Background: an optimization exercise with open tools, aiming at small area, a short achievable clock period and few clock cycles. Do not read the settings as production practice.
At most, simulation tests tie the RTL to the original design; equivalence was not proved.
Not every run is shown, and edits may drop behaviour that the tests do not exercise.
Function not checked in runs 5, 6, 12 and 13: the RTL went through the layout flow alone.

==> flow/design.v <==
`timescale 1ns/10ps
module  ATCONV(
	input		clk,
	input		reset,
	output	reg	busy,	
	input		ready,	
	output reg	[11:0]	iaddr,
	input signed [12:0]	idata,
	output	reg 	cwr,
	output  reg	[11:0]	caddr_wr,
	output reg 	[12:0] 	cdata_wr,
	output	 	crd,
	output 	[11:0] 	caddr_rd,
	input 	[12:0] 	cdata_rd,
	output reg 	csel
	);
reg [2:0] Currentstate, Nextstate;
localparam CHECK_IMG_RD = 3'd0;
localparam GET_DATA_FROM_MEM = 3'd1;
localparam CONVOLUTION = 3'd2;
localparam WRITE_RELU_LAYER0= 3'd3;
localparam WRITE_LAYER1 = 3'd4;
localparam RESULT = 3'd5;
reg [12:0] sum_conv;				 
reg [11:0] image_mem_idx;    
reg [10:0] layer1_mem_idx;   
reg [11:0] current_pixel; 
reg [3:0] counter_for_8;   
reg [1:0] counter_for_4;   
wire [2:0] filter_shift[8:0];
wire [11:0] next_mem_offset[3:0];
wire [12:0] bias;
reg [12:0] max_data;
assign filter_shift[0] = 3'd0;  
assign filter_shift[1] = 3'd4;  
assign filter_shift[2] = 3'd4;
assign filter_shift[3] = 3'd4;
assign filter_shift[4] = 3'd4;
assign filter_shift[5] = 3'd2;
assign filter_shift[6] = 3'd2;  
assign filter_shift[7] = 3'd3;  
assign filter_shift[8] = 3'd3;
assign bias = 13'h1FF4;         
assign next_mem_offset[0] =  12'd1;
assign next_mem_offset[1] =  12'd63;
assign next_mem_offset[2] =  12'd1;
assign next_mem_offset[3] =  12'hFC1;  
assign crd = 1'b0;
assign caddr_rd = 12'd0;
always @(counter_for_8 or current_pixel) begin
	case (counter_for_8)
		0 : begin
			image_mem_idx <= current_pixel;
		end
		1 : begin
			image_mem_idx <= {current_pixel[11:6] - {current_pixel[11:6] > 6'd1, current_pixel[11:6] == 6'd1}, current_pixel[5:0] - {current_pixel[5:0] > 6'd1, current_pixel[5:0] == 6'd1}};
		end
		2 : begin
			image_mem_idx <= {current_pixel[11:6] - {current_pixel[11:6] > 6'd1, current_pixel[11:6] == 6'd1}, current_pixel[5:0] + {current_pixel[5:0] < 6'd62, current_pixel[5:0] == 6'd62}};
		end
		3 : begin
			image_mem_idx <= {current_pixel[11:6] + {current_pixel[11:6] < 6'd62, current_pixel[11:6] == 6'd62}, current_pixel[5:0] - {current_pixel[5:0] > 6'd1, current_pixel[5:0] == 6'd1}};
		end
		4 : begin
			image_mem_idx <= {current_pixel[11:6] + {current_pixel[11:6] < 6'd62, current_pixel[11:6] == 6'd62}, current_pixel[5:0] + {current_pixel[5:0] < 6'd62, current_pixel[5:0] == 6'd62}};
		end
		5 : begin
			image_mem_idx <= {current_pixel[11:6], current_pixel[5:0] + {current_pixel[5:0] < 6'd62, current_pixel[5:0] == 6'd62}};
		end
		6 : begin
			image_mem_idx <= {current_pixel[11:6], current_pixel[5:0] - {current_pixel[5:0] > 6'd1, current_pixel[5:0] == 6'd1}};
		end
		7 : begin
			image_mem_idx <= {current_pixel[11:6] - {current_pixel[11:6] > 6'd1, current_pixel[11:6] == 6'd1}, current_pixel[5:0]};
		end
		8 : begin
			image_mem_idx <= {current_pixel[11:6] + {current_pixel[11:6] < 6'd62, current_pixel[11:6] == 6'd62}, current_pixel[5:0]};
		end
		default: begin image_mem_idx <= current_pixel; end  
	endcase
end
always @(posedge clk) begin
	if (reset) begin
		Currentstate <= CHECK_IMG_RD;
	end
	else begin
		Currentstate <= Nextstate;
	end 
end
always @(*) begin
	case (Currentstate)
		CHECK_IMG_RD : begin
			if (ready) begin
				Nextstate <= GET_DATA_FROM_MEM;
			end
			else begin
				Nextstate <= CHECK_IMG_RD;
			end
		end 
		GET_DATA_FROM_MEM : begin
			if (layer1_mem_idx < 11'd1024) begin
				Nextstate <= CONVOLUTION;
			end
			else begin
				Nextstate <= RESULT;
			end
		end
		CONVOLUTION : begin
			if (counter_for_8 < 4'd9) begin
				Nextstate <= CONVOLUTION;
			end
			else begin
				Nextstate <= WRITE_RELU_LAYER0;
			end
		end
		WRITE_RELU_LAYER0 : begin
			if (counter_for_4 < 2'd3) begin
				Nextstate <= GET_DATA_FROM_MEM;
			end
			else begin
				Nextstate <= WRITE_LAYER1;
			end
		end
		WRITE_LAYER1 : begin
			Nextstate <= GET_DATA_FROM_MEM;
		end
		RESULT : begin
			Nextstate <= CHECK_IMG_RD;	
		end
		default: begin Nextstate <= CHECK_IMG_RD; end 
	endcase
end
always @(posedge clk) begin
	if (reset) begin
		sum_conv <= bias;  	 
		busy <= 1'd0;  			 
		csel <= 1'd0;
		cwr <= 1'd0;
		iaddr <= 12'd0;
		counter_for_8 <= 4'd0;
		counter_for_4 <= 2'd0;
		current_pixel <= 12'd0;
		layer1_mem_idx <= 11'd0;
		max_data <= 13'd0;
	end
	else begin
		case (Currentstate) 
			CHECK_IMG_RD : begin
				busy <= ready;
			end 
			GET_DATA_FROM_MEM : begin
				iaddr <= image_mem_idx;
				counter_for_8 <= 4'd1;
			end
			CONVOLUTION : begin
				iaddr <= image_mem_idx;
				if (filter_shift[counter_for_8 - 4'd1]) begin
					sum_conv <= sum_conv + (~(idata >> filter_shift[counter_for_8 - 4'd1]) + 13'd1);
				end 
				else begin
					sum_conv <= sum_conv + idata;
				end
				if (counter_for_8 == 4'd9) begin
					counter_for_8 <= 4'd0;
				end
				else begin
					counter_for_8 <= counter_for_8 + 4'd1;
				end
			end
			WRITE_RELU_LAYER0 : begin
				cwr <= 1'd1;   
				csel <= 1'd0;  
				caddr_wr <= current_pixel;  
				current_pixel <= current_pixel + next_mem_offset[counter_for_4];
				if (sum_conv & 13'b1_0000_0000_0000) begin
					cdata_wr <= 13'd0;
				end else begin
					cdata_wr <= sum_conv;
					if (max_data < sum_conv) begin
						max_data <= sum_conv;
					end 
				end
				sum_conv <= bias;
				counter_for_4 <= counter_for_4 + 2'd1;
			end
			WRITE_LAYER1 : begin
				csel <= 1'd1;  
				caddr_wr <= layer1_mem_idx;  
				cdata_wr <= ((max_data >> 4) + (max_data[3:0] != 4'd0)) << 4;
				max_data <= 13'd0;
				layer1_mem_idx <= layer1_mem_idx + 11'd1; 
				current_pixel <= current_pixel + ((layer1_mem_idx[4:0] == 5'd31) << 6);
			end
			RESULT : begin
				busy <= 1'd0;
			end
			default: begin
			end 
		endcase
	end
end
endmodule
==> flow/run.sh <==
#!/bin/bash
# synth_recipe.tcl (not shown) runs the flow's synth.tcl, then flattens the netlist and writes it again
# the make line also repeats each setting of config.mk as NAME=value (left out here)
make -C /OpenROAD-flow-scripts/flow DESIGN_CONFIG=/design/flow/config.mk WORK_HOME=/design/flow/orfs CLKGATE_MAP_FILE= SYNTH_SCRIPT=/design/flow/synth_recipe.tcl finish
==> flow/config.mk <==
export PLATFORM = sky130hd
export DESIGN_NAME = ATCONV
export DESIGN_NICKNAME = ATCONV
export VERILOG_FILES = /design/flow/design.v
export SDC_FILE = /design/flow/constraint.sdc
export NUM_CORES = 4
export LEC_CHECK = 0
export CAP_MARGIN = 20
export CORE_MARGIN = 2
export CORE_UTILIZATION = 40
export PLACE_DENSITY = 0.6
export SLEW_MARGIN = 20
==> flow/constraint.sdc <==
create_clock -name core_clock -period 5.0 [get_ports {clk}]
set_input_delay 1.0000 -clock core_clock [delete_from_list [all_inputs] [get_ports {clk}]]
set_output_delay 1.0000 -clock core_clock [all_outputs]
set_load 0.01 [all_outputs]
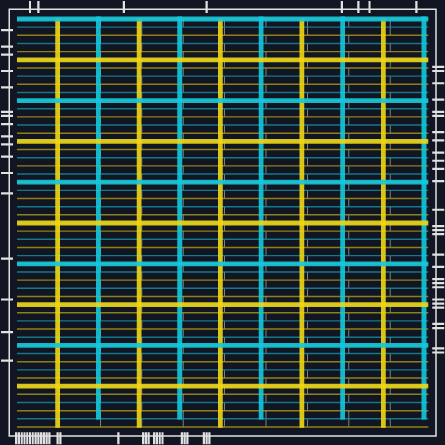
Run 1: supply network
Scale: 3 px per µm. Pins as bars on the die edge. Tap cells in grey.
| colour | net |
|---|---|
| cyan | VDD |
| yellow | VSS |
met4 straps: 10
rows: 50
tap cells: 234
signal pins: 82
area of the core: 18600 µm²
Die X-Extent: 142 µm
die height: 142 µm

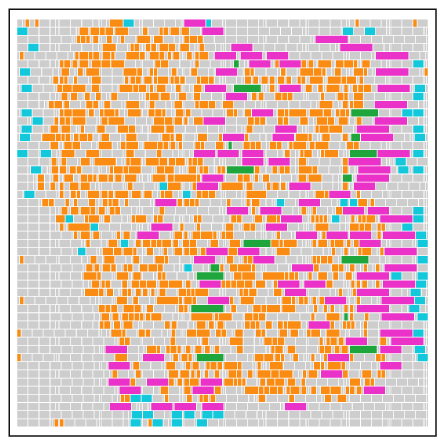
Run 1: cells coloured by class
Scale: 3 px per µm. Fill, decap, tap and diode cells in grey.
| colour | class | cells |
|---|---|---|
| green | clock drivers and dummy loads | 16 |
| orange | combinational and other logic | 800 |
| magenta | flops | 97 |
| cyan | other buffers and delay cells | 66 |

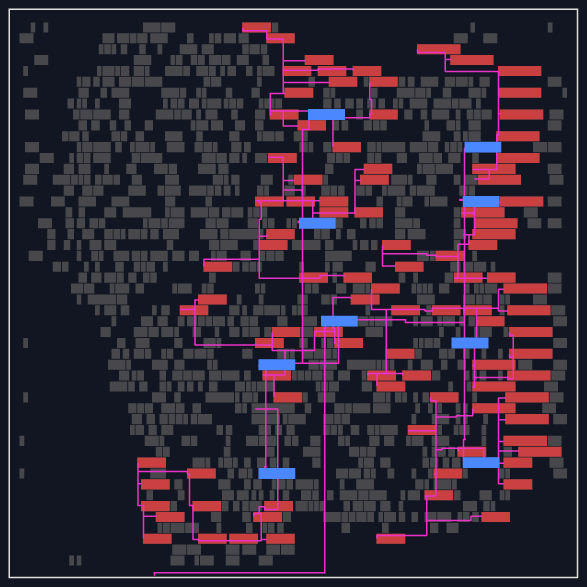
Run 1: routed clock nets over the placement
Scale: 4 px per µm.
[blue] clock drivers | count: 9
[red] flip-flops | count: 97
[magenta] clock wires | length: 1220 µm
routed clock nets: 10
Setup Skew: 0.0102 ns

==> run_results.csv, run 1 <==
group,metric,value,unit
clocking,clkTransAtPathRegs,0.07,ns
yosys,yosysWarningCount,1,
grt,grt.total_usage,19.8,%
yosys,post-synth-top-area-fraction,19.0,%
grt,grt_max_degree,35,
setup_path,critPathArrivalTime,4.11,ns
cells_and_area,syn2layout_area_growth,12.1,%
die,rows,50,
yosys,synth_ff_type,"dfxtp_1",
sta,hold_violations,0,
cells_and_area,n_all_buffers,66,
status,status,"finished clean",
cells_and_area,nets,1069,
detailed_routing,drt_iter0_drc,497,
yosys,ys_top_cells_by_area,"dfxtp_1 19%, ha_1 10%, edfxtp_1 9.9%",
sta,max_freq,0.257,GHz
setup_path,setup.worst_path.start_class,"flip-flop",
detailed_routing,antenna_left,0,
clocking,clk_latency,0.35,ns
cells_and_area,sh_seq_area,25.8,%
setup_path,cp_slowest_stage_delay,0.61,ns
yosys,synthMostInstantiatedCell,"nand2_1",
detailed_routing,dr_total_vias,7000,
cells_and_area,inverters_excl_clock,33,
detailed_routing,finalWirelength,19.9,mm
clocking,cts_buffers,9,
cells_and_area,diodes,0,
Testbench counts for the RTL of run 1, summed over its fixed seeds: cycles 737,328.
## run 1: flip-flops by register name, indices dropped and copies added (netlist names)
signal and cells:
layer1_mem_idx 11, cdata_wr 13, busy 1, counter_for_4 2, caddr_wr 12, counter_for_8 4, csel 1, cwr 1
current_pixel 12, sum_conv 13, max_data 12, Currentstate 3, iaddr 12
## run 1: kinds of logic after synthesis
| family | after synthesis | share of synthesized area (%) |
|---|---|---|
| other | 1 | 0.0494 |
| XOR/XNOR | 38 | 4.39 |
| AO/OA/AOI/OAI | 304 | 25.3 |
| buffers and inverters | 106 | 6.30 |
| flip-flops | 97 | 28.9 |
| adder cells (fa/ha/maj) | 66 | 11.4 |
| multiplexers | 19 | 2.66 |
| AND/OR/NAND/NOR | 327 | 21.0 |
## run 1: through the flow
step	hold WS, ns	utilization (%)	area, µm²	worst slack (ns)
2_1_floorplan	0.458	-	7630	1.63
3_3_place_gp	0.457	44.0	8210	0.820
3_5_place_dp	0.478	44.0	8210	0.830
4_1_cts	0.495	45.6	8500	1.19
5_1_grt	0.525	45.6	8500	0.788
6_report	0.487	45.6	8500	1.11
## run 1: metal layers
metal  track usage [%]  up-vias  share of wire (%)
li1                  -     3535                  -
met2              28.9      212                 42
met5                 0        -                  0
met4              7.37        0                2.3
met1              30.1     3223                 51
met3              1.86       30                4.4
## run 1: cell usage in the layout (no fill, tap or decap), types with 13 or more instances in the layout
cell type        count
a21oi_1             81
clkdlybuf4s50_1     54
edfxtp_1            25
nand4_1             20
xor2_1              16
nor2_1              80
or3_1               17
nor3_1              29
xnor2_1             22
dfxtp_1             72
inv_1               31
mux2i_1             13
ha_1                61
conb_1              13
a211oi_1            17
nand2_1            102
o21ai_0             80
a21o_1              15
nand3_1             16
a31oi_1             15
## run 1: worst paths after layout
path | from | end | slack (ns) | cells past startpoint
max reg2reg | counter_for_8[3] | sum_conv[6] | 1.11 | 12
min | cwr | cwr | 0.49 | 2
max | counter_for_8[3] | sum_conv[6] | 1.11 | 12
min reg2reg | cwr | cwr | 0.49 | 2
## Run 2: what changed since run 1
==> flow/design.v (replaced) <==
`timescale 1ns/10ps
module  ATCONV(
	input		clk,
	input		reset,
	output	reg	busy,
	input		ready,
	output reg	[11:0]	iaddr,
	input signed [12:0]	idata,
	output	reg 	cwr,
	output  reg	[11:0]	caddr_wr,
	output reg 	[12:0] 	cdata_wr,
	output	 	crd,
	output 	[11:0] 	caddr_rd,
	input 	[12:0] 	cdata_rd,
	output reg 	csel
	);
assign crd = 1'b0;
assign caddr_rd = 12'd0;
localparam [12:0] BIAS = 13'h1FF4;    
localparam [12:0] NBIAS = 13'h000C;   
reg        done;       
reg        ending;     
reg  [5:0] bi;         
reg        g;          
reg  [1:0] ph;         
wire [5:0] x = iaddr[5:0];
wire active = busy & ~ending | ~busy & ~done & ready;
reg  [5:0] bi_n;
reg        g_n;
reg  [1:0] ph_n;
reg  [5:0] x_n;
always @(*) begin
	bi_n = bi; g_n = g; ph_n = ph + 2'd1; x_n = x;
	if (ph == 2'd2) begin
		ph_n = 2'd0;
		g_n = ~g;
		if (g) begin
			x_n = x + 6'd1;
			if (x == 6'd63) bi_n = bi + 6'd1;
		end
	end
end
wire [4:0] bim = bi_n[4:0];
reg  [5:0] row_n;
always @(*) begin
	case (ph_n)
		2'd0:    row_n = (bim == 5'd0)  ? 6'd0  : {bim - 5'd1, g_n};
		2'd1:    row_n = {bim, g_n};
		default: row_n = (bim == 5'd31) ? 6'd63 : {bim + 5'd1, g_n};
	endcase
end
reg fx0, fx1, fodd, fvalid, flast;
wire finish = busy & ~ending & (ph == 2'd1);
always @(posedge clk) begin
	if (reset) begin
		busy <= 1'b0;
		done <= 1'b0;
		ending <= 1'b0;
		bi <= 6'd0;
		g <= 1'b0;
		ph <= 2'd0;
		iaddr <= 12'd0;
		fx0 <= 1'b0; fx1 <= 1'b0; fodd <= 1'b0; fvalid <= 1'b0; flast <= 1'b0;
	end else begin
		if (~busy & ~done & ready) busy <= 1'b1;
		if (active) begin
			bi <= bi_n; g <= g_n; ph <= ph_n;
			iaddr <= {row_n, x_n};
			if (ph == 2'd2) begin
				fx0 <= (x == 6'd0);
				fx1 <= (x == 6'd1);
				fodd <= x[0] & g;
				fvalid <= (bi != 6'd0) | (x[5:1] != 5'd0);
				flast <= bi[5] & (x == 6'd1) & g;
			end
		end
		if (finish & flast) ending <= 1'b1;
		if (l1c & ending) begin
			busy <= 1'b0;
			done <= 1'b1;
		end
	end
end
reg  [12:0] dreg;
always @(posedge clk) dreg <= idata;
wire d_top = (ph == 2'd1);
wire d_mid = (ph == 2'd2);
reg  [12:0] acc_s, acc_c;
wire [12:0] s_base = d_top ? BIAS  : acc_s;
wire [12:0] c_base = d_top ? NBIAS : acc_c;
wire [12:0] s_term = d_mid ? {2'b0, dreg[12:2]} : {4'b0, dreg[12:4]};
wire [12:0] c_term = {3'b0, dreg[12:3]};
wire [12:0] s_next = s_base - s_term;
wire [12:0] c_next = d_mid ? c_base + dreg : c_base - c_term;
always @(posedge clk) begin
	acc_s <= s_next;
	acc_c <= c_next;
end
reg  [12:0] sf0, sf1, sf2, sf3;
reg  [12:0] pf0, pf1, pf2, pf3;
wire [12:0] left  = fx0 ? acc_s : (fx1 ? sf2 : sf0);
wire [12:0] right = fx0 ? sf2   : (fx1 ? sf0 : acc_s);
wire [12:0] p_new = acc_c + left;
wire [12:0] l0    = pf0 + right;
always @(posedge clk) begin
	if (finish) begin
		sf0 <= sf1; sf1 <= sf2; sf2 <= sf3; sf3 <= acc_s;
		pf0 <= pf1; pf1 <= pf2; pf2 <= pf3; pf3 <= p_new;
	end
end
reg [11:0] mx;
reg l1a, l1b, l1c;
wire wr0 = finish & fvalid;
always @(posedge clk) begin
	if (reset) begin
		cwr <= 1'b0;
		csel <= 1'b1;
		caddr_wr <= 12'h3FF;
		l1a <= 1'b0; l1b <= 1'b0; l1c <= 1'b0;
	end else begin
		l1a <= wr0 & fodd;
		l1b <= l1a;
		l1c <= l1b;
		cwr <= wr0 | l1b;
		if (wr0) begin
			cdata_wr <= l0[12] ? 13'd0 : l0;
			csel <= 1'b0;
			if (csel)
				caddr_wr <= {caddr_wr[9:5] + {4'd0, &caddr_wr[4:0]}, 1'b0, caddr_wr[4:0] + 5'd1, 1'b0};
			else if (~caddr_wr[6])
				caddr_wr[6] <= 1'b1;
			else begin
				caddr_wr[6] <= 1'b0;
				caddr_wr[0] <= 1'b1;
			end
		end else if (l1b) begin
			cdata_wr <= {{1'b0, mx[11:4]} + {8'd0, mx[3:0] != 4'd0}, 4'd0};
			csel <= 1'b1;
			caddr_wr <= {2'b00, caddr_wr[11:7], caddr_wr[5:1]};
		end
	end
end
always @(posedge clk) begin
	if (cwr & ~csel) begin
		if (~caddr_wr[6] & ~caddr_wr[0])
			mx <= cdata_wr[11:0];
		else if (cdata_wr[11:0] > mx)
			mx <= cdata_wr[11:0];
	end
end
endmodule
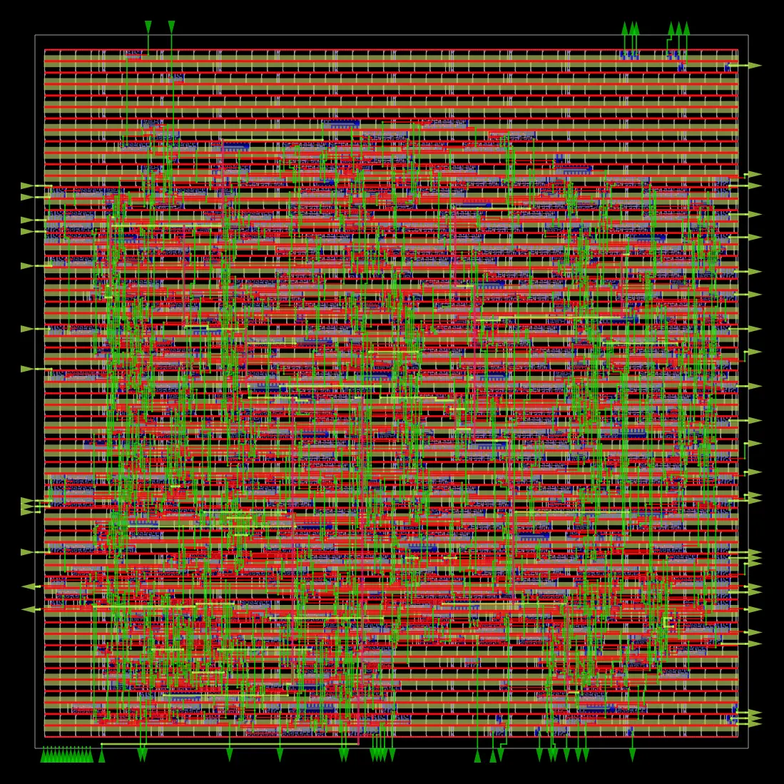
Run 2: routing view
Routed WL per cell: 14.4 µm
DR top layer: met4
met2 WL: 9.20 mm
Met1 Routed Length: 10.4 mm
drt total wl: 20.6 mm

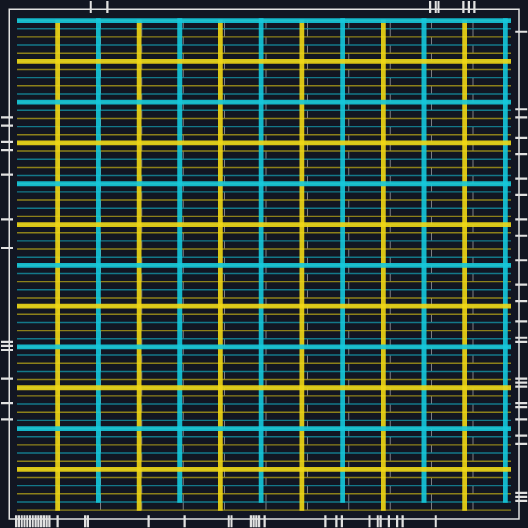
Run 2: supply network
Scale: 3 px per µm. Pins as bars on the die edge. Tap cells in grey.
| colour | net |
|---|---|
| cyan | VDD |
| yellow | VSS |
met5 straps: 12
met4 straps: 12
tap cells: 341

==> run_results.csv, run 2 <==
group,metric,value,unit
status,status,"finished clean",
yosys,synth_xor_area_share,6.00,%
cells_and_area,diodes,0,
yosys,synthTopCellsByCount,"129 x edfxtp_1, 87 x nand2_1, 85 x dfxtp_1",
cells_and_area,syn2layout_area_growth,14.9,%
flow_run,cap_violations,0,
yosys,async_flop_share,0,%
placed_design,gp_congestion,0.847,
grt,grt_max_degree,72,
clocking,htree_levels,1,
sta,max_freq,0.250,GHz
yosys,synth-seq-area-share,50.9,%
clocking,cts_resized,0,
setup_path,critPathArrivalTime,4.36,ns
yosys,yosysWarningCount,1,
die,die_y,169,µm
grt,grt.total_usage,14.5,%
detailed_routing,dr_total_vias,7298,
cells_and_area,final_cell_mix,"129 x edfxtp_1, 87 x nand2_1, 85 x dfxtp_1, 81 x nor2_1, 73 x ha_1",
cells_and_area,final_common_cell,"edfxtp_1",
die,rows,60,
die,core,26900,µm²
yosys,synth_seq_cells,214,
setup_path,worst_ep_required_time,5.36,ns
sta,hold_violations,0,
die,fp.dieW,169,µm
die,die_area,28700,µm²
sta,skew,0.0108,ns
setup_path,setup.worst_path.start_class,"flip-flop",
detailed_routing,antenna_left,0,
yosys,synthMostInstantiatedCell,"edfxtp_1",
yosys,synthAdderAreaFrac,9.08,%
sta,rsz0062_at_grt,"false",
clocking,cts_buffers,24,
yosys,synth_mux_area_share,3.21,%
detailed_routing,drt_iter0_drc,484,
clocking,clkTransAtPathRegs,0.06,ns
cells_and_area,nets,1181,
yosys,synth_ff_type,"edfxtp_1",
yosys,syn-cell-area,10900,µm²
yosys,synth_compound_area_share,12.1,%
yosys,ys_top_cells_by_area,"edfxtp_1 35%, dfxtp_1 16%, ha_1 8.3%",
clocking,cts.path.max_buffers,3,
sta,holdWs,0.410,ns
yosys,synthSimpleGateAreaFrac,14.8,%
detailed_routing,firstDrtPassIters,5,
yosys,synth_top_family_by_area,"simple AND/OR/NAND/NOR gates",
yosys,post-synth-top-area-fraction,35.4,%
cells_and_area,fin_util,46.8,%
clocking,clk_latency,0.51,ns
Testbench counts for the RTL of run 2, summed over its fixed seeds: cycles 196,880.
[run 2: cell count changes after synthesis, moves of 15 or more]
cell      before  now
edfxtp_1      25  129
mux2i_1       13   34
o21ai_0       80   54
xnor2_1       22   49
a21oi_1       81   58
nand2_1      102   87
clkbuf_1      42   23
[run 2: worst paths after layout]
kind | startpoint | endpoint | slack [ns] | cells past startpoint
max reg2reg | ph[1] | acc_s[12] | 1.0 | 15
min | sf3[12] | sf2[12] | 0.41 | 0
min reg2reg | sf3[12] | sf2[12] | 0.41 | 0
max | ph[1] | acc_s[12] | 1.0 | 15
[run 2: cells by family after synthesis]
group	count (synthesis)
compound gates	206
xor+xnor	75
fa+ha+maj	77
buf+inv	89
flops	214
mux	35
other cells	1
simple gates	326
[run 2: per-stage QoR]
step	std cells	area (µm²)	worst slack, ns
after floorplan	1035	11000	1.16
after global placement	1390	11800	1.14
after detailed placement	1390	11800	0.987
after CTS	1434	12600	0.970
after global routing	1434	12600	0.608
final	1434	12600	0.999
[run 2: cell type report]
type / instances / share of cell area (%)
Timing Repair Buffer: 68 / 5.15
Clock inverter: 16 / 1.08
Clock buffer: 28 / 5.14
Tap cell: 341 / 3.39
Inverter: 35 / 1.04
Sequential cell: 214 / 44.3
Multi-Input combinational cell: 732 / 39.9
[run 2: critical path: stages (launching register included)]
cell       delay [ns]
dfxtp_1          0.72
inv_1            0.16
nor2_1           0.17
buf_4            0.27
nand2_1          0.09
o21ai_0          0.12
ha_1             0.22
inv_1            0.05
fa_1             0.40
a21o_1           0.18
a21oi_1          0.27
o21ai_0          0.16
a31oi_1          0.24
o21ai_0          0.19
mux2i_1          0.15
a2111oi_0        0.44
[run 2: metal layers]
metal	GRT usage, %	vias up	wire, µm	share of wire, %
li1	-	3767	-	-
met5	0	-	0	0
met3	2.15	31	666	3.2
met2	23.0	107	9200	45
met1	21.0	3393	10400	50
met4	3.34	0	364	1.8
## Run 3: what changed since run 2
--- a/flow/config.mk
+++ b/flow/config.mk
@@ -7,2 +7,3 @@
 export LEC_CHECK = 0
+export ABC_CLOCK_PERIOD_IN_PS = 3000
 export CAP_MARGIN = 20
@@ -11,2 +12,3 @@
 export PLACE_DENSITY = 0.6
+export SETUP_SLACK_MARGIN = 2.0
 export SLEW_MARGIN = 20
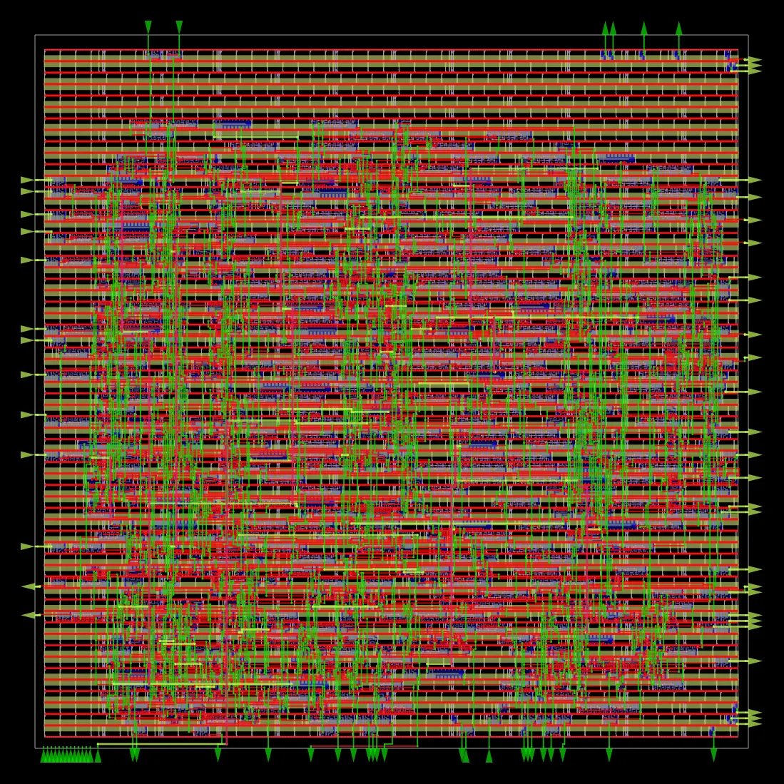
Run 3: routing view
Routed WL per cell: 14.6 µm
All-Layer GR Usage: 14.7%

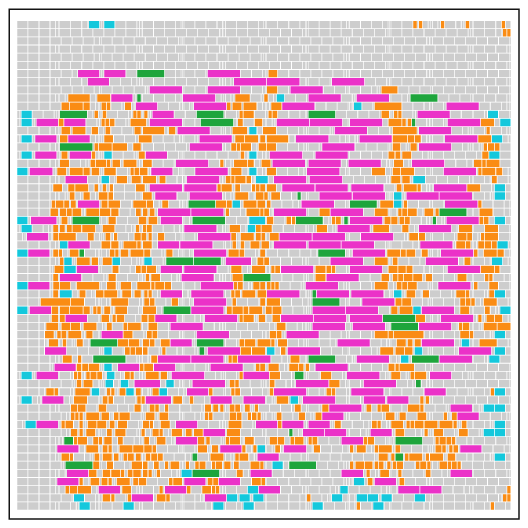
Run 3: cells coloured by class
Scale: 3 px per µm. Fill, decap, tap and diode cells in grey.
| colour | class | cells |
|---|---|---|
| orange | combinational and other logic | 768 |
| green | clock drivers and dummy loads | 44 |
| cyan | other buffers and delay cells | 93 |
| magenta | flops | 214 |

==> run_results.csv, run 3 <==
group,metric,value,unit
clocking,clkTransAtPathRegs,0.06,ns
yosys,async_flop_share,0,%
yosys,synth_ff_type,"edfxtp_1",
cells_and_area,nets,1207,
yosys,yosysWarningCount,1,
yosys,post-synth-top-area-fraction,35.4,%
min_path,worstHoldStart,"pf1[5]",
detailed_routing,highest_layer,"met4",
setup_path,setup.worst_path.start_class,"flip-flop",
grt,grt_max_degree,61,
yosys,ys_top_cells_by_area,"edfxtp_1 35%, dfxtp_1 16%, ha_1 8.3%",
grt,grt_use_met3,2.05,%
clocking,cts.path.max_buffers,3,
sta,max_freq,0.328,GHz
setup_path,rrSetupSlack,1.95,ns
detailed_routing,firstDrtPassIters,5,
flow_run,cap_violations,0,
setup_path,critPathArrivalTime,3.50,ns
die,rows,60,
grt,met1_usage,21.4,%
status,status,"finished clean",
cells_and_area,syn2layout_area_growth,19.5,%
setup_path,cp_common_cell,"or3_4",
die,core,26900,µm²
yosys,synthMostInstantiatedCell,"edfxtp_1",
sta,skew,0.0153,ns
grt,grt_use_met2,22.8,%
sta,rsz0062_at_grt,"true",
detailed_routing,finalWirelength,21.4,mm
setup_path,cp_slowest_stage_delay,0.53,ns
cells_and_area,diodes,0,
clocking,clk_latency,0.51,ns
min_path,hold_path_depth,0,
yosys,synth-seq-area-share,50.9,%
setup_path,worstReg2RegStart,"dreg[7]",
yosys,synthTopCellsByCount,"129 x edfxtp_1, 87 x nand2_1, 85 x dfxtp_1",
cells_and_area,final_common_cell,"edfxtp_1",
grt,busiest_layer,"met2",
die,die_y,169,µm
setup_path,slowest_stage,"or4_4",
clocking,cts_buffers,24,
setup_path,r2r-end,"acc_c[12]",
setup_path,worst_ep_required_time,5.44,ns
clocking,htree_levels,1,
setup_path,crit_chain,"or4_4, or3_4, or3_4, o32ai_2, nor2_1, ha_1, nor2b_1, a41o_1, o41ai_4, xor2_1",
detailed_routing,dr_total_vias,7507,
die,fp.dieW,169,µm
detailed_routing,wl_met3,716,µm
detailed_routing,antenna_left,0,
min_path,holdPathEnd,"pf0[5]",
detailed_routing,wl_met1,10.6,mm
[run 3: cell counts after synthesis]
Identical to the previous run, type by type.
[run 3: through the flow]
stage | utilization [%] | hold WS, ns | cells | area (µm²)
floorplan | - | 0.400 | 1035 | 11100
global placement | 44.1 | 0.400 | 1388 | 11800
detailed placement | 44.1 | 0.405 | 1388 | 11800
CTS | 47.7 | 0.417 | 1444 | 12800
global route | 48.7 | 0.421 | 1460 | 13100
finish | 48.7 | 0.414 | 1460 | 13100
[run 3: worst max-delay path by stage]
stage | endpoint | cells past startpoint | startpoint | slack [ns]
CTS | acc_c[12] | 10 | dreg[7] | 1.89
floorplan | cdata_wr[0] | 7 | ph[1] | 1.70
detailed placement | acc_s[12] | 15 | ph[1] | 1.40
global route | cdata_wr[11] | 12 | fx1 | 1.74
finish | acc_c[12] | 10 | dreg[7] | 1.95
global placement | acc_s[12] | 15 | ph[1] | 1.40
[run 3: kinds of logic (layout without fill, tap and decap cells)]
group	Yosys count	after routing	share of synthesized area (%)
AO/OA/AOI/OAI	206	206	12.1
multiplexers	35	35	3.21
flip-flops	214	214	50.9
adder cells (fa/ha/maj)	77	77	9.08
other	1	13	0.0343
AND/OR/NAND/NOR	326	327	14.8
buffers and inverters	89	172	3.78
XOR/XNOR	75	75	6.00
[run 3: layout make-up]
class | instances | area share (%)
tap | 341 | 3.26
multi-input combinational | 733 | 39.9
sequential | 214 | 42.8
clock inverter | 15 | 1.58
timing repair buffer | 93 | 6.56
clock buffer | 29 | 4.90
inverter | 35 | 1.00
[run 3: timing repair]
| item | CTS | global route |
|---|---|---|
| setup endpoints to repair | 33 | 31 |
| pin swaps | 4 | 9 |
| setup buffers | 11 | 15 |
| resized for setup | 19 | 41 |
| cloned | 1 | 1 |
[run 3: critical path: cells and delay by family (launching register included)]
kind,cells,cell delay [ns]
adder cells (fa/ha/maj),1,0.32
XOR/XNOR,1,0.17
AO/OA/AOI/OAI,3,0.70
flip-flops,1,0.34
AND/OR/NAND/NOR,5,1.43
## Run 4: what changed since run 3
--- a/flow/config.mk
+++ b/flow/config.mk
@@ -7,3 +7,3 @@
 export LEC_CHECK = 0
-export ABC_CLOCK_PERIOD_IN_PS = 3000
+export ABC_CLOCK_PERIOD_IN_PS = 2300
 export CAP_MARGIN = 20
@@ -12,3 +12,3 @@
 export PLACE_DENSITY = 0.6
-export SETUP_SLACK_MARGIN = 2.0
+export SETUP_SLACK_MARGIN = 2.7
 export SLEW_MARGIN = 20
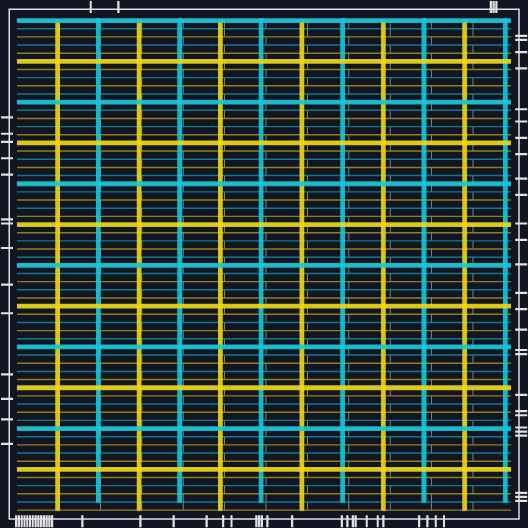
Run 4: supply network
Scale: 3 px per µm. Pins as bars on the die edge. Tap cells in grey.
| colour | net |
|---|---|
| cyan | VDD |
| yellow | VSS |
signal pins: 82
met5 straps: 12
rows: 60
tap cells: 341
met1 rails: 61

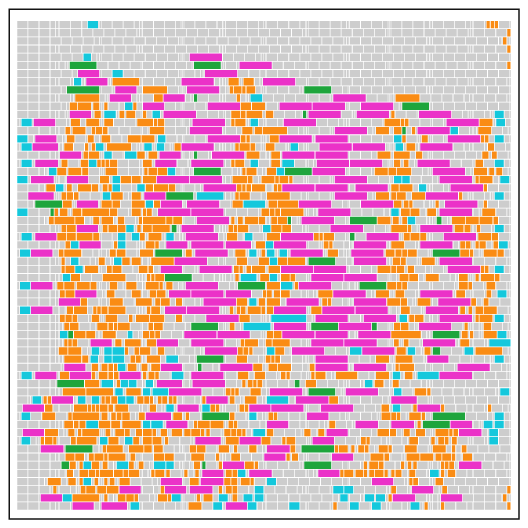
Run 4: cells coloured by class
Scale: 3 px per µm. Fill, decap, tap and diode cells in grey.
| colour | class | cells |
|---|---|---|
| magenta | flops | 214 |
| green | clock drivers and dummy loads | 44 |
| cyan | other buffers and delay cells | 163 |
| orange | combinational and other logic | 769 |
Final Core Density: 52.8%
Finished Cell Area: 14200 µm²
sequential share of cell area: 39.6%
row count: 60

==> run_results.csv, run 4 <==
group,metric,value,unit
status,status,"finished clean",
yosys,synthTopCellsByCount,"129 x edfxtp_1, 87 x nand2_1, 85 x dfxtp_1",
detailed_routing,dr_total_vias,7862,
yosys,post-synth-top-area-fraction,35.4,%
clocking,cts.path.max_buffers,3,
die,core,26900,µm²
setup_path,worstReg2RegStart,"fx1",
cells_and_area,diodes,0,
setup_path,crit_chain,"buf_12, mux2i_2, o21ai_2, ha_1, o21a_1, o31a_1, o221ai_2, a21oi_2, o41ai_4, mux2i_2, buf_4, o22ai_1",
detailed_routing,wl_met1,10.8,mm
setup_path,crit_path_start,"fx1",
die,die_y,169,µm
setup_path,worst_ep_required_time,5.24,ns
min_path,worstHoldStart,"pf3[11]",
clocking,clk_latency,0.51,ns
yosys,synth-seq-area-share,50.9,%
sta,max_freq,0.334,GHz
setup_path,cp_slowest_stage_delay,0.42,ns
yosys,yosysWarningCount,1,
grt,grt_use_met2,25.6,%
yosys,synthMostInstantiatedCell,"edfxtp_1",
sta,skew,0.00957,ns
grt,grt_use_met3,2.10,%
grt,busiest_layer,"met2",
setup_path,crit_family,"compound AO/OA/AOI/OAI gates",
yosys,synth_ff_type,"edfxtp_1",
setup_path,critPathArrivalTime,3.24,ns
detailed_routing,post_drt_wl_per_cell,15.2,µm
die,fp.dieW,169,µm
grt,grt_max_degree,66,
detailed_routing,highest_layer,"met4",
setup_path,cp_common_cell,"mux2i_2",
clocking,cts_buffers,24,
cells_and_area,nets,1278,
grt,grt.total_usage,15.9,%
cells_and_area,syn2layout_area_growth,29.7,%
detailed_routing,antenna_left,0,
sta,rsz0062_at_grt,"true",
setup_path,setup.worst_path.start_class,"flip-flop",
clocking,htree_levels,1,
yosys,async_flop_share,0,%
detailed_routing,finalWirelength,23.3,mm
run 4: cell types whose count changed in the layout (fill, tap and decap cells not counted), moves of 8 or more:
cell and change:
o21ai_0 -14, nand2_1 -10, dlygate4sd2_1 +40, clkdlybuf4s50_1 -40, buf_4 +50, a21oi_1 -13, a21oi_2 +12, dfxtp_1 -15
dfxtp_2 +11, o21ai_1 +9, nand2_2 +8, buf_6 +12, ha_1 -8
run 4: area by class of cell:
type	count	area (µm²)	share of cell area [%]
Tap cell	341	427	3.00
Clock inverter	13	143	1.00
Clock buffer	31	648	4.56
Multi-Input combinational cell	734	5730	40.3
Sequential cell	214	5630	39.6
Timing Repair Buffer	163	1490	10.5
Inverter	35	135	0.952
run 4: kinds of logic (layout without fill, tap and decap cells):
group | count (synthesis) | after routing | synth area share [%]
muxes | 35 | 35 | 3.21
xor gates and xnor gates | 75 | 75 | 6.00
and+or+nand+nor | 326 | 328 | 14.8
AOI/OAI and AO/OA | 206 | 206 | 12.1
DFF | 214 | 214 | 50.9
other | 1 | 13 | 0.0343
adders and majority gates | 77 | 77 | 9.08
buffers and inverters | 89 | 242 | 3.78
run 4: final timing paths:
check	cells past startpoint	slack, ns	to
setup / recovery	12	2.00	cdata_wr[6]
hold / removal	0	0.42	pf2[11]
setup reg to reg	12	2.00	cdata_wr[6]
hold reg to reg	0	0.42	pf2[11]
run 4: timing repair:
action / CTS / global route
endpoints found under the setup margin: 198 / 133
setup buffers: 61 / 34
gates resized for setup: 139 / 104
cloned: 4 / 3
pin swaps: 33 / 56
run 4: through the flow:
stage | setup WS, ns | instance area [µm²] | util [%] | hold WS, ns | std cells
3_3_place_gp | 1.55 | 11900 | 44.3 | 0.400 | 1385
4_1_cts | 2.00 | 13500 | 50.2 | 0.418 | 1494
3_5_place_dp | 1.43 | 11900 | 44.3 | 0.405 | 1385
5_1_grt | 1.80 | 14200 | 52.8 | 0.424 | 1531
6_report | 2.00 | 14200 | 52.8 | 0.415 | 1531
2_1_floorplan | 1.70 | 11200 | - | 0.400 | 1035
==> run 5: a larger rewrite; changed files in full <==
==> flow/design.v <==
`timescale 1ns/10ps
module  ATCONV(
	input		clk,
	input		reset,
	output	reg	busy,
	input		ready,
	output reg	[11:0]	iaddr,
	input signed [12:0]	idata,
	output	reg 	cwr,
	output  reg	[11:0]	caddr_wr,
	output reg 	[12:0] 	cdata_wr,
	output	 	crd,
	output 	[11:0] 	caddr_rd,
	input 	[12:0] 	cdata_rd,
	output reg 	csel
	);
assign crd = 1'b0;
assign caddr_rd = 12'd0;
localparam [12:0] BIAS = 13'h1FF4;    
localparam [12:0] NBIAS = 13'h000C;   
reg        done;       
reg        ending;     
reg  [5:0] bi;         
reg        g;          
reg  [1:0] ph;         
reg        vm1;        
wire [5:0] x = iaddr[5:0];
wire active = busy & ~ending | ~busy & ~done & ready;
reg  [5:0] bi_n;
reg        g_n, vm1_n;
reg  [1:0] ph_n;
reg  [5:0] x_n;
always @(*) begin
	bi_n = bi; g_n = g; ph_n = ph + 2'd1; x_n = x; vm1_n = vm1;
	if (ph == 2'd2) begin
		ph_n = 2'd0;
		g_n = ~g;
		if (g) begin
			if (vm1)
				vm1_n = 1'b0;
			else if (x == 6'd63) begin
				x_n = 6'd0;
				vm1_n = 1'b1;
				bi_n = bi + 6'd1;
			end else
				x_n = x + 6'd1;
		end
	end
end
wire [4:0] bim = bi_n[4:0];
reg  [5:0] row_n;
always @(*) begin
	case (ph_n)
		2'd0:    row_n = (bim == 5'd0)  ? 6'd0  : {bim - 5'd1, g_n};
		2'd1:    row_n = {bim, g_n};
		default: row_n = (bim == 5'd31) ? 6'd63 : {bim + 5'd1, g_n};
	endcase
end
reg d_top, d_mid, d_bot;   
reg d_fl;                  
reg d_vm1;                 
reg d_v1;                  
reg d_bi0;                 
reg f_valid;               
always @(posedge clk) begin
	if (reset) begin
		busy <= 1'b0;
		done <= 1'b0;
		bi <= 6'd0;
		g <= 1'b0;
		ph <= 2'd0;
		vm1 <= 1'b1;
		iaddr <= 12'd0;
		d_top <= 1'b0; d_mid <= 1'b0; d_bot <= 1'b0;
		d_fl <= 1'b0; d_vm1 <= 1'b0; d_v1 <= 1'b0; d_bi0 <= 1'b0;
		f_valid <= 1'b0;
	end else begin
		if (~busy & ~done & ready) busy <= 1'b1;
		if (active) begin
			bi <= bi_n; g <= g_n; ph <= ph_n; vm1 <= vm1_n;
			iaddr <= {row_n, x_n};
		end
		d_top <= active & (ph == 2'd0);
		d_mid <= active & (ph == 2'd1);
		d_bot <= active & (ph == 2'd2);
		d_fl  <= vm1 | (x == 6'd0);
		d_vm1 <= vm1;
		d_v1  <= ~vm1 & (x == 6'd1);
		d_bi0 <= (bi == 6'd0);
		if (d_bot)
			f_valid <= d_fl ? ~d_bi0 : ~d_v1;
		if (ending) begin
			busy <= 1'b0;
			done <= 1'b1;
		end
	end
end
reg  [12:0] dreg;
always @(posedge clk) dreg <= idata;
wire [12:0] d2 = {2'b0, dreg[12:2]};
wire [12:0] d3 = {3'b0, dreg[12:3]};
wire [12:0] d4 = {4'b0, dreg[12:4]};
wire [12:0] sterm = d_mid ? d2 : d4;
reg  [12:0] sf0, sf1, sf2, sf3;
reg  [12:0] pf0, pf1, pf2, pf3;
reg  [12:0] acc_s, acc_c, acc_o;
wire [12:0] left = d_fl ? sf3 : sf1;
wire [12:0] o_add = ~d_fl ? ~sterm :
                    d_top ? (d_vm1 ? sf3 : sf1) :
                    d_mid ? NBIAS : 13'd0;
always @(posedge clk) begin
	acc_s <= (d_top ? BIAS : acc_s) - sterm;
	acc_c <= (d_top ? left : acc_c) + (d_mid ? dreg : ~d3) + {12'd0, ~d_mid};
	acc_o <= (d_top ? pf1  : acc_o) + o_add + {12'd0, ~d_fl};
end
wire finish = busy & d_top;
always @(posedge clk) begin
	if (finish) begin
		sf0 <= sf1; sf1 <= sf2; sf2 <= sf3; sf3 <= acc_s;
		pf0 <= pf1; pf1 <= pf2; pf2 <= pf3; pf3 <= acc_c;
	end
end
reg [11:0] mx;
reg l1a, l1b;
wire wr0 = finish & f_valid & ~ending;
always @(posedge clk) begin
	if (reset) begin
		cwr <= 1'b0;
		csel <= 1'b1;
		caddr_wr <= 12'h3FF;
		l1a <= 1'b0; l1b <= 1'b0;
		ending <= 1'b0;
	end else begin
		l1a <= wr0 & ~csel & ~caddr_wr[6] & caddr_wr[0];
		l1b <= l1a;
		cwr <= wr0 | l1b;
		if (wr0) begin
			cdata_wr <= acc_o[12] ? 13'd0 : acc_o;
			csel <= 1'b0;
			if (csel)
				caddr_wr <= {caddr_wr[9:5] + {4'd0, &caddr_wr[4:0]}, 1'b0, caddr_wr[4:0] + 5'd1, 1'b0};
			else if (~caddr_wr[6])
				caddr_wr[6] <= 1'b1;
			else begin
				caddr_wr[6] <= 1'b0;
				caddr_wr[0] <= 1'b1;
			end
		end else if (l1b) begin
			cdata_wr <= {{1'b0, mx[11:4]} + {8'd0, mx[3:0] != 4'd0}, 4'd0};
			csel <= 1'b1;
			caddr_wr <= {2'b00, caddr_wr[11:7], caddr_wr[5:1]};
			if ((&caddr_wr[11:7]) & (&caddr_wr[5:1])) ending <= 1'b1;
		end
	end
end
always @(posedge clk) begin
	if (cwr & ~csel) begin
		if ((~caddr_wr[6] & ~caddr_wr[0]) | (cdata_wr[11:0] > mx))
			mx <= cdata_wr[11:0];
	end
end
endmodule
==> flow/config.mk <==
export PLATFORM = sky130hd
export DESIGN_NAME = ATCONV
export DESIGN_NICKNAME = ATCONV
export VERILOG_FILES = /design/flow/design.v
export SDC_FILE = /design/flow/constraint.sdc
export NUM_CORES = 4
export LEC_CHECK = 0
export ABC_CLOCK_PERIOD_IN_PS = 2400
export CAP_MARGIN = 20
export CORE_MARGIN = 2
export CORE_UTILIZATION = 40
export PLACE_DENSITY = 0.6
export SETUP_SLACK_MARGIN = 2.6
export SLEW_MARGIN = 20
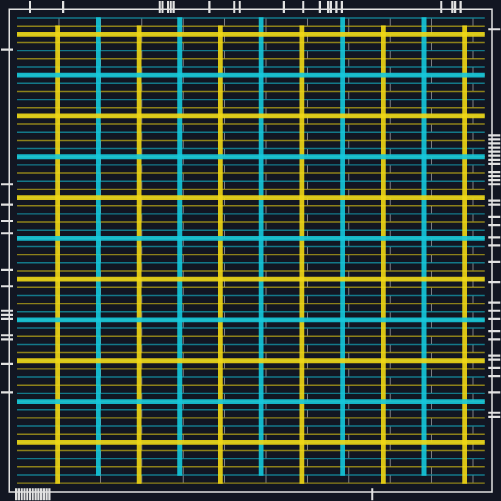
Run 5: supply network
Scale: 3 px per µm. Pins as bars on the die edge. Tap cells in grey.
| colour | net |
|---|---|
| cyan | VDD |
| yellow | VSS |
met4 straps: 11
signal pins: 82
rows: 57
die height: 160 µm
area of the core: 24200 µm²
Die X-Extent: 160 µm

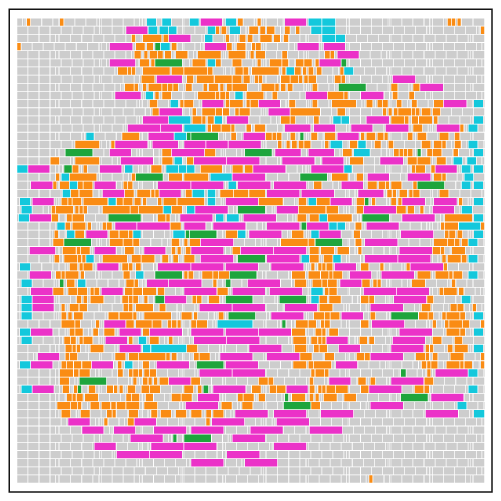
Run 5: cells coloured by class
Scale: 3 px per µm. Fill, decap, tap and diode cells in grey.
| colour | class | cells |
|---|---|---|
| cyan | other buffers and delay cells | 115 |
| orange | combinational and other logic | 666 |
| green | clock drivers and dummy loads | 44 |
| magenta | flops | 204 |
Final Core Density: 51.3%
sequential share of cell area: 41.7%
Finished Cell Area: 12400 µm²

==> run_results.csv, run 5 <==
group,metric,value,unit
status,status,"finished clean",
yosys,synthAdderAreaFrac,8.44,%
yosys,synth_ff_type,"edfxtp_1",
setup_path,cp_slowest_stage_delay,0.35,ns
yosys,synth-seq-area-share,52.3,%
yosys,yosysWarningCount,1,
sta,max_freq,0.350,GHz
yosys,synth_xor_area_share,4.74,%
cells_and_area,multi_input_area,4820,µm²
clocking,htree_levels,1,
yosys,async_flop_share,0,%
detailed_routing,post_drt_wl_per_cell,15.0,µm
yosys,synthMostInstantiatedCell,"edfxtp_1",
placed_design,dp_slack,1.60,ns
yosys,post-synth-top-area-fraction,31.6,%
sta,rsz0062_at_grt,"true",
setup_path,critPathArrivalTime,3.25,ns
sta,slew_headroom,55.9,%
detailed_routing,finalWirelength,20.2,mm
cells_and_area,final_common_cell,"edfxtp_1",
clocking,cts_buffers,24,
yosys,synth_mux_area_share,5.38,%
setup_path,crit_chain,"buf_12, mux2i_2, nor2_2, a21oi_2, fa_2, inv_2, fa_2, a21o_1, a21oi_2, nor2_1, o31a_1, o211ai_1, a31oi_1, xnor2_1",
sta,fin_ws,2.14,ns
min_path,hold_class,"reg -> reg",
grt,grt_max_degree,80,
cells_and_area,seq_area,5170,µm²
setup_path,crit_family,"compound AO/OA/AOI/OAI gates",
yosys,synth_compound_area_share,11.0,%
grt,grt.total_usage,15.5,%
cells_and_area,nets,1103,
clocking,clk_latency,0.50,ns
cells_and_area,syn2layout_area_growth,26.6,%
detailed_routing,dr_total_vias,6759,
setup_path,setup.worst_path.start_class,"flip-flop",
setup_path,rrSetupSlack,2.14,ns
yosys,synthTopCellsByCount,"103 x edfxtp_1, 101 x dfxtp_1, 91 x nor2_1",
cells_and_area,diodes,0,
clocking,cts.path.max_buffers,3,
die,rows,57,
sta,skew,0.00931,ns
-- run 5: cell count changes after synthesis, sizes merged, moves of 11 or more --
cell,change
nand2,-31
edfxtp,-26
a21oi,-17
dfxtp,+16
ha,-15
mux2,+12
xnor2,-12
nand2b,-11
-- run 5: routing by layer --
| metal | wire (µm) | GRT usage, % | vias up | share of wire, % |
|---|---|---|---|---|
| met5 | 0 | 0 | - | 0 |
| met4 | 282 | 3.36 | 0 | 1.4 |
| met3 | 730 | 2.01 | 26 | 3.6 |
| met2 | 8950 | 23.6 | 128 | 44 |
| met1 | 10300 | 23.5 | 3161 | 51 |
| li1 | - | - | 3444 | - |
-- run 5: kinds of logic after synthesis --
kind of cell | Yosys count
compound gates | 170
xor+xnor | 53
fa+ha+maj | 63
buf+inv | 86
flops | 204
mux | 51
other cells | 1
simple gates | 277
-- run 5: per-stage QoR --
step           cells  utilization, %  instance area, µm²  hold slack (ns)
2_1_floorplan    917               -               10000            0.400
3_3_place_gp    1254            44.2               10700            0.400
3_5_place_dp    1254            44.2               10700            0.405
4_1_cts         1334            49.6               12000            0.413
5_1_grt         1353            51.3               12400            0.415
6_report        1353            51.3               12400            0.414
-- run 5: final cells by class --
cell class / instances / area share, %
clock inverters: 14 / 0.767
clock buffers: 30 / 5.20
repair buffers: 115 / 8.91
inverters: 39 / 1.24
well taps: 324 / 3.27
multi-input cells: 627 / 38.9
flip-flops and latches: 204 / 41.7
-- run 5: worst paths after layout --
path                              from         to  cells after the start
worst min register to register  pf3[3]     pf2[3]                      0
worst min-delay path            pf3[3]     pf2[3]                      0
worst max-delay path              d_fl  acc_c[12]                     14
worst max register to register    d_fl  acc_c[12]                     14
-- run 5: repair_timing --
item                       4_1_cts  5_1_grt
pin swaps                       26       37
setup buffers                   34       19
gates cloned                     2        0
gates resized for setup        109       57
setup endpoints to repair      121       58
hold endpoints to repair         0        0
## Run 6: what changed since run 5
--- a/flow/config.mk
+++ b/flow/config.mk
@@ -7,3 +7,3 @@
 export LEC_CHECK = 0
-export ABC_CLOCK_PERIOD_IN_PS = 2400
+export ABC_CLOCK_PERIOD_IN_PS = 2100
 export CAP_MARGIN = 20
@@ -12,3 +12,3 @@
 export PLACE_DENSITY = 0.6
-export SETUP_SLACK_MARGIN = 2.6
+export SETUP_SLACK_MARGIN = 2.9
 export SLEW_MARGIN = 20
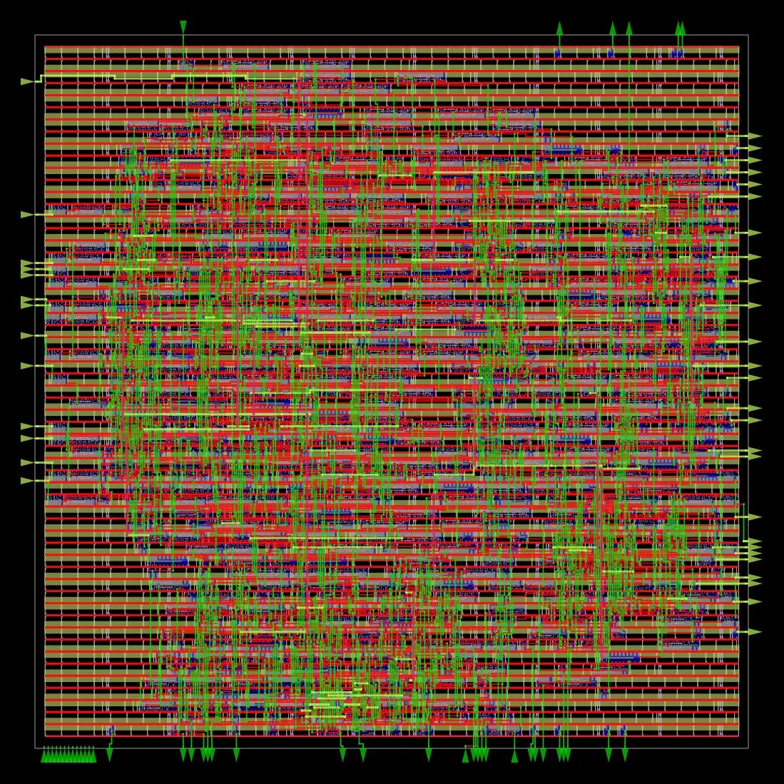
Run 6: routing view
vias after detailed routing: 7335
drt total wl: 22.6 mm
met2 WL: 10.7 mm
met3 WL: 925 µm
Met1 Routed Length: 10.6 mm

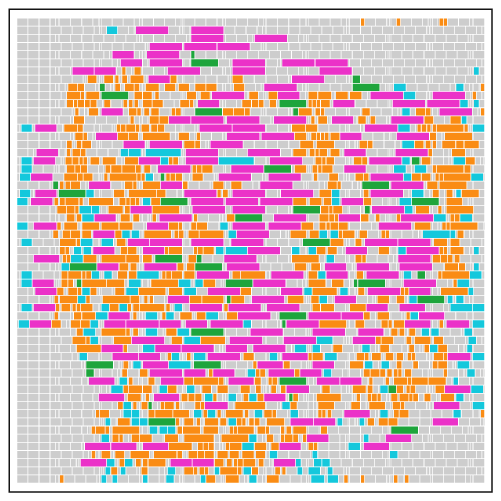
Run 6: cells coloured by class
Scale: 3 px per µm. Fill, decap, tap and diode cells in grey.
| colour | class | cells |
|---|---|---|
| green | clock drivers and dummy loads | 44 |
| orange | combinational and other logic | 669 |
| cyan | other buffers and delay cells | 195 |
| magenta | flops | 204 |

==> run_results.csv, run 6 <==
group,metric,value,unit
sta,slew_headroom,52.5,%
placed_design,dp_cells,1254,
clocking,clk_latency,0.51,ns
setup_path,setup.worst_path.start_class,"flip-flop",
status,status,"finished clean",
setup_path,r2r-end,"acc_c[12]",
cells_and_area,final_area,13500,µm²
setup_path,rrSetupSlack,2.14,ns
cells_and_area,seq_area,5220,µm²
cells_and_area,fin_cells,1436,
yosys,async_flop_share,0,%
clocking,cts_hold_buf,0,
die,fp.dieW,160,µm
cells_and_area,syn2layout_area_growth,38.3,%
cells_and_area,diodes,0,
yosys,synthTopCellsByCount,"103 x edfxtp_1, 101 x dfxtp_1, 91 x nor2_1",
cells_and_area,fin_util,56.0,%
clocking,cts_buffers,24,
yosys,yosysWarningCount,1,
setup_path,crit_path_start,"d_fl",
grt,grt.total_usage,16.7,%
yosys,synth-seq-area-share,52.3,%
die,die_y,160,µm
sta,rsz0062_at_grt,"true",
min_path,hold_class,"reg -> reg",
setup_path,worstReg2RegStart,"d_fl",
yosys,synthAdderAreaFrac,8.44,%
yosys,post-synth-top-area-fraction,31.6,%
detailed_routing,post_drt_wl_per_cell,15.8,µm
sta,max_freq,0.349,GHz
yosys,synth_mux_area_share,5.38,%
placed_design,postPlaceCellArea,10800,µm²
grt,grt_max_degree,79,
setup_path,critPathArrivalTime,3.26,ns
die,die_area,25700,µm²
sta,skew,0.0111,ns
cells_and_area,multi_input_area,5270,µm²
die,core,24200,µm²
cells_and_area,final_cell_mix,"103 x edfxtp_1, 100 x buf_4, 80 x nor2_1, 67 x dfxtp_1, 49 x nand2_1",
clocking,cts.path.max_buffers,3,
setup_path,r2r_cells,14,
setup_path,endpoint,"acc_c[12]",
die,rows,57,
cells_and_area,nets,1186,
die,initial_core_util,40.5,%
yosys,synth_ff_type,"edfxtp_1",
## run 6: cell types whose count changed in the layout (fill, tap and decap cells not counted), sizes merged
cell and change:
dlygate4sd2 -33, dlymetal6s2s -3, xnor2 +1, clkdlybuf4s50 -4, buf +105, clkinv -1
clkbuf +4, and3b +1, clkinvlp +4, clkdlybuf4s15 +8, or2 +1
## run 6: critical path: stages, from the launching register on
cell,delay [ns]
dfxtp_4,0.35
buf_12,0.12
mux2i_1,0.20
nor2_1,0.07
a21oi_2,0.18
fa_2,0.25
inv_2,0.04
fa_2,0.33
a21o_1,0.17
a21oi_2,0.17
nor2_2,0.06
o31a_1,0.28
o211ai_1,0.25
a31oi_1,0.13
xnor2_1,0.14
## run 6: cell families after synthesis
| kind of cell | after synthesis |
|---|---|
| AND/OR/NAND/NOR | 277 |
| flip-flops | 204 |
| AO/OA/AOI/OAI | 170 |
| buffers and inverters | 86 |
| adder cells (fa/ha/maj) | 63 |
| XOR/XNOR | 53 |
| multiplexers | 51 |
| other | 1 |
## run 6: repair_timing
item,CTS,global route
cloned,3,3
resized for setup,281,105
setup buffers,97,35
setup endpoints to repair,209,86
pin swaps,63,60
## run 6: worst min path at each step
stage                         start       to  slack [ns]
after floorplan           acc_s[10]  sf3[10]        0.40
after global placement       sf2[6]   sf1[6]        0.40
after detailed placement    pf2[12]  pf1[12]        0.40
after CTS                    sf2[0]   sf1[0]        0.42
after global routing         pf2[0]   pf1[0]        0.43
final                       pf3[11]  pf2[11]        0.42
## run 6: through the flow
step | setup WS (ns) | hold slack [ns]
global route | 1.98 | 0.425
floorplan | 2.23 | 0.400
global placement | 1.63 | 0.400
finish | 2.14 | 0.418
CTS | 2.12 | 0.417
detailed placement | 1.60 | 0.405
## run 6: cell type report
type | instances | share of cell area [%]
Clock buffer | 27 | 4.68
Sequential cell | 204 | 38.5
Multi-Input combinational cell | 630 | 38.9
Clock inverter | 17 | 0.859
Tap cell | 324 | 2.99
Timing Repair Buffer | 195 | 12.9
Inverter | 39 | 1.14
## run 6: routing by layer
metal / global-route usage (%) / share of wire, %
met3: 2.45 / 4.1
met5: 0 / 0
met4: 3.89 / 2.0
met2: 27.4 / 47
met1: 23.6 / 47
## Run 7: what changed since run 6
--- a/flow/design.v
+++ b/flow/design.v
@@ -110,6 +110,26 @@
                     d_mid ? NBIAS : 13'd0;
+function [12:0] add13;
+	input [12:0] a, b;
+	input        ci;
+	reg   [12:0] p, gg, pp;
+	integer      k, i, j;
+	begin
+		p  = a ^ b;
+		gg = a & b;
+		gg[0] = gg[0] | (p[0] & ci);
+		pp = p;
+		for (k = 0; k < 4; k = k + 1)
+			for (i = 0; i < 13; i = i + 1)
+				if (i[k]) begin
+					j = ((i >> k) << k) - 1;
+					gg[i] = gg[i] | (pp[i] & gg[j]);
+					pp[i] = pp[i] & pp[j];
+				end
+		add13 = p ^ {gg[11:0], ci};
+	end
+endfunction
 always @(posedge clk) begin
-	acc_s <= (d_top ? BIAS : acc_s) - sterm;
-	acc_c <= (d_top ? left : acc_c) + (d_mid ? dreg : ~d3) + {12'd0, ~d_mid};
-	acc_o <= (d_top ? pf1  : acc_o) + o_add + {12'd0, ~d_fl};
+	acc_s <= add13(d_top ? BIAS : acc_s, ~sterm, 1'b1);
+	acc_c <= add13(d_top ? left : acc_c, d_mid ? dreg : ~d3, ~d_mid);
+	acc_o <= add13(d_top ? pf1  : acc_o, o_add, ~d_fl);
 end
--- a/flow/config.mk
+++ b/flow/config.mk
@@ -7,3 +7,2 @@
 export LEC_CHECK = 0
-export ABC_CLOCK_PERIOD_IN_PS = 2100
 export CAP_MARGIN = 20
@@ -12,3 +11,3 @@
 export PLACE_DENSITY = 0.6
-export SETUP_SLACK_MARGIN = 2.9
+export SETUP_SLACK_MARGIN = 2.8
 export SLEW_MARGIN = 20
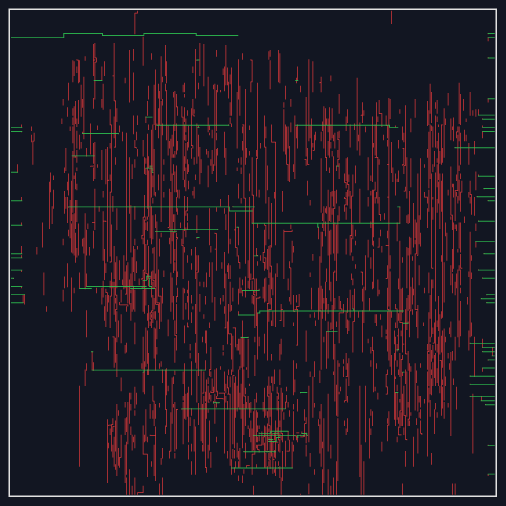
Run 7: wiring by layer
Scale: 3 px per µm. Only two layers are drawn.
| colour | layer | wire length |
|---|---|---|
| red | metal 2 | 9480 µm |
| green | metal 3 | 753 µm |

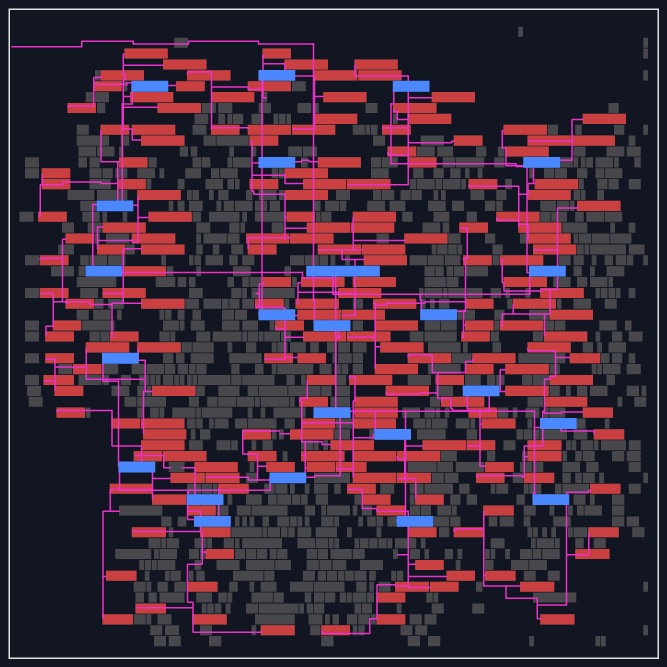
Run 7: routed clock nets over the placement
Scale: 4 px per µm.
[magenta] clock wires | length: 2570 µm
[red] flip-flops | count: 204
[blue] clock drivers | count: 24
flops lie: widely spread
routed clock nets: 25

==> run_results.csv, run 7 <==
group,metric,value,unit
sta,rsz0062_at_grt,"true",
clocking,cts.path.max_buffers,3,
sta,max_freq,0.357,GHz
cells_and_area,syn2layout_area_growth,29.2,%
yosys,synth_ff_type,"edfxtp_1",
yosys,yosysWarningCount,1,
die,core,24400,µm²
grt,grt.total_usage,15.7,%
sta,slew_headroom,51.8,%
die,die_area,26200,µm²
status,status,"finished clean",
detailed_routing,dr_total_vias,6772,
cells_and_area,seq_area,5190,µm²
clocking,cts_buffers,24,
min_path,hold_class,"reg -> reg",
setup_path,critPathArrivalTime,3.20,ns
die,fp.dieW,162,µm
setup_path,r2r_cells,11,
yosys,post-synth-top-area-fraction,31.0,%
cells_and_area,final_cell_mix,"103 x edfxtp_1, 75 x nor2_1, 69 x dfxtp_1, 66 x buf_4, 60 x inv_1",
die,initial_core_util,40.9,%
setup_path,setup.worst_path.start_class,"flip-flop",
Testbench counts for the RTL of run 7, summed over its fixed seeds: cycles 199,952.
==> run 7: worst max-delay path by stage <==
stage	endpoint	startpoint
detailed placement	acc_o[9]	d_top
finish	acc_s[9]	d_mid
global placement	acc_o[9]	d_top
floorplan	acc_o[9]	d_fl
global route	acc_o[8]	d_vm1
CTS	acc_o[8]	d_vm1
==> run 7: cells by family (layout without fill, tap and decap cells) <==
kind of cell / Yosys count / after routing
xor gates and xnor gates: 53 / 53
other: 1 / 13
DFF: 204 / 204
AOI/OAI and AO/OA: 153 / 155
and+or+nand+nor: 236 / 236
adders and majority gates: 69 / 69
buffers and inverters: 118 / 258
muxes: 56 / 56
==> run 7: worst max-delay path: stages (launching register included) <==
cell	delay (ns)
dfxtp_4	0.39
o21ai_4	0.19
buf_6	0.12
ha_4	0.11
inv_2	0.03
fa_2	0.37
a21o_1	0.19
a21o_1	0.20
a2111oi_4	0.43
o21bai_4	0.15
fa_2	0.35
xor2_1	0.16
==> run 7: what timing repair did <==
item / CTS / global route
pin swaps: 28 / 52
setup endpoints to repair: 201 / 89
gates resized for setup: 138 / 80
setup buffers: 54 / 27
cloned: 3 / 0
==> run 7: layer usage <==
metal / track usage (%) / wire [µm] / vias up
li1: - / - / 3394
met1: 22.9 / 10300 / 3219
met2: 24.5 / 9480 / 129
met3: 1.89 / 753 / 30
met4: 4.67 / 397 / 0
met5: 0 / 0 / -
==> run 7: layout make-up <==
type                       count  share of cell area, %
timing repair buffer         145                   10.3
sequential                   204                   40.3
multi-input combinational    582                   38.0
inverter                      70                   2.06
clock inverter                 8                  0.923
clock buffer                  35                   5.23
tap                          324                   3.15
==> run 7: through the flow <==
stage               setup slack, ns  util [%]  hold WS [ns]  cells
floorplan                      2.20         -         0.400    902
global placement               1.42      44.8         0.401   1241
detailed placement             1.41      44.8         0.405   1241
CTS                            2.19      50.9         0.410   1341
global route                   2.07      52.8         0.423   1368
finish                         2.20      52.8         0.412   1368
## Run 8: what changed since run 7
--- a/flow/config.mk
+++ b/flow/config.mk
@@ -11,3 +11,3 @@
 export PLACE_DENSITY = 0.6
-export SETUP_SLACK_MARGIN = 2.8
+export SETUP_SLACK_MARGIN = 2.6
 export SLEW_MARGIN = 20
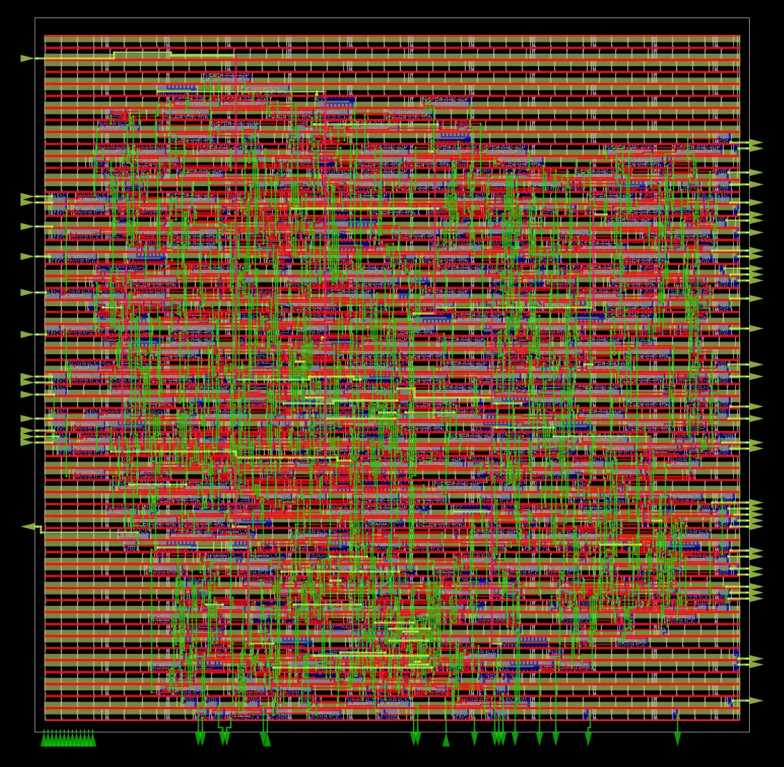
Run 8: routing view
met3 WL: 848 µm
Routed WL per cell: 15.0 µm
met2 WL: 8.88 mm

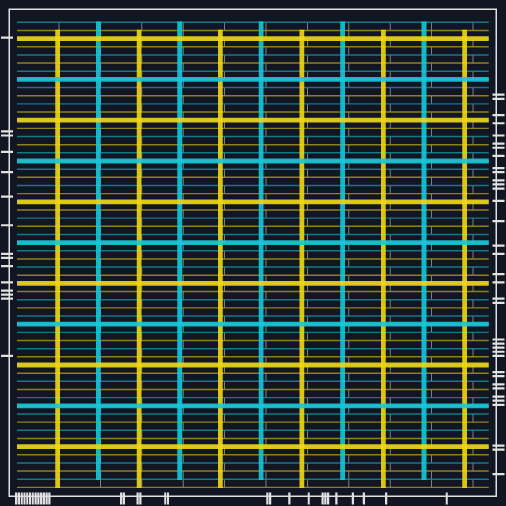
Run 8: supply network
Scale: 3 px per µm. Pins as bars on the die edge. Tap cells in grey.
| colour | net |
|---|---|
| yellow | VSS |
| cyan | VDD |
met5 straps: 11
met1 rails: 58
met4 straps: 11
signal pins: 82
rows: 57

==> run_results.csv, run 8 <==
group,metric,value,unit
setup_path,r2r_cells,13,
die,rows,57,
setup_path,setup.worst_path.start_class,"flip-flop",
die,core,24400,µm²
setup_path,endpoint,"acc_o[8]",
yosys,post-synth-top-area-fraction,31.0,%
placed_design,postPlaceCellArea,10900,µm²
clocking,htree_levels,1,
setup_path,crit_chain,"mux2i_1, o22a_1, fa_2, inv_2, fa_2, a21o_1, a21oi_2, o21bai_1, a21oi_2, o21bai_2, a21oi_2, fa_1, inv_1",
detailed_routing,dr_total_vias,6547,
placed_design,gp_congestion,0.860,
status,status,"finished clean",
sta,max_freq,0.349,GHz
sta,slew_headroom,34.9,%
setup_path,slowest_stage,"fa_1",
die,fp.dieW,162,µm
sta,rsz0062_at_grt,"true",
cells_and_area,syn2layout_area_growth,24.1,%
grt,grt.total_usage,15.5,%
yosys,yosysWarningCount,1,
yosys,syn-cell-area,9970,µm²
yosys,synth_ff_type,"edfxtp_1",
min_path,hold_class,"reg -> reg",
die,die_area,26200,µm²
setup_path,critPathArrivalTime,3.31,ns
yosys,synthMostInstantiatedCell,"edfxtp_1",
die,initial_core_util,40.9,%
min_path,hold_path_depth,0,
setup_path,cp_common_cell,"a21oi_2",
setup_path,cp_slowest_stage_delay,0.43,ns
detailed_routing,drc_errors,0,
placed_design,dpl.hpwl,13.1,mm
cells_and_area,final_cell_mix,"103 x edfxtp_1, 75 x dfxtp_1, 73 x nor2_1, 61 x inv_1, 51 x ha_1",
grt,grt_pass1_wl,33.1,mm
detailed_routing,vias_per_cell,4.93,
clocking,clkTransAtPathRegs,0.06,ns
cells_and_area,diodes,0,
clocking,cts.path.max_buffers,3,
setup_path,crit_path_start,"sf3[0]",
cells_and_area,drive_gt1_share,21.6,%
clocking,cts_buffers,23,
sta,skew,0.00865,ns
run 8: worst max-delay path: cells and delay by family, from the launching register on:
| family | cells | cell delay, ns |
|---|---|---|
| AO/OA/AOI/OAI | 7 | 1.14 |
| adder cells (fa/ha/maj) | 3 | 1.00 |
| flip-flops | 1 | 0.41 |
| multiplexers | 1 | 0.16 |
| buffers and inverters | 2 | 0.09 |
run 8: logic make-up (layout without fill, tap and decap cells):
logic type | after synthesis | in the layout | synth area share (%)
xor gates and xnor gates | 53 | 53 | 4.92
muxes | 56 | 56 | 5.76
other | 1 | 13 | 0.0376
and+or+nand+nor | 236 | 236 | 12.6
adders and majority gates | 69 | 69 | 9.72
DFF | 204 | 204 | 51.3
AOI/OAI and AO/OA | 153 | 153 | 10.1
buffers and inverters | 118 | 221 | 5.64
run 8: worst min path at each step:
stage               startpoint       to
floorplan            acc_s[10]  sf3[10]
global placement        sf2[8]   sf1[8]
detailed placement      pf2[9]   pf1[9]
global route            sf2[0]   sf1[0]
CTS                     pf3[5]   pf2[5]
finish                  pf3[5]   pf2[5]
run 8: through the flow:
stage / utilization [%] / std cells / hold slack (ns) / worst slack (ns)
2_1_floorplan: - / 902 / 0.400 / 2.17
3_3_place_gp: 44.5 / 1242 / 0.401 / 1.56
3_5_place_dp: 44.5 / 1242 / 0.405 / 1.53
4_1_cts: 49.4 / 1319 / 0.418 / 2.22
5_1_grt: 50.7 / 1329 / 0.420 / 2.03
6_report: 50.7 / 1329 / 0.417 / 2.13
run 8: timing repair:
action | CTS | global route
cloned | 1 | 0
resized for setup | 111 | 59
endpoints found under the setup margin | 182 | 54
pin swaps | 27 | 30
setup buffers | 34 | 10
run 8: cell type report:
type	count	area [µm²]
clock buffers	31	646
clock inverters	11	86.3
flip-flops and latches	204	5170
well taps	324	405
repair buffers	109	1050
multi-input cells	580	4750
fillers	2156	12000
inverters	70	268
run 8: routing by layer:
| layer | vias to the layer above | global-route usage, % | routed length, µm |
|---|---|---|---|
| li1 | 3305 | - | - |
| met2 | 131 | 24.0 | 8880 |
| met1 | 3084 | 22.9 | 9850 |
| met4 | 0 | 3.82 | 389 |
| met5 | - | 0 | 0 |
| met3 | 27 | 2.35 | 848 |
## Run 9: what changed since run 8
--- a/flow/config.mk
+++ b/flow/config.mk
@@ -9,4 +9,5 @@
 export CORE_MARGIN = 2
-export CORE_UTILIZATION = 40
-export PLACE_DENSITY = 0.6
+export CORE_UTILIZATION = 60
+export CTS_BUF_LIST = sky130_fd_sc_hd__clkbuf_4 sky130_fd_sc_hd__clkbuf_8
+export PLACE_DENSITY = 0.75
 export SETUP_SLACK_MARGIN = 2.6
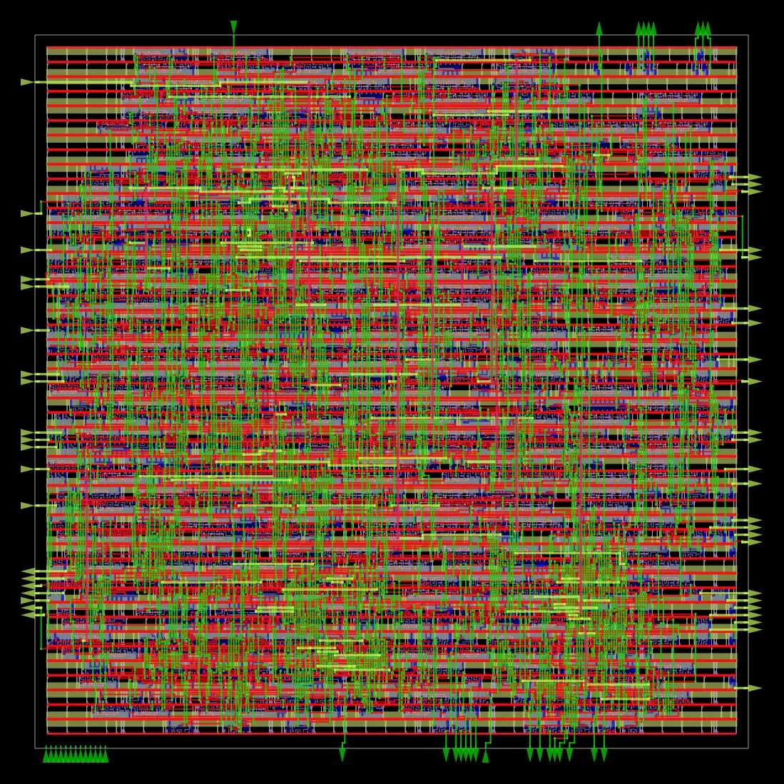
Run 9: routing view
vias after detailed routing: 6942
Met1 Routed Length: 9.62 mm

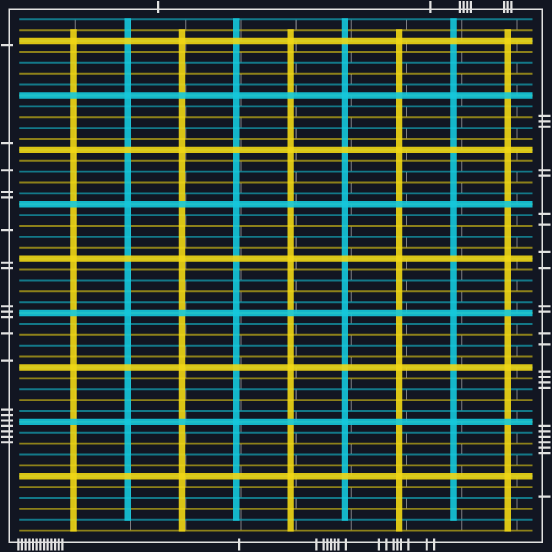
Run 9: supply network
Scale: 4 px per µm. Pins as bars on the die edge. Tap cells in grey.
| colour | net |
|---|---|
| yellow | VSS |
| cyan | VDD |
signal pins: 82
tap cells: 220

==> run_results.csv, run 9 <==
group,metric,value,unit
yosys,synthMostInstantiatedCell,"edfxtp_1",
clocking,cts_buffers,36,
min_path,hold_class,"reg -> reg",
yosys,syn-cell-area,9970,µm²
sta,rsz0062_at_grt,"true",
sta,slew_headroom,33.8,%
yosys,synth_ff_type,"edfxtp_1",
clocking,cts.path.max_buffers,3,
yosys,synth-seq-area-share,51.3,%
placed_design,gp_congestion,0.892,
sta,skew,0.0243,ns
cells_and_area,syn2layout_area_growth,23.7,%
die,rows,47,
grt,grt.total_usage,23.5,%
detailed_routing,drc_errors,0,
die,fp.dieW,133,µm
yosys,async_flop_share,0,%
cells_and_area,drive_gt1_share,24.9,%
cells_and_area,diodes,0,
clocking,clkTransAtPathRegs,0.06,ns
grt,grt_overflow_total,0,
yosys,post-synth-top-area-fraction,31.0,%
setup_path,critPathArrivalTime,3.34,ns
setup_path,path_max_fanout,8,
cells_and_area,fin_util,75.1,%
detailed_routing,vias_per_cell,5.53,
die,initial_core_util,60.7,%
sta,max_freq,0.349,GHz
yosys,synth.distinct_cells,71,
die,core,16400,µm²
detailed_routing,post_drt_wl_per_cell,17.3,µm
grt,grt_pass1_wl,33.4,mm
status,status,"finished clean",
cells_and_area,fin_cells,1255,
die,die_area,17700,µm²
yosys,yosysWarningCount,1,
sta,fin_crit_sh,57.4,%
placed_design,dp_cells,1136,
yosys,avgSynthCellArea,11.2,µm²
setup_path,setup.worst_path.start_class,"flip-flop",
placed_design,dpl.hpwl,13.1,mm
setup_path,worst-setup-path-type,"reg -> reg",
detailed_routing,antenna_left,0,
yosys,synthCells,890,
clocking,htree_levels,2,
cells_and_area,final_cell_mix,"103 x edfxtp_1, 77 x nor2_1, 77 x dfxtp_1, 61 x inv_1, 49 x ha_1",
## run 9: timing repair
item,in CTS,in global routing
gates resized for setup,97,70
setup buffers,23,28
endpoints found under the hold margin,0,0
gates cloned,2,1
setup endpoints to repair,141,52
pin swaps,16,42
## run 9: area by class of cell
class,count,area [µm²]
Tap cell,220,275
Sequential cell,204,5160
Fill cell,1083,4080
Clock buffer,57,678
Timing Repair Buffer,115,1080
Multi-Input combinational cell,581,4800
Clock inverter,8,65.1
Inverter,70,265
## run 9: routing by layer
metal | track usage (%) | vias up | part of all wire (%)
li1 | - | 3357 | -
met1 | 32.2 | 3361 | 44
met2 | 38.2 | 190 | 49
met5 | 0 | - | 0
met4 | 6.27 | 0 | 1.9
met3 | 5.13 | 34 | 4.7
## run 9: cells by family (layout without fill, tap and decap cells)
group / Yosys count / after routing / share of synthesized area, %
simple gates: 236 / 236 / 12.6
fa+ha+maj: 69 / 69 / 9.72
compound gates: 153 / 154 / 10.1
mux: 56 / 56 / 5.76
flops: 204 / 204 / 51.3
buf+inv: 118 / 250 / 5.64
other cells: 1 / 13 / 0.0376
xor+xnor: 53 / 53 / 4.92
## run 9: path summary, 6_finish.rpt
path          start  endpoint  slack (ns)  cells after the start
min          pf3[5]    pf2[5]        0.41                      0
max           d_mid  acc_o[8]        2.13                     14
max reg2reg   d_mid  acc_o[8]        2.13                     14
min reg2reg  pf3[5]    pf2[5]        0.41                      0
## run 9: metrics by stage
stage	hold slack, ns	area [µm²]	worst slack (ns)
5_1_grt	0.414	12300	1.99
2_1_floorplan	0.400	10200	2.17
6_report	0.406	12300	2.13
3_3_place_gp	0.400	10700	1.59
4_1_cts	0.409	11800	2.16
3_5_place_dp	0.405	10700	1.44
## run 9: worst max-delay path, stage by stage (launching register included)
cell and delay [ns]:
dfxtp_4 0.42, nand2_4 0.08, o21ai_4 0.08, o22a_1 0.22, fa_2 0.21, inv_2 0.04, fa_2 0.33, a21o_1 0.21
a21oi_4 0.13, o21bai_1 0.10, a21oi_2 0.18, o21bai_2 0.12, a21oi_2 0.18, fa_2 0.45, inv_1 0.06
--- run 10 (changed files replaced; the others as in run 9) ---
==> flow/design.v <==
`timescale 1ns/10ps
module  ATCONV(
	input		clk,
	input		reset,
	output	reg	busy,
	input		ready,
	output reg	[11:0]	iaddr,
	input signed [12:0]	idata,
	output	reg 	cwr,
	output  reg	[11:0]	caddr_wr,
	output reg 	[12:0] 	cdata_wr,
	output	 	crd,
	output 	[11:0] 	caddr_rd,
	input 	[12:0] 	cdata_rd,
	output reg 	csel
	);
assign crd = 1'b0;
assign caddr_rd = 12'd0;
localparam [12:0] BIAS = 13'h1FF4;    
localparam [12:0] NBIAS = 13'h000C;   
reg        done;       
reg        ending;     
reg  [5:0] bi;         
reg        g;          
reg  [1:0] ph;         
reg        vm1;        
wire [5:0] x = iaddr[5:0];
wire active = busy & ~ending | ~busy & ~done & ready;
reg  [5:0] bi_n;
reg        g_n, vm1_n;
reg  [1:0] ph_n;
reg  [5:0] x_n;
always @(*) begin
	bi_n = bi; g_n = g; ph_n = ph + 2'd1; x_n = x; vm1_n = vm1;
	if (ph == 2'd2) begin
		ph_n = 2'd0;
		g_n = ~g;
		if (g) begin
			if (vm1)
				vm1_n = 1'b0;
			else if (x == 6'd63) begin
				x_n = 6'd0;
				vm1_n = 1'b1;
				bi_n = bi + 6'd1;
			end else
				x_n = x + 6'd1;
		end
	end
end
wire [4:0] bim = bi_n[4:0];
reg  [5:0] row_n;
always @(*) begin
	case (ph_n)
		2'd0:    row_n = (bim == 5'd0)  ? 6'd0  : {bim - 5'd1, g_n};
		2'd1:    row_n = {bim, g_n};
		default: row_n = (bim == 5'd31) ? 6'd63 : {bim + 5'd1, g_n};
	endcase
end
reg d_top, d_mid, d_bot;   
reg d_fl;                  
reg d_vm1;                 
reg d_v1;                  
reg d_bi0;                 
reg f_valid;               
always @(posedge clk) begin
	if (reset) begin
		busy <= 1'b0;
		done <= 1'b0;
		bi <= 6'd0;
		g <= 1'b0;
		ph <= 2'd0;
		vm1 <= 1'b1;
		iaddr <= 12'd0;
		d_top <= 1'b0; d_mid <= 1'b0; d_bot <= 1'b0;
		d_fl <= 1'b0; d_vm1 <= 1'b0; d_v1 <= 1'b0; d_bi0 <= 1'b0;
		f_valid <= 1'b0;
	end else begin
		if (~busy & ~done & ready) busy <= 1'b1;
		if (active) begin
			bi <= bi_n; g <= g_n; ph <= ph_n; vm1 <= vm1_n;
			iaddr <= {row_n, x_n};
		end
		d_top <= active & (ph == 2'd0);
		d_mid <= active & (ph == 2'd1);
		d_bot <= active & (ph == 2'd2);
		d_fl  <= vm1 | (x == 6'd0);
		d_vm1 <= vm1;
		d_v1  <= ~vm1 & (x == 6'd1);
		d_bi0 <= (bi == 6'd0);
		if (d_bot)
			f_valid <= d_fl ? ~d_bi0 : ~d_v1;
		if (ending) begin
			busy <= 1'b0;
			done <= 1'b1;
		end
	end
end
reg  [12:0] dreg;
reg  [12:7] dreg_h;        
always @(posedge clk) begin
	dreg <= idata;
	dreg_h <= dreg[12:7];
end
reg d_top_h, d_mid_h, d_fl_h, d_vm1_h;
always @(posedge clk) begin
	d_top_h <= d_top;
	d_mid_h <= d_mid;
	d_fl_h  <= d_fl;
	d_vm1_h <= d_vm1;
end
reg  [12:0] sf0, sf1, sf2, sf3;
reg  [12:0] pf0, pf1, pf2, pf3;
reg  [12:0] acc_s, acc_c, acc_o;
reg         cy_s, cy_c, cy_o;   
wire [12:0] sterm = d_mid ? {2'b0, dreg[12:2]} : {4'b0, dreg[12:4]};
wire [12:0] nsterm = ~sterm;
wire [12:0] cterm = d_mid ? dreg : ~{3'b0, dreg[12:3]};
wire [12:0] left  = d_fl ? sf3 : sf1;
wire [12:0] o_add = ~d_fl ? nsterm :
                    d_top ? (d_vm1 ? sf3 : sf1) :
                    d_mid ? NBIAS : 13'd0;
wire [12:0] dh      = {dreg_h, 7'd0};
wire [12:0] sterm_h = d_mid_h ? {2'b0, dh[12:2]} : {4'b0, dh[12:4]};
wire [12:0] nsterm_h = ~sterm_h;
wire [12:0] cterm_h = d_mid_h ? dh : ~{3'b0, dh[12:3]};
wire [12:0] left_h  = d_fl_h ? sf3 : sf1;
wire [12:0] o_add_h = ~d_fl_h ? nsterm_h :
                      d_top_h ? (d_vm1_h ? sf3 : sf1) : 13'd0;
wire [7:0] s_lo = (d_top ? BIAS[6:0] : acc_s[6:0]) + nsterm[6:0] + 8'd1;
wire [7:0] c_lo = (d_top ? left[6:0] : acc_c[6:0]) + cterm[6:0] + {6'd0, ~d_mid};
wire [7:0] o_lo = (d_top ? pf1[6:0]  : acc_o[6:0]) + o_add[6:0] + {6'd0, ~d_fl};
wire [5:0] s_hi = (d_top_h ? BIAS[12:7]  : acc_s[12:7]) + nsterm_h[12:7] + {5'd0, cy_s};
wire [5:0] c_hi = (d_top_h ? left_h[12:7] : acc_c[12:7]) + cterm_h[12:7] + {5'd0, cy_c};
wire [5:0] o_hi = (d_top_h ? pf1[12:7]   : acc_o[12:7]) + o_add_h[12:7] + {5'd0, cy_o};
always @(posedge clk) begin
	{cy_s, acc_s[6:0]} <= s_lo;
	{cy_c, acc_c[6:0]} <= c_lo;
	{cy_o, acc_o[6:0]} <= o_lo;
	acc_s[12:7] <= s_hi;
	acc_c[12:7] <= c_hi;
	acc_o[12:7] <= o_hi;
end
wire finish = busy & d_top;
reg  finish_h;
always @(posedge clk) finish_h <= finish;
always @(posedge clk) begin
	if (finish) begin
		sf0[6:0] <= sf1[6:0]; sf1[6:0] <= sf2[6:0]; sf2[6:0] <= sf3[6:0]; sf3[6:0] <= acc_s[6:0];
		pf0[6:0] <= pf1[6:0]; pf1[6:0] <= pf2[6:0]; pf2[6:0] <= pf3[6:0]; pf3[6:0] <= acc_c[6:0];
	end
	if (finish_h) begin
		sf0[12:7] <= sf1[12:7]; sf1[12:7] <= sf2[12:7]; sf2[12:7] <= sf3[12:7]; sf3[12:7] <= acc_s[12:7];
		pf0[12:7] <= pf1[12:7]; pf1[12:7] <= pf2[12:7]; pf2[12:7] <= pf3[12:7]; pf3[12:7] <= acc_c[12:7];
	end
end
reg  [11:0] mx;
reg         wr0_h, l1;
wire        wr0 = finish & f_valid & ~ending;
wire [11:0] l0v = acc_o[12] ? 12'd0 : {acc_o[11:7], cdata_wr[6:0]};
always @(posedge clk) begin
	if (reset) begin
		cwr <= 1'b0;
		csel <= 1'b1;
		caddr_wr <= 12'h3FF;
		wr0_h <= 1'b0;
		l1 <= 1'b0;
		ending <= 1'b0;
	end else begin
		wr0_h <= wr0;
		l1 <= wr0_h & ~csel & ~caddr_wr[6] & caddr_wr[0];
		cwr <= wr0_h | l1;
		if (wr0)
			cdata_wr[6:0] <= acc_o[6:0];
		if (wr0_h) begin
			cdata_wr <= {1'b0, l0v};
			csel <= 1'b0;
			if (csel)
				caddr_wr <= {caddr_wr[9:5] + {4'd0, &caddr_wr[4:0]}, 1'b0, caddr_wr[4:0] + 5'd1, 1'b0};
			else if (~caddr_wr[6])
				caddr_wr[6] <= 1'b1;
			else begin
				caddr_wr[6] <= 1'b0;
				caddr_wr[0] <= 1'b1;
			end
		end else if (l1) begin
			cdata_wr <= {{1'b0, mx[11:4]} + {8'd0, mx[3:0] != 4'd0}, 4'd0};
			csel <= 1'b1;
			caddr_wr <= {2'b00, caddr_wr[11:7], caddr_wr[5:1]};
			if ((&caddr_wr[11:7]) & (&caddr_wr[5:1])) ending <= 1'b1;
		end
	end
end
always @(posedge clk) begin
	if (wr0_h & (csel | (l0v > mx)))
		mx <= l0v;
end
endmodule
==> flow/config.mk <==
export PLATFORM = sky130hd
export DESIGN_NAME = ATCONV
export DESIGN_NICKNAME = ATCONV
export VERILOG_FILES = /design/flow/design.v
export SDC_FILE = /design/flow/constraint.sdc
export NUM_CORES = 4
export LEC_CHECK = 0
export CAP_MARGIN = 20
export CORE_MARGIN = 2
export CORE_UTILIZATION = 40
export PLACE_DENSITY = 0.6
export SETUP_SLACK_MARGIN = 3.0
export SLEW_MARGIN = 20
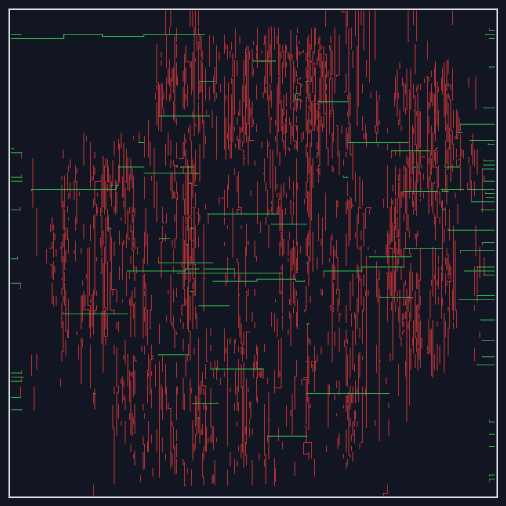
Run 10: wiring by layer
Scale: 3 px per µm. Only two layers are drawn.
| colour | layer | wire length |
|---|---|---|
| red | metal 2 | 9390 µm |
| green | metal 3 | 779 µm |
Routed WL per cell: 14.7 µm
drt total wl: 20.6 mm
vias after detailed routing: 6757

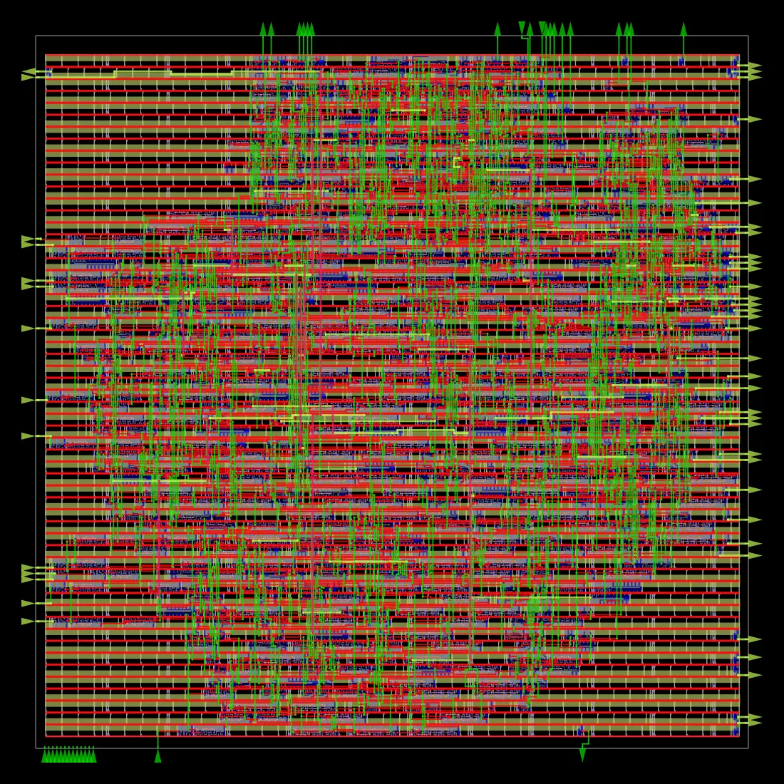
Run 10: routing view
Met1 Routed Length: 10.0 mm
met3 WL: 778 µm

==> run_results.csv, run 10 <==
group,metric,value,unit
yosys,yosysWarningCount,1,
cells_and_area,multi_input_area,5010,µm²
grt,grt.total_usage,15.3,%
yosys,async_flop_share,0,%
min_path,hold_class,"reg -> reg",
yosys,post-synth-top-area-fraction,30.9,%
setup_path,crit_family,"compound AO/OA/AOI/OAI gates",
clocking,clkTransAtPathRegs,0.06,ns
setup_path,crit_chain,"buf_4, buf_4, nor2b_2, a21oi_1, a21o_1, ha_1, a21boi_1, o21a_1, nor2_2, o21bai_1, a21o_1",
yosys,synth_ff_type,"dfxtp_1",
clocking,htree_levels,1,
yosys,synthCells,888,
die,initial_core_util,40.9,%
sta,fin_ws,2.72,ns
setup_path,r2r_cells,11,
sta,fin_crit_sh,45.5,%
cells_and_area,final_area,13500,µm²
cells_and_area,final_cell_mix,"103 x edfxtp_1, 97 x buf_4, 70 x nor2_1, 70 x dfxtp_1, 45 x inv_1",
cells_and_area,syn2layout_area_growth,34.5,%
yosys,synth.distinct_cells,55,
setup_path,cp_slowest_stage_delay,0.43,ns
yosys,synth-seq-area-share,53.9,%
detailed_routing,vias_per_cell,4.82,
cells_and_area,drive_gt1_share,36.8,%
cells_and_area,fin_util,55.0,%
placed_design,gp_congestion,0.799,
setup_path,slowest_stage,"dfxtp_4",
setup_path,critPathArrivalTime,2.68,ns
yosys,synthMostInstantiatedCell,"dfxtp_1",
cells_and_area,seq_area,5530,µm²
detailed_routing,antenna_left,0,
setup_path,cp.buffers_inverters,2,
cells_and_area,n_fill_cell,2052,
die,rows,57,
die,die_area,26300,µm²
die,fp.dieW,162,µm
placed_design,dp_slack,2.00,ns
setup_path,worst-setup-path-type,"reg -> reg",
min_path,hold_path_depth,0,
setup_path,worstReg2RegStart,"d_mid",
clocking,cts_buffers,25,
status,status,"finished clean",
detailed_routing,drc_errors,0,
setup_path,crit_path_start,"d_mid",
sta,rsz0062_at_grt,"true",
Testbench counts for the RTL of run 10, summed over its fixed seeds: cycles 199,952.
## run 10: cells by family after synthesis
logic type	after synthesis	share of synthesized area (%)
muxes	59	6.13
AOI/OAI and AO/OA	156	9.58
xor gates and xnor gates	54	4.80
and+or+nand+nor	240	12.4
other	1	0.0375
buffers and inverters	95	4.19
adders and majority gates	65	8.95
DFF	218	53.9
## run 10: area by class of cell
type                    count  share of cell area [%]
well taps                 324                    3.01
repair buffers            173                    10.9
multi-input cells         590                    37.3
flip-flops and latches    218                    41.1
inverters                  51                    1.45
clock buffers              29                    4.84
clock inverters            17                    1.41
## run 10: worst register-to-register path: stages (launching register included)
cell,delay (ns)
dfxtp_4,0.43
buf_4,0.16
buf_4,0.12
nor2b_2,0.04
a21oi_1,0.25
a21o_1,0.20
ha_1,0.26
a21boi_1,0.15
o21a_1,0.18
nor2_2,0.11
o21bai_1,0.08
a21o_1,0.18
## run 10: path summary, 6_finish.rpt
check                to
max                cy_o
min          dreg_h[11]
max reg2reg        cy_o
min reg2reg  dreg_h[11]
## run 10: repair_timing
| action | in CTS | in global routing |
|---|---|---|
| setup buffers | 84 | 28 |
| resized for setup | 320 | 96 |
| cloned | 2 | 1 |
| setup endpoints to repair | 167 | 88 |
| hold buffers | 0 | 0 |
| pin swaps | 50 | 65 |
## run 10: layer usage
layer	part of all wire [%]	wire length [µm]	GRT usage, %
met1	49	10000	21.5
met2	46	9390	24.7
met3	3.8	778	2.35
met4	2.2	450	4.02
met5	0	0	0
## run 10: through the flow
stage / hold WS [ns] / cells
2_1_floorplan: 0.310 / 900
3_3_place_gp: 0.313 / 1241
3_5_place_dp: 0.315 / 1241
4_1_cts: 0.334 / 1373
5_1_grt: 0.346 / 1402
6_report: 0.326 / 1402
## Run 11: what changed since run 10
--- a/flow/config.mk
+++ b/flow/config.mk
@@ -11,3 +11,3 @@
 export PLACE_DENSITY = 0.6
-export SETUP_SLACK_MARGIN = 3.0
+export SETUP_SLACK_MARGIN = 2.7
 export SLEW_MARGIN = 20
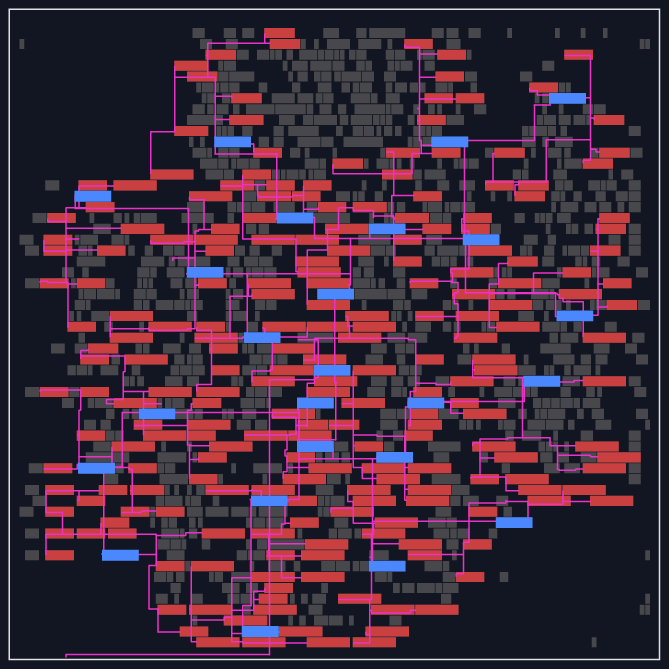
Run 11: routed clock nets over the placement
Scale: 4 px per µm.
[magenta] clock wires | length: 2740 µm
[blue] clock drivers | count: 24
[red] flip-flops | count: 218
flops lie: widely spread
routed clock nets: 25
Clk Latency, worst-skew pair: 0.51 ns
Setup Skew: 0.00966 ns

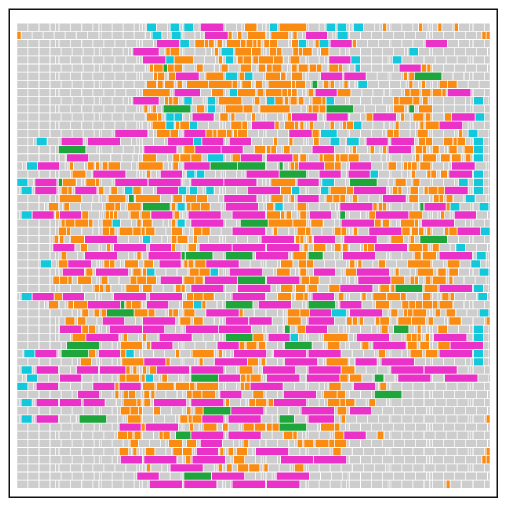
Run 11: cells coloured by class
Scale: 3 px per µm. Fill, decap, tap and diode cells in grey.
| colour | class | cells |
|---|---|---|
| green | clock drivers and dummy loads | 44 |
| magenta | flops | 218 |
| cyan | other buffers and delay cells | 99 |
| orange | combinational and other logic | 639 |

==> run_results.csv, run 11 <==
group,metric,value,unit
setup_path,r2r_cells,10,
detailed_routing,vias_per_cell,4.84,
cells_and_area,final_area,12300,µm²
sta,worst_slew_pin_slew,0.586,ns
setup_path,r2r-end,"cy_o",
clocking,cts_hold_buf,0,
setup_path,crit_chain,"buf_4, nor2b_1, a21oi_1, a21o_1, ha_1, a21boi_1, o21a_1, nor2_2, o21bai_1, a21o_1",
die,initial_core_util,40.9,%
grt,grt.total_usage,14.2,%
sta,fin_tns_setup,0,ns
cells_and_area,final_cell_mix,"103 x edfxtp_1, 82 x dfxtp_1, 71 x nor2_1, 51 x ha_1, 48 x inv_1",
setup_path,worst-setup-path-type,"reg -> reg",
yosys,synth_ff_type,"dfxtp_1",
sta,rsz0062_at_grt,"true",
min_path,hold_class,"reg -> reg",
clocking,clkTransAtPathRegs,0.06,ns
setup_path,critPathArrivalTime,2.68,ns
detailed_routing,dr_total_vias,6403,
detailed_routing,antenna_left,0,
cells_and_area,fin_util,50.1,%
setup_path,crit_family,"compound AO/OA/AOI/OAI gates",
clocking,cts_buffers,24,
yosys,async_flop_share,0,%
sta,drv_slew,0,
cells_and_area,syn2layout_area_growth,22.5,%
clocking,htree_levels,1,
yosys,yosysWarningCount,1,
grt,first_global_vias,6106,
detailed_routing,drc_errors,0,
setup_path,worstReg2RegStart,"d_mid",
cells_and_area,multi_input_area,4520,µm²
detailed_routing,post_drt_wl_per_cell,14.4,µm
setup_path,crit_path_start,"d_mid",
yosys,synthCells,888,
min_path,hold_path_depth,0,
setup_path,cp_slowest_stage_delay,0.43,ns
placed_design,gp_congestion,0.808,
cells_and_area,seq_area,5470,µm²
setup_path,slowest_stage,"dfxtp_4",
cells_and_area,n_fill_cell,2184,
die,die_area,26300,µm²
yosys,synthMostInstantiatedCell,"dfxtp_1",
yosys,synth.distinct_cells,55,
die,fp.dieW,162,µm
cells_and_area,drive_gt1_share,20.4,%
yosys,synth-seq-area-share,53.9,%
setup_path,cp.buffers_inverters,1,
die,rows,57,
detailed_routing,finalWirelength,19.0,mm
yosys,post-synth-top-area-fraction,30.9,%
status,status,"finished clean",
sta,fin_crit_sh,45.7,%
min_path,holdPathEnd,"dreg_h[12]",
-- run 11: per-layer routing --
metal	global-route usage [%]	up-vias	share of wire, %
met4	3.46	0	1.6
met2	22.4	104	44
li1	-	3295	-
met5	0	-	0
met1	20.5	2973	50
met3	2.17	31	4.0
-- run 11: cell type report --
type / instances / share of cell area (%)
Clock buffer: 36 / 6.11
Clock inverter: 8 / 0.551
Inverter: 51 / 1.56
Multi-Input combinational cell: 588 / 36.8
Sequential cell: 218 / 44.6
Tap cell: 324 / 3.31
Timing Repair Buffer: 99 / 7.03
-- run 11: worst max-delay path by stage --
stage | cells after the start | slack (ns) | end
6_report | 10 | 2.72 | cy_o
5_1_grt | 11 | 2.56 | cy_c
4_1_cts | 7 | 2.70 | iaddr[5]
3_5_place_dp | 5 | 1.89 | d_v1
3_3_place_gp | 5 | 1.86 | d_v1
2_1_floorplan | 6 | 2.69 | iaddr[5]
-- run 11: worst reg2reg max path, delay by kind of cell (launching register included) --
family,cells,cell delay [ns]
compound gates,6,1.13
fa+ha+maj,1,0.26
buf+inv,1,0.16
flops,1,0.43
simple gates,2,0.20
-- run 11: what timing repair did --
action / in CTS / in global routing
setup buffers: 24 / 15
gates resized for setup: 96 / 61
endpoints found under the setup margin: 102 / 37
cloned: 0 / 1
pin swaps: 9 / 22
-- run 11: cells by family after synthesis --
family                   Yosys count  share of synthesized area [%]
AO/OA/AOI/OAI                    156                           9.58
XOR/XNOR                          54                           4.80
adder cells (fa/ha/maj)           65                           8.95
buffers and inverters             95                           4.19
flip-flops                       218                           53.9
multiplexers                      59                           6.13
other                              1                         0.0375
AND/OR/NAND/NOR                  240                           12.4
-- run 11: metrics by stage --
step	setup slack [ns]	instances	hold WS, ns
3_5_place_dp	1.89	1240	0.313
5_1_grt	2.56	1324	0.330
4_1_cts	2.70	1308	0.328
3_3_place_gp	1.86	1240	0.315
2_1_floorplan	2.69	900	0.310
6_report	2.72	1324	0.328
==> run 12: too many edits to list; what changed since run 11 <==
flow/design.v: 197 -> 168 lines; modules unchanged: 0
  ATCONV: edited, 196 -> 167 lines
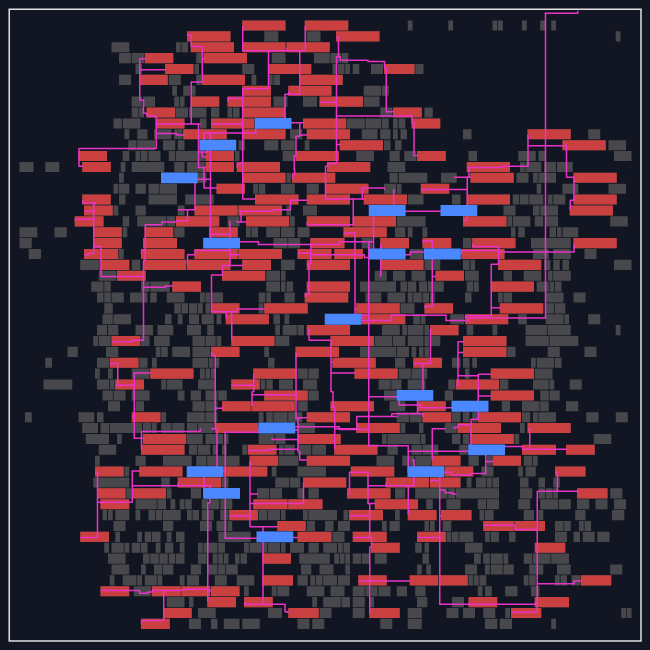
Run 12: routed clock nets over the placement
Scale: 4 px per µm.
[magenta] clock wires | length: 2240 µm
[blue] clock drivers | count: 17
[red] flip-flops | count: 200
routed clock nets: 18

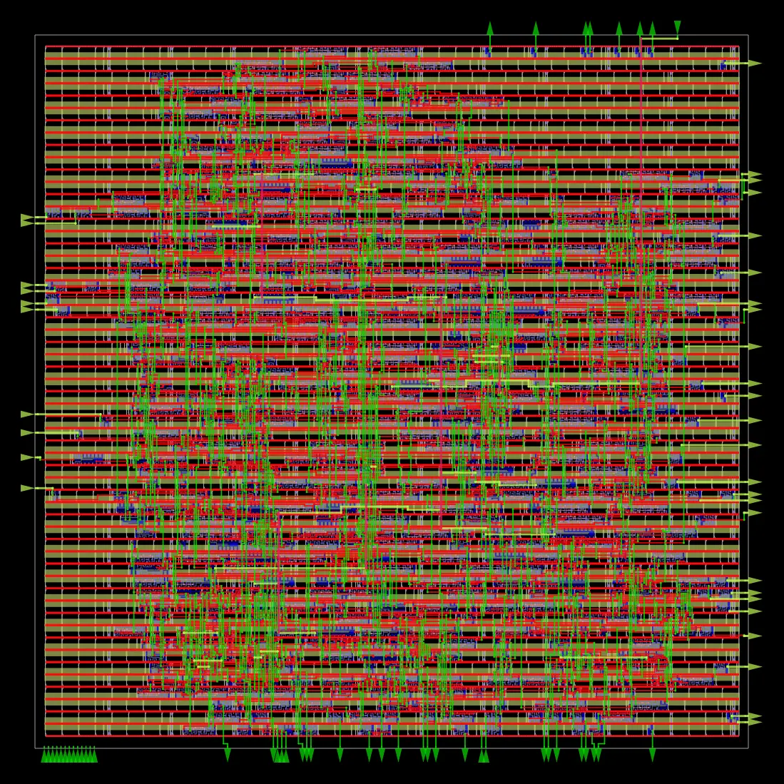
Run 12: routing view
met3 WL: 516 µm
met2 WL: 7.98 mm

==> run_results.csv, run 12 <==
group,metric,value,unit
grt,grt.total_usage,14.8,%
setup_path,cp.buffers_inverters,2,
grt,first_global_vias,5870,
setup_path,critPathArrivalTime,2.85,ns
setup_path,crit_family,"compound AO/OA/AOI/OAI gates",
yosys,synth.distinct_cells,61,
yosys,async_flop_share,0,%
status,status,"finished clean",
cells_and_area,final_cell_mix,"103 x edfxtp_1, 75 x nor2_1, 72 x dfxtp_1, 52 x nand2_1, 50 x ha_1",
yosys,synth_ff_type,"edfxtp_1",
setup_path,cp_slowest_stage_delay,0.34,ns
detailed_routing,vias_per_cell,4.84,
clocking,clkTransAtPathRegs,0.08,ns
cells_and_area,drive_gt1_share,20.8,%
detailed_routing,dr_total_vias,6081,
yosys,post-synth-top-area-fraction,32.8,%
yosys,yosysWarningCount,1,
detailed_routing,drc_errors,0,
grt,grt_use_met2,23.6,%
sta,drv_slew,0,
die,initial_core_util,40.4,%
cells_and_area,seq_area,5100,µm²
cells_and_area,multi_input_area,4280,µm²
setup_path,crit_chain,"buf_2, nand2_4, o21ai_4, o22ai_4, fa_2, inv_2, fa_2, nor2b_2, o21ai_2, a21boi_2, nor4_1, a311o_1",
die,fp.dieW,158,µm
cells_and_area,n_fill_cell,2054,
die,die_area,24800,µm²
yosys,synthCells,850,
cells_and_area,syn2layout_area_growth,20.5,%
min_path,hold_class,"reg -> reg",
grt,grt_use_met3,3.36,%
grt,met1_usage,20.3,%
placed_design,dp_slack,1.22,ns
detailed_routing,finalWirelength,17.5,mm
placed_design,gp_congestion,0.765,
die,rows,56,
sta,fin_crit_sh,50.8,%
clocking,clk_latency,0.43,ns
grt,antenna_found_initial,0,
detailed_routing,post_drt_wl_per_cell,13.9,µm
detailed_routing,antenna_left,0,
setup_path,worst-setup-path-type,"in -> reg",
sta,worst_slew_pin_slew,0.758,ns
clocking,cts_buffers,17,
clocking,htree_levels,4,
yosys,synthMostInstantiatedCell,"edfxtp_1",
sta,rsz0062_at_grt,"true",
yosys,synth-seq-area-share,53.4,%
sta,fin_tns_setup,0,ns
## run 12: layer usage
metal,wire length (µm),up-vias
met5,0,-
met4,209,0
met3,516,17
met2,7980,76
met1,8810,2859
li1,-,3129
## run 12: metrics by stage
step	hold slack [ns]	std cells	util (%)	instance area [µm²]
2_1_floorplan	0.359	862	-	9540
3_3_place_gp	0.400	1199	44.1	10300
3_5_place_dp	0.405	1199	44.1	10300
4_1_cts	0.418	1241	47.5	11100
5_1_grt	0.426	1257	48.7	11400
6_report	0.418	1257	48.7	11400
## run 12: cells by family (layout without fill, tap and decap cells)
| logic type | after synthesis | after routing | synth area share [%] |
|---|---|---|---|
| AO/OA/AOI/OAI | 152 | 152 | 9.96 |
| XOR/XNOR | 44 | 44 | 4.09 |
| adder cells (fa/ha/maj) | 65 | 65 | 9.50 |
| buffers and inverters | 95 | 171 | 4.72 |
| flip-flops | 200 | 200 | 53.4 |
| multiplexers | 54 | 54 | 5.94 |
| other | 1 | 13 | 0.0398 |
| AND/OR/NAND/NOR | 239 | 239 | 12.4 |
## run 12: cell type report
type | count | area share, %
clock buffers | 17 | 3.74
clock inverters | 15 | 1.35
inverters | 52 | 1.80
multi-input cells | 567 | 37.7
flip-flops and latches | 200 | 44.8
well taps | 319 | 3.51
repair buffers | 87 | 7.11
## run 12: worst paths after layout
path / start / to / cells past startpoint
min reg2reg: pf2[9] / pf1[9] / 0
max: idata[2] / acc_o[6] / 12
min: pf2[9] / pf1[9] / 0
max reg2reg: p0 / acc_o[6] / 10
## run 12: what timing repair did
action,in CTS,in global routing
buffers inserted,10,16
pin swaps,23,26
gates resized for setup,127,46
endpoints found under the setup margin,85,47
## Run 13: what changed since run 12
--- a/flow/design.v
+++ b/flow/design.v
@@ -28,3 +28,3 @@
 wire [5:0] x = iaddr[5:0];
-wire [12:0] din = idata;
+reg  [12:0] din;         
 wire hold = reset | ~busy & ~ready;
@@ -69,13 +69,19 @@
 end
-reg f_valid;
-always @(posedge clk)
-	f_valid <= c_fl ? (bi != 6'd0) : ~(~vm1 & (x == 6'd1));
+reg f_valid, f_valid2;
+always @(posedge clk) begin
+	if (reset) begin
+		f_valid <= 1'b0;
+		f_valid2 <= 1'b0;
+	end else begin
+		f_valid <= c_fl ? (bi != 6'd0) : ~(~vm1 & (x == 6'd1));
+		f_valid2 <= f_valid;
+	end
+end
 reg [12:7] din_h;
-reg        p0_h, p1_h, fl_h, vm1_h;
+reg        fl_lo, fl_hi;
 always @(posedge clk) begin
+	din <= idata;
 	din_h <= din[12:7];
-	p0_h  <= p0;
-	p1_h  <= p1;
-	fl_h  <= c_fl;
-	vm1_h <= vm1;
+	fl_lo <= c_fl;
+	fl_hi <= fl_lo;
 end
@@ -85,22 +91,22 @@
 reg         cy_s, cy_c, cy_o;   
-wire [12:0] sterm = p1 ? {2'b0, din[12:2]} : {4'b0, din[12:4]};
+wire [12:0] sterm = p2 ? {2'b0, din[12:2]} : {4'b0, din[12:4]};
 wire [12:0] nsterm = ~sterm;
-wire [12:0] cterm = p1 ? din : ~{3'b0, din[12:3]};
-wire [12:0] left  = c_fl ? sf3 : sf1;
-wire [12:0] o_add = ~c_fl ? nsterm :
-                    p0 ? (vm1 ? sf3 : sf1) :
-                    p1 ? NBIAS : 13'd0;
+wire [12:0] cterm = p2 ? din : ~{3'b0, din[12:3]};
+wire [12:0] left  = fl_lo ? sf3 : sf1;
+wire [12:0] o_add = ~fl_lo ? nsterm :
+                    p1 ? (vm1 ? sf3 : sf1) :
+                    p2 ? NBIAS : 13'd0;
 wire [12:0] dh      = {din_h, 7'd0};
-wire [12:0] sterm_h = p1_h ? {2'b0, dh[12:2]} : {4'b0, dh[12:4]};
+wire [12:0] sterm_h = p0 ? {2'b0, dh[12:2]} : {4'b0, dh[12:4]};
 wire [12:0] nsterm_h = ~sterm_h;
-wire [12:0] cterm_h = p1_h ? dh : ~{3'b0, dh[12:3]};
-wire [12:0] left_h  = fl_h ? sf3 : sf1;
-wire [12:0] o_add_h = ~fl_h ? nsterm_h :
-                      p0_h ? (vm1_h ? sf3 : sf1) : 13'd0;
-wire [7:0] s_lo = (p0 ? BIAS[6:0] : acc_s[6:0]) + nsterm[6:0] + 8'd1;
-wire [7:0] c_lo = (p0 ? left[6:0] : acc_c[6:0]) + cterm[6:0] + {6'd0, ~p1};
-wire [7:0] o_lo = (p0 ? pf1[6:0]  : acc_o[6:0]) + o_add[6:0] + {6'd0, ~c_fl};
-wire [5:0] s_hi = (p0_h ? BIAS[12:7]  : acc_s[12:7]) + nsterm_h[12:7] + {5'd0, cy_s};
-wire [5:0] c_hi = (p0_h ? left_h[12:7] : acc_c[12:7]) + cterm_h[12:7] + {5'd0, cy_c};
-wire [5:0] o_hi = (p0_h ? pf1[12:7]   : acc_o[12:7]) + o_add_h[12:7] + {5'd0, cy_o};
+wire [12:0] cterm_h = p0 ? dh : ~{3'b0, dh[12:3]};
+wire [12:0] left_h  = fl_hi ? sf3 : sf1;
+wire [12:0] o_add_h = ~fl_hi ? nsterm_h :
+                      p2 ? (vm1 ? sf3 : sf1) : 13'd0;
+wire [7:0] s_lo = (p1 ? BIAS[6:0] : acc_s[6:0]) + nsterm[6:0] + 8'd1;
+wire [7:0] c_lo = (p1 ? left[6:0] : acc_c[6:0]) + cterm[6:0] + {6'd0, ~p2};
+wire [7:0] o_lo = (p1 ? pf1[6:0]  : acc_o[6:0]) + o_add[6:0] + {6'd0, ~fl_lo};
+wire [5:0] s_hi = (p2 ? BIAS[12:7]  : acc_s[12:7]) + nsterm_h[12:7] + {5'd0, cy_s};
+wire [5:0] c_hi = (p2 ? left_h[12:7] : acc_c[12:7]) + cterm_h[12:7] + {5'd0, cy_c};
+wire [5:0] o_hi = (p2 ? pf1[12:7]   : acc_o[12:7]) + o_add_h[12:7] + {5'd0, cy_o};
 always @(posedge clk) begin
@@ -113,5 +119,4 @@
 end
-wire finish = busy & p0;
-reg  finish_h;
-always @(posedge clk) finish_h <= finish;
+wire finish = busy & p1;
+wire finish_h = busy & p2;
 always @(posedge clk) begin
@@ -128,3 +133,3 @@
 reg         wr0_h, l1;
-wire        wr0 = finish & f_valid & ~ending;
+wire        wr0 = finish & f_valid2 & ~ending;
 wire [11:0] l0v = acc_o[12] ? 12'd0 : {acc_o[11:7], cdata_wr[6:0]};
--- a/flow/config.mk
+++ b/flow/config.mk
@@ -11,3 +11,3 @@
 export PLACE_DENSITY = 0.6
-export SETUP_SLACK_MARGIN = 2.7
+export SETUP_SLACK_MARGIN = 2.8
 export SLEW_MARGIN = 20
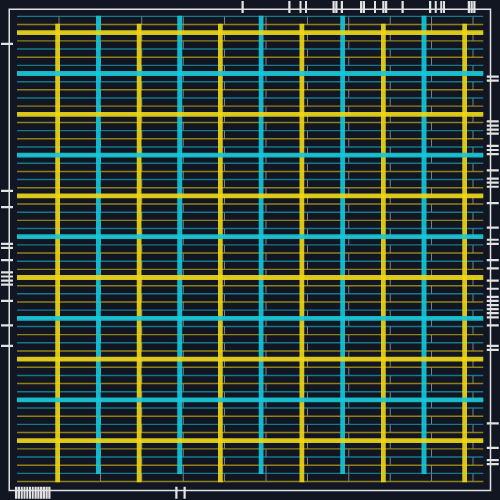
Run 13: supply network
Scale: 3 px per µm. Pins as bars on the die edge. Tap cells in grey.
| colour | net |
|---|---|
| cyan | VDD |
| yellow | VSS |
met1 rails: 58
tap cells: 324
met4 straps: 11
area of the core: 24100 µm²
Die X-Extent: 160 µm

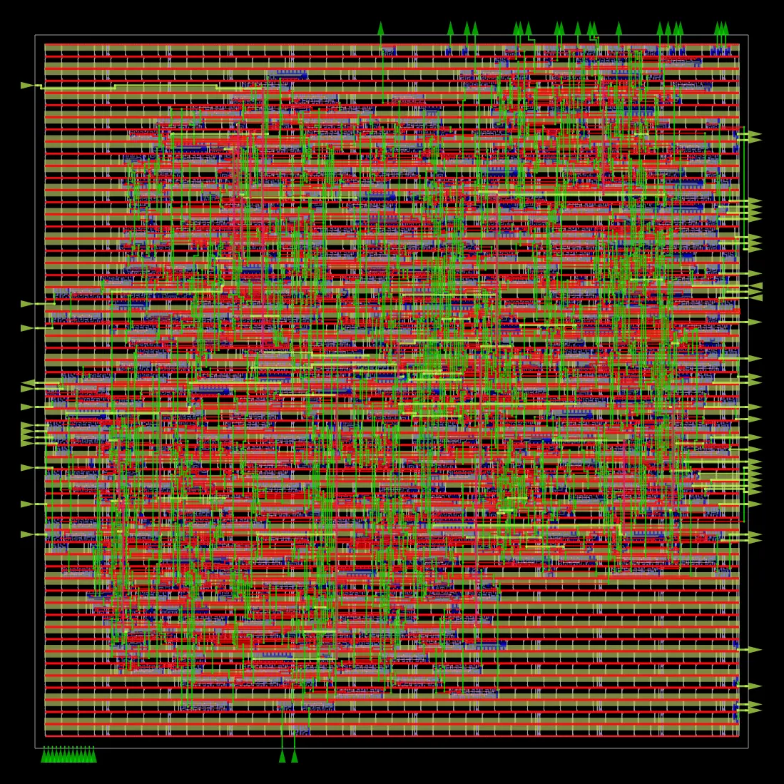
Run 13: routing view
met2 WL: 8.97 mm
drt total wl: 20.4 mm
Met1 Routed Length: 10.1 mm

==> run_results.csv, run 13 <==
group,metric,value,unit
sta,fin_tns_setup,0,ns
yosys,post-synth-top-area-fraction,31.8,%
clocking,htree_levels,1,
setup_path,critPathArrivalTime,2.76,ns
cells_and_area,fin_util,51.0,%
setup_path,crit_family,"simple AND/OR/NAND/NOR gates",
grt,antenna_found_initial,0,
yosys,yosysWarningCount,1,
detailed_routing,wl_met3,872,µm
setup_path,worst-setup-path-type,"reg -> reg",
yosys,synth_ff_type,"dfxtp_1",
sta,worst_slew_pin_slew,0.695,ns
clocking,cts_resized,175,
cells_and_area,fin_cells,1319,
cells_and_area,drive_gt1_share,25.0,%
die,die_area,25600,µm²
placed_design,gp_congestion,0.813,
die,rows,57,
detailed_routing,highest_layer,"met4",
setup_path,worstReg2RegStart,"p2",
min_path,worstHoldStart,"din[11]",
detailed_routing,vias_per_cell,4.97,
status,status,"finished clean",
clocking,clk_latency,0.52,ns
detailed_routing,dr_total_vias,6552,
min_path,hold_path_depth,0,
grt,met1_usage,23.3,%
clocking,cts_buffers,23,
cells_and_area,syn2layout_area_growth,26.4,%
grt,first_global_vias,6393,
cells_and_area,n_fill_cell,2187,
-- run 13: layout make-up --
cell class | instances | area [µm²] | share of cell area (%)
clock buffer | 28 | 616 | 5.01
clock inverter | 14 | 123 | 0.998
inverter | 52 | 203 | 1.65
multi-input combinational | 576 | 4520 | 36.8
sequential | 211 | 5340 | 43.4
tap | 324 | 405 | 3.30
timing repair buffer | 114 | 1080 | 8.82
-- run 13: through the flow --
stage	worst slack [ns]	cell area [µm²]
after floorplan	2.75	9910
after global placement	1.88	10600
after detailed placement	1.82	10600
after CTS	2.56	11900
after global routing	2.57	12300
final	2.67	12300
-- run 13: worst max-delay path by stage --
stage | start | endpoint | slack [ns] | depth (start not counted)
after detailed placement | reset | cdata_wr[2] | 1.82 | 3
final | p2 | acc_c[6] | 2.67 | 12
after floorplan | vm1 | acc_o[6] | 2.75 | 12
after global placement | reset | cdata_wr[2] | 1.88 | 3
after global routing | p2 | acc_o[6] | 2.57 | 12
after CTS | p1 | acc_o[6] | 2.56 | 10
-- run 13: kinds of logic (layout without fill, tap and decap cells) --
family,count (synthesis),after routing,synth area share [%]
AO/OA/AOI/OAI,148,148,9.40
XOR/XNOR,48,48,4.32
adder cells (fa/ha/maj),65,65,9.22
buffers and inverters,96,208,4.53
flip-flops,211,211,54.1
multiplexers,55,55,5.87
other,1,13,0.0386
AND/OR/NAND/NOR,247,247,12.6

==> notes/layouts.md <==
Pictures saved along the way, in no particular order.

Cells coloured by class.
shot_01.png
Scale: 3 px per µm. Fill, decap, tap and diode cells in grey.
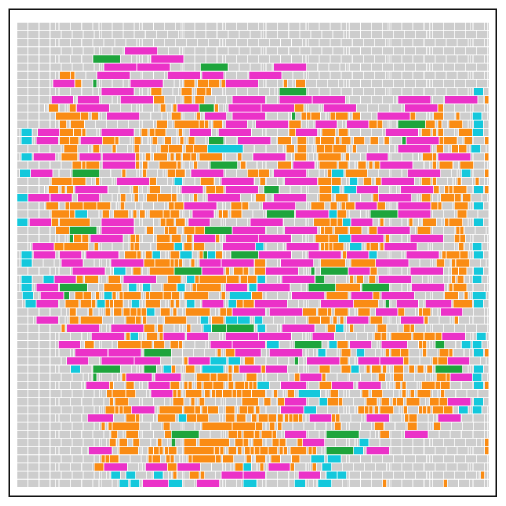
shot_02.png
Scale: 3 px per µm. Fill, decap, tap and diode cells in grey.
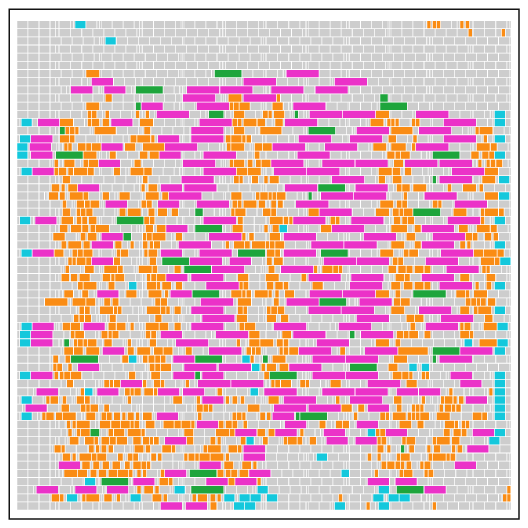
shot_03.png
Scale: 3 px per µm. Fill, decap, tap and diode cells in grey.
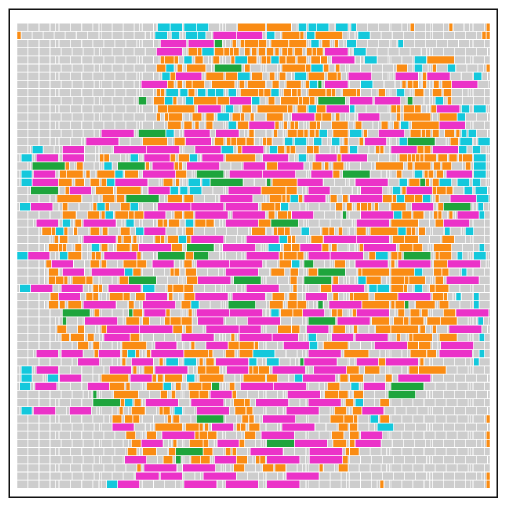
shot_04.png
Scale: 3 px per µm. Fill, decap, tap and diode cells in grey.
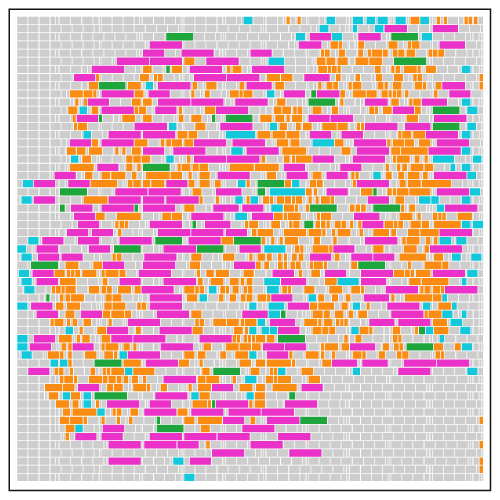
shot_05.png
Scale: 4 px per µm. Fill, decap, tap and diode cells in grey.
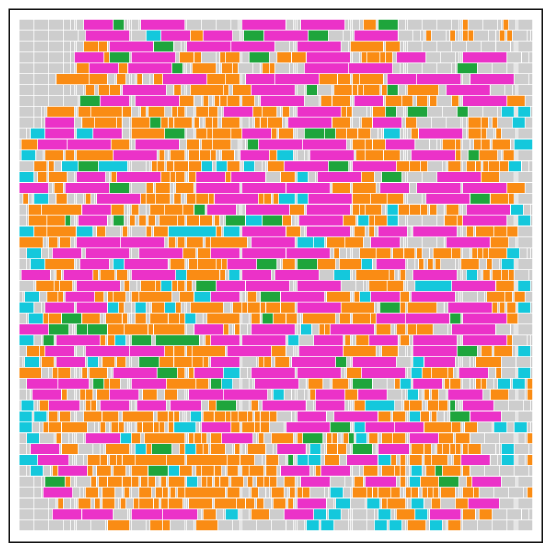
shot_06.png
Scale: 3 px per µm. Fill, decap, tap and diode cells in grey.
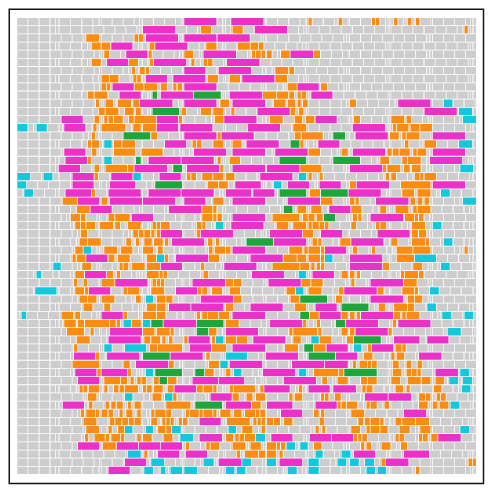
shot_03.png: run 10
shot_02.png: run 2
shot_04.png: run 13
shot_06.png: run 12
shot_05.png: run 9
shot_01.png: run 8
- smallest die: shot_05.png
- highest utilization: shot_05.png

==> re-timing with driven ports <==
In the flow no input, the clock included, has a driving cell. The finished layouts below were timed again as built, in two steps. Step 1 assumes that a clkbuf_16 drives the clock port and a buf_2 every other input. Step 2 adds t to the input delays and takes it off the output delays; t is the mean of the earliest and latest rising clock arrival at the registers after step 1. Input paths then give back, and output paths get back, about the clock's delay inside the block. Slacks: ideal ports / drivers / drivers and shift; pairs: ideal ports / drivers.
run	shift t [ns]	setup WS [ns]	hold WS [ns]	slew at the worst register clock pin (ns)	cell pins on the clock port's net
run 1	0.383	1.110 / 1.110 / 0.793	0.487 / 0.487 / 0.487	0.07 / 0.07	1
run 2	0.550	0.999 / 0.999 / 0.999	0.410 / 0.410 / 0.410	0.06 / 0.06	1
run 3	0.554	1.948 / 1.948 / 1.926	0.414 / 0.414 / 0.414	0.06 / 0.06	1
run 4	0.548	2.002 / 2.002 / 2.002	0.415 / 0.415 / 0.415	0.06 / 0.06	1
run 5	0.544	2.140 / 2.140 / 2.140	0.414 / 0.414 / 0.414	0.06 / 0.06	1
run 6	0.547	2.137 / 2.137 / 2.137	0.418 / 0.418 / 0.418	0.06 / 0.06	1
run 7	0.542	2.195 / 2.195 / 2.195	0.412 / 0.412 / 0.412	0.06 / 0.06	1
run 8	0.548	2.135 / 2.135 / 2.135	0.417 / 0.417 / 0.417	0.06 / 0.06	1
run 9	0.564	2.131 / 2.131 / 2.131	0.406 / 0.406 / 0.406	0.07 / 0.07	1
run 10	0.559	2.723 / 2.723 / 2.558	0.326 / 0.326 / 0.326	0.06 / 0.06	1
run 11	0.541	2.715 / 2.679 / 2.232	0.328 / 0.328 / 0.328	0.06 / 0.06	1
run 12	0.473	2.461 / 2.488 / 2.016	0.418 / 0.418 / 0.418	0.08 / 0.08	1
run 13	0.555	2.672 / 2.672 / 2.621	0.327 / 0.327 / 0.327	0.06 / 0.06	1
After both steps setup and hold are still met in every run listed. For run 11, which loses most, drivers alone change the setup slack by -0.036 ns; drivers and shift together by -0.483 ns.
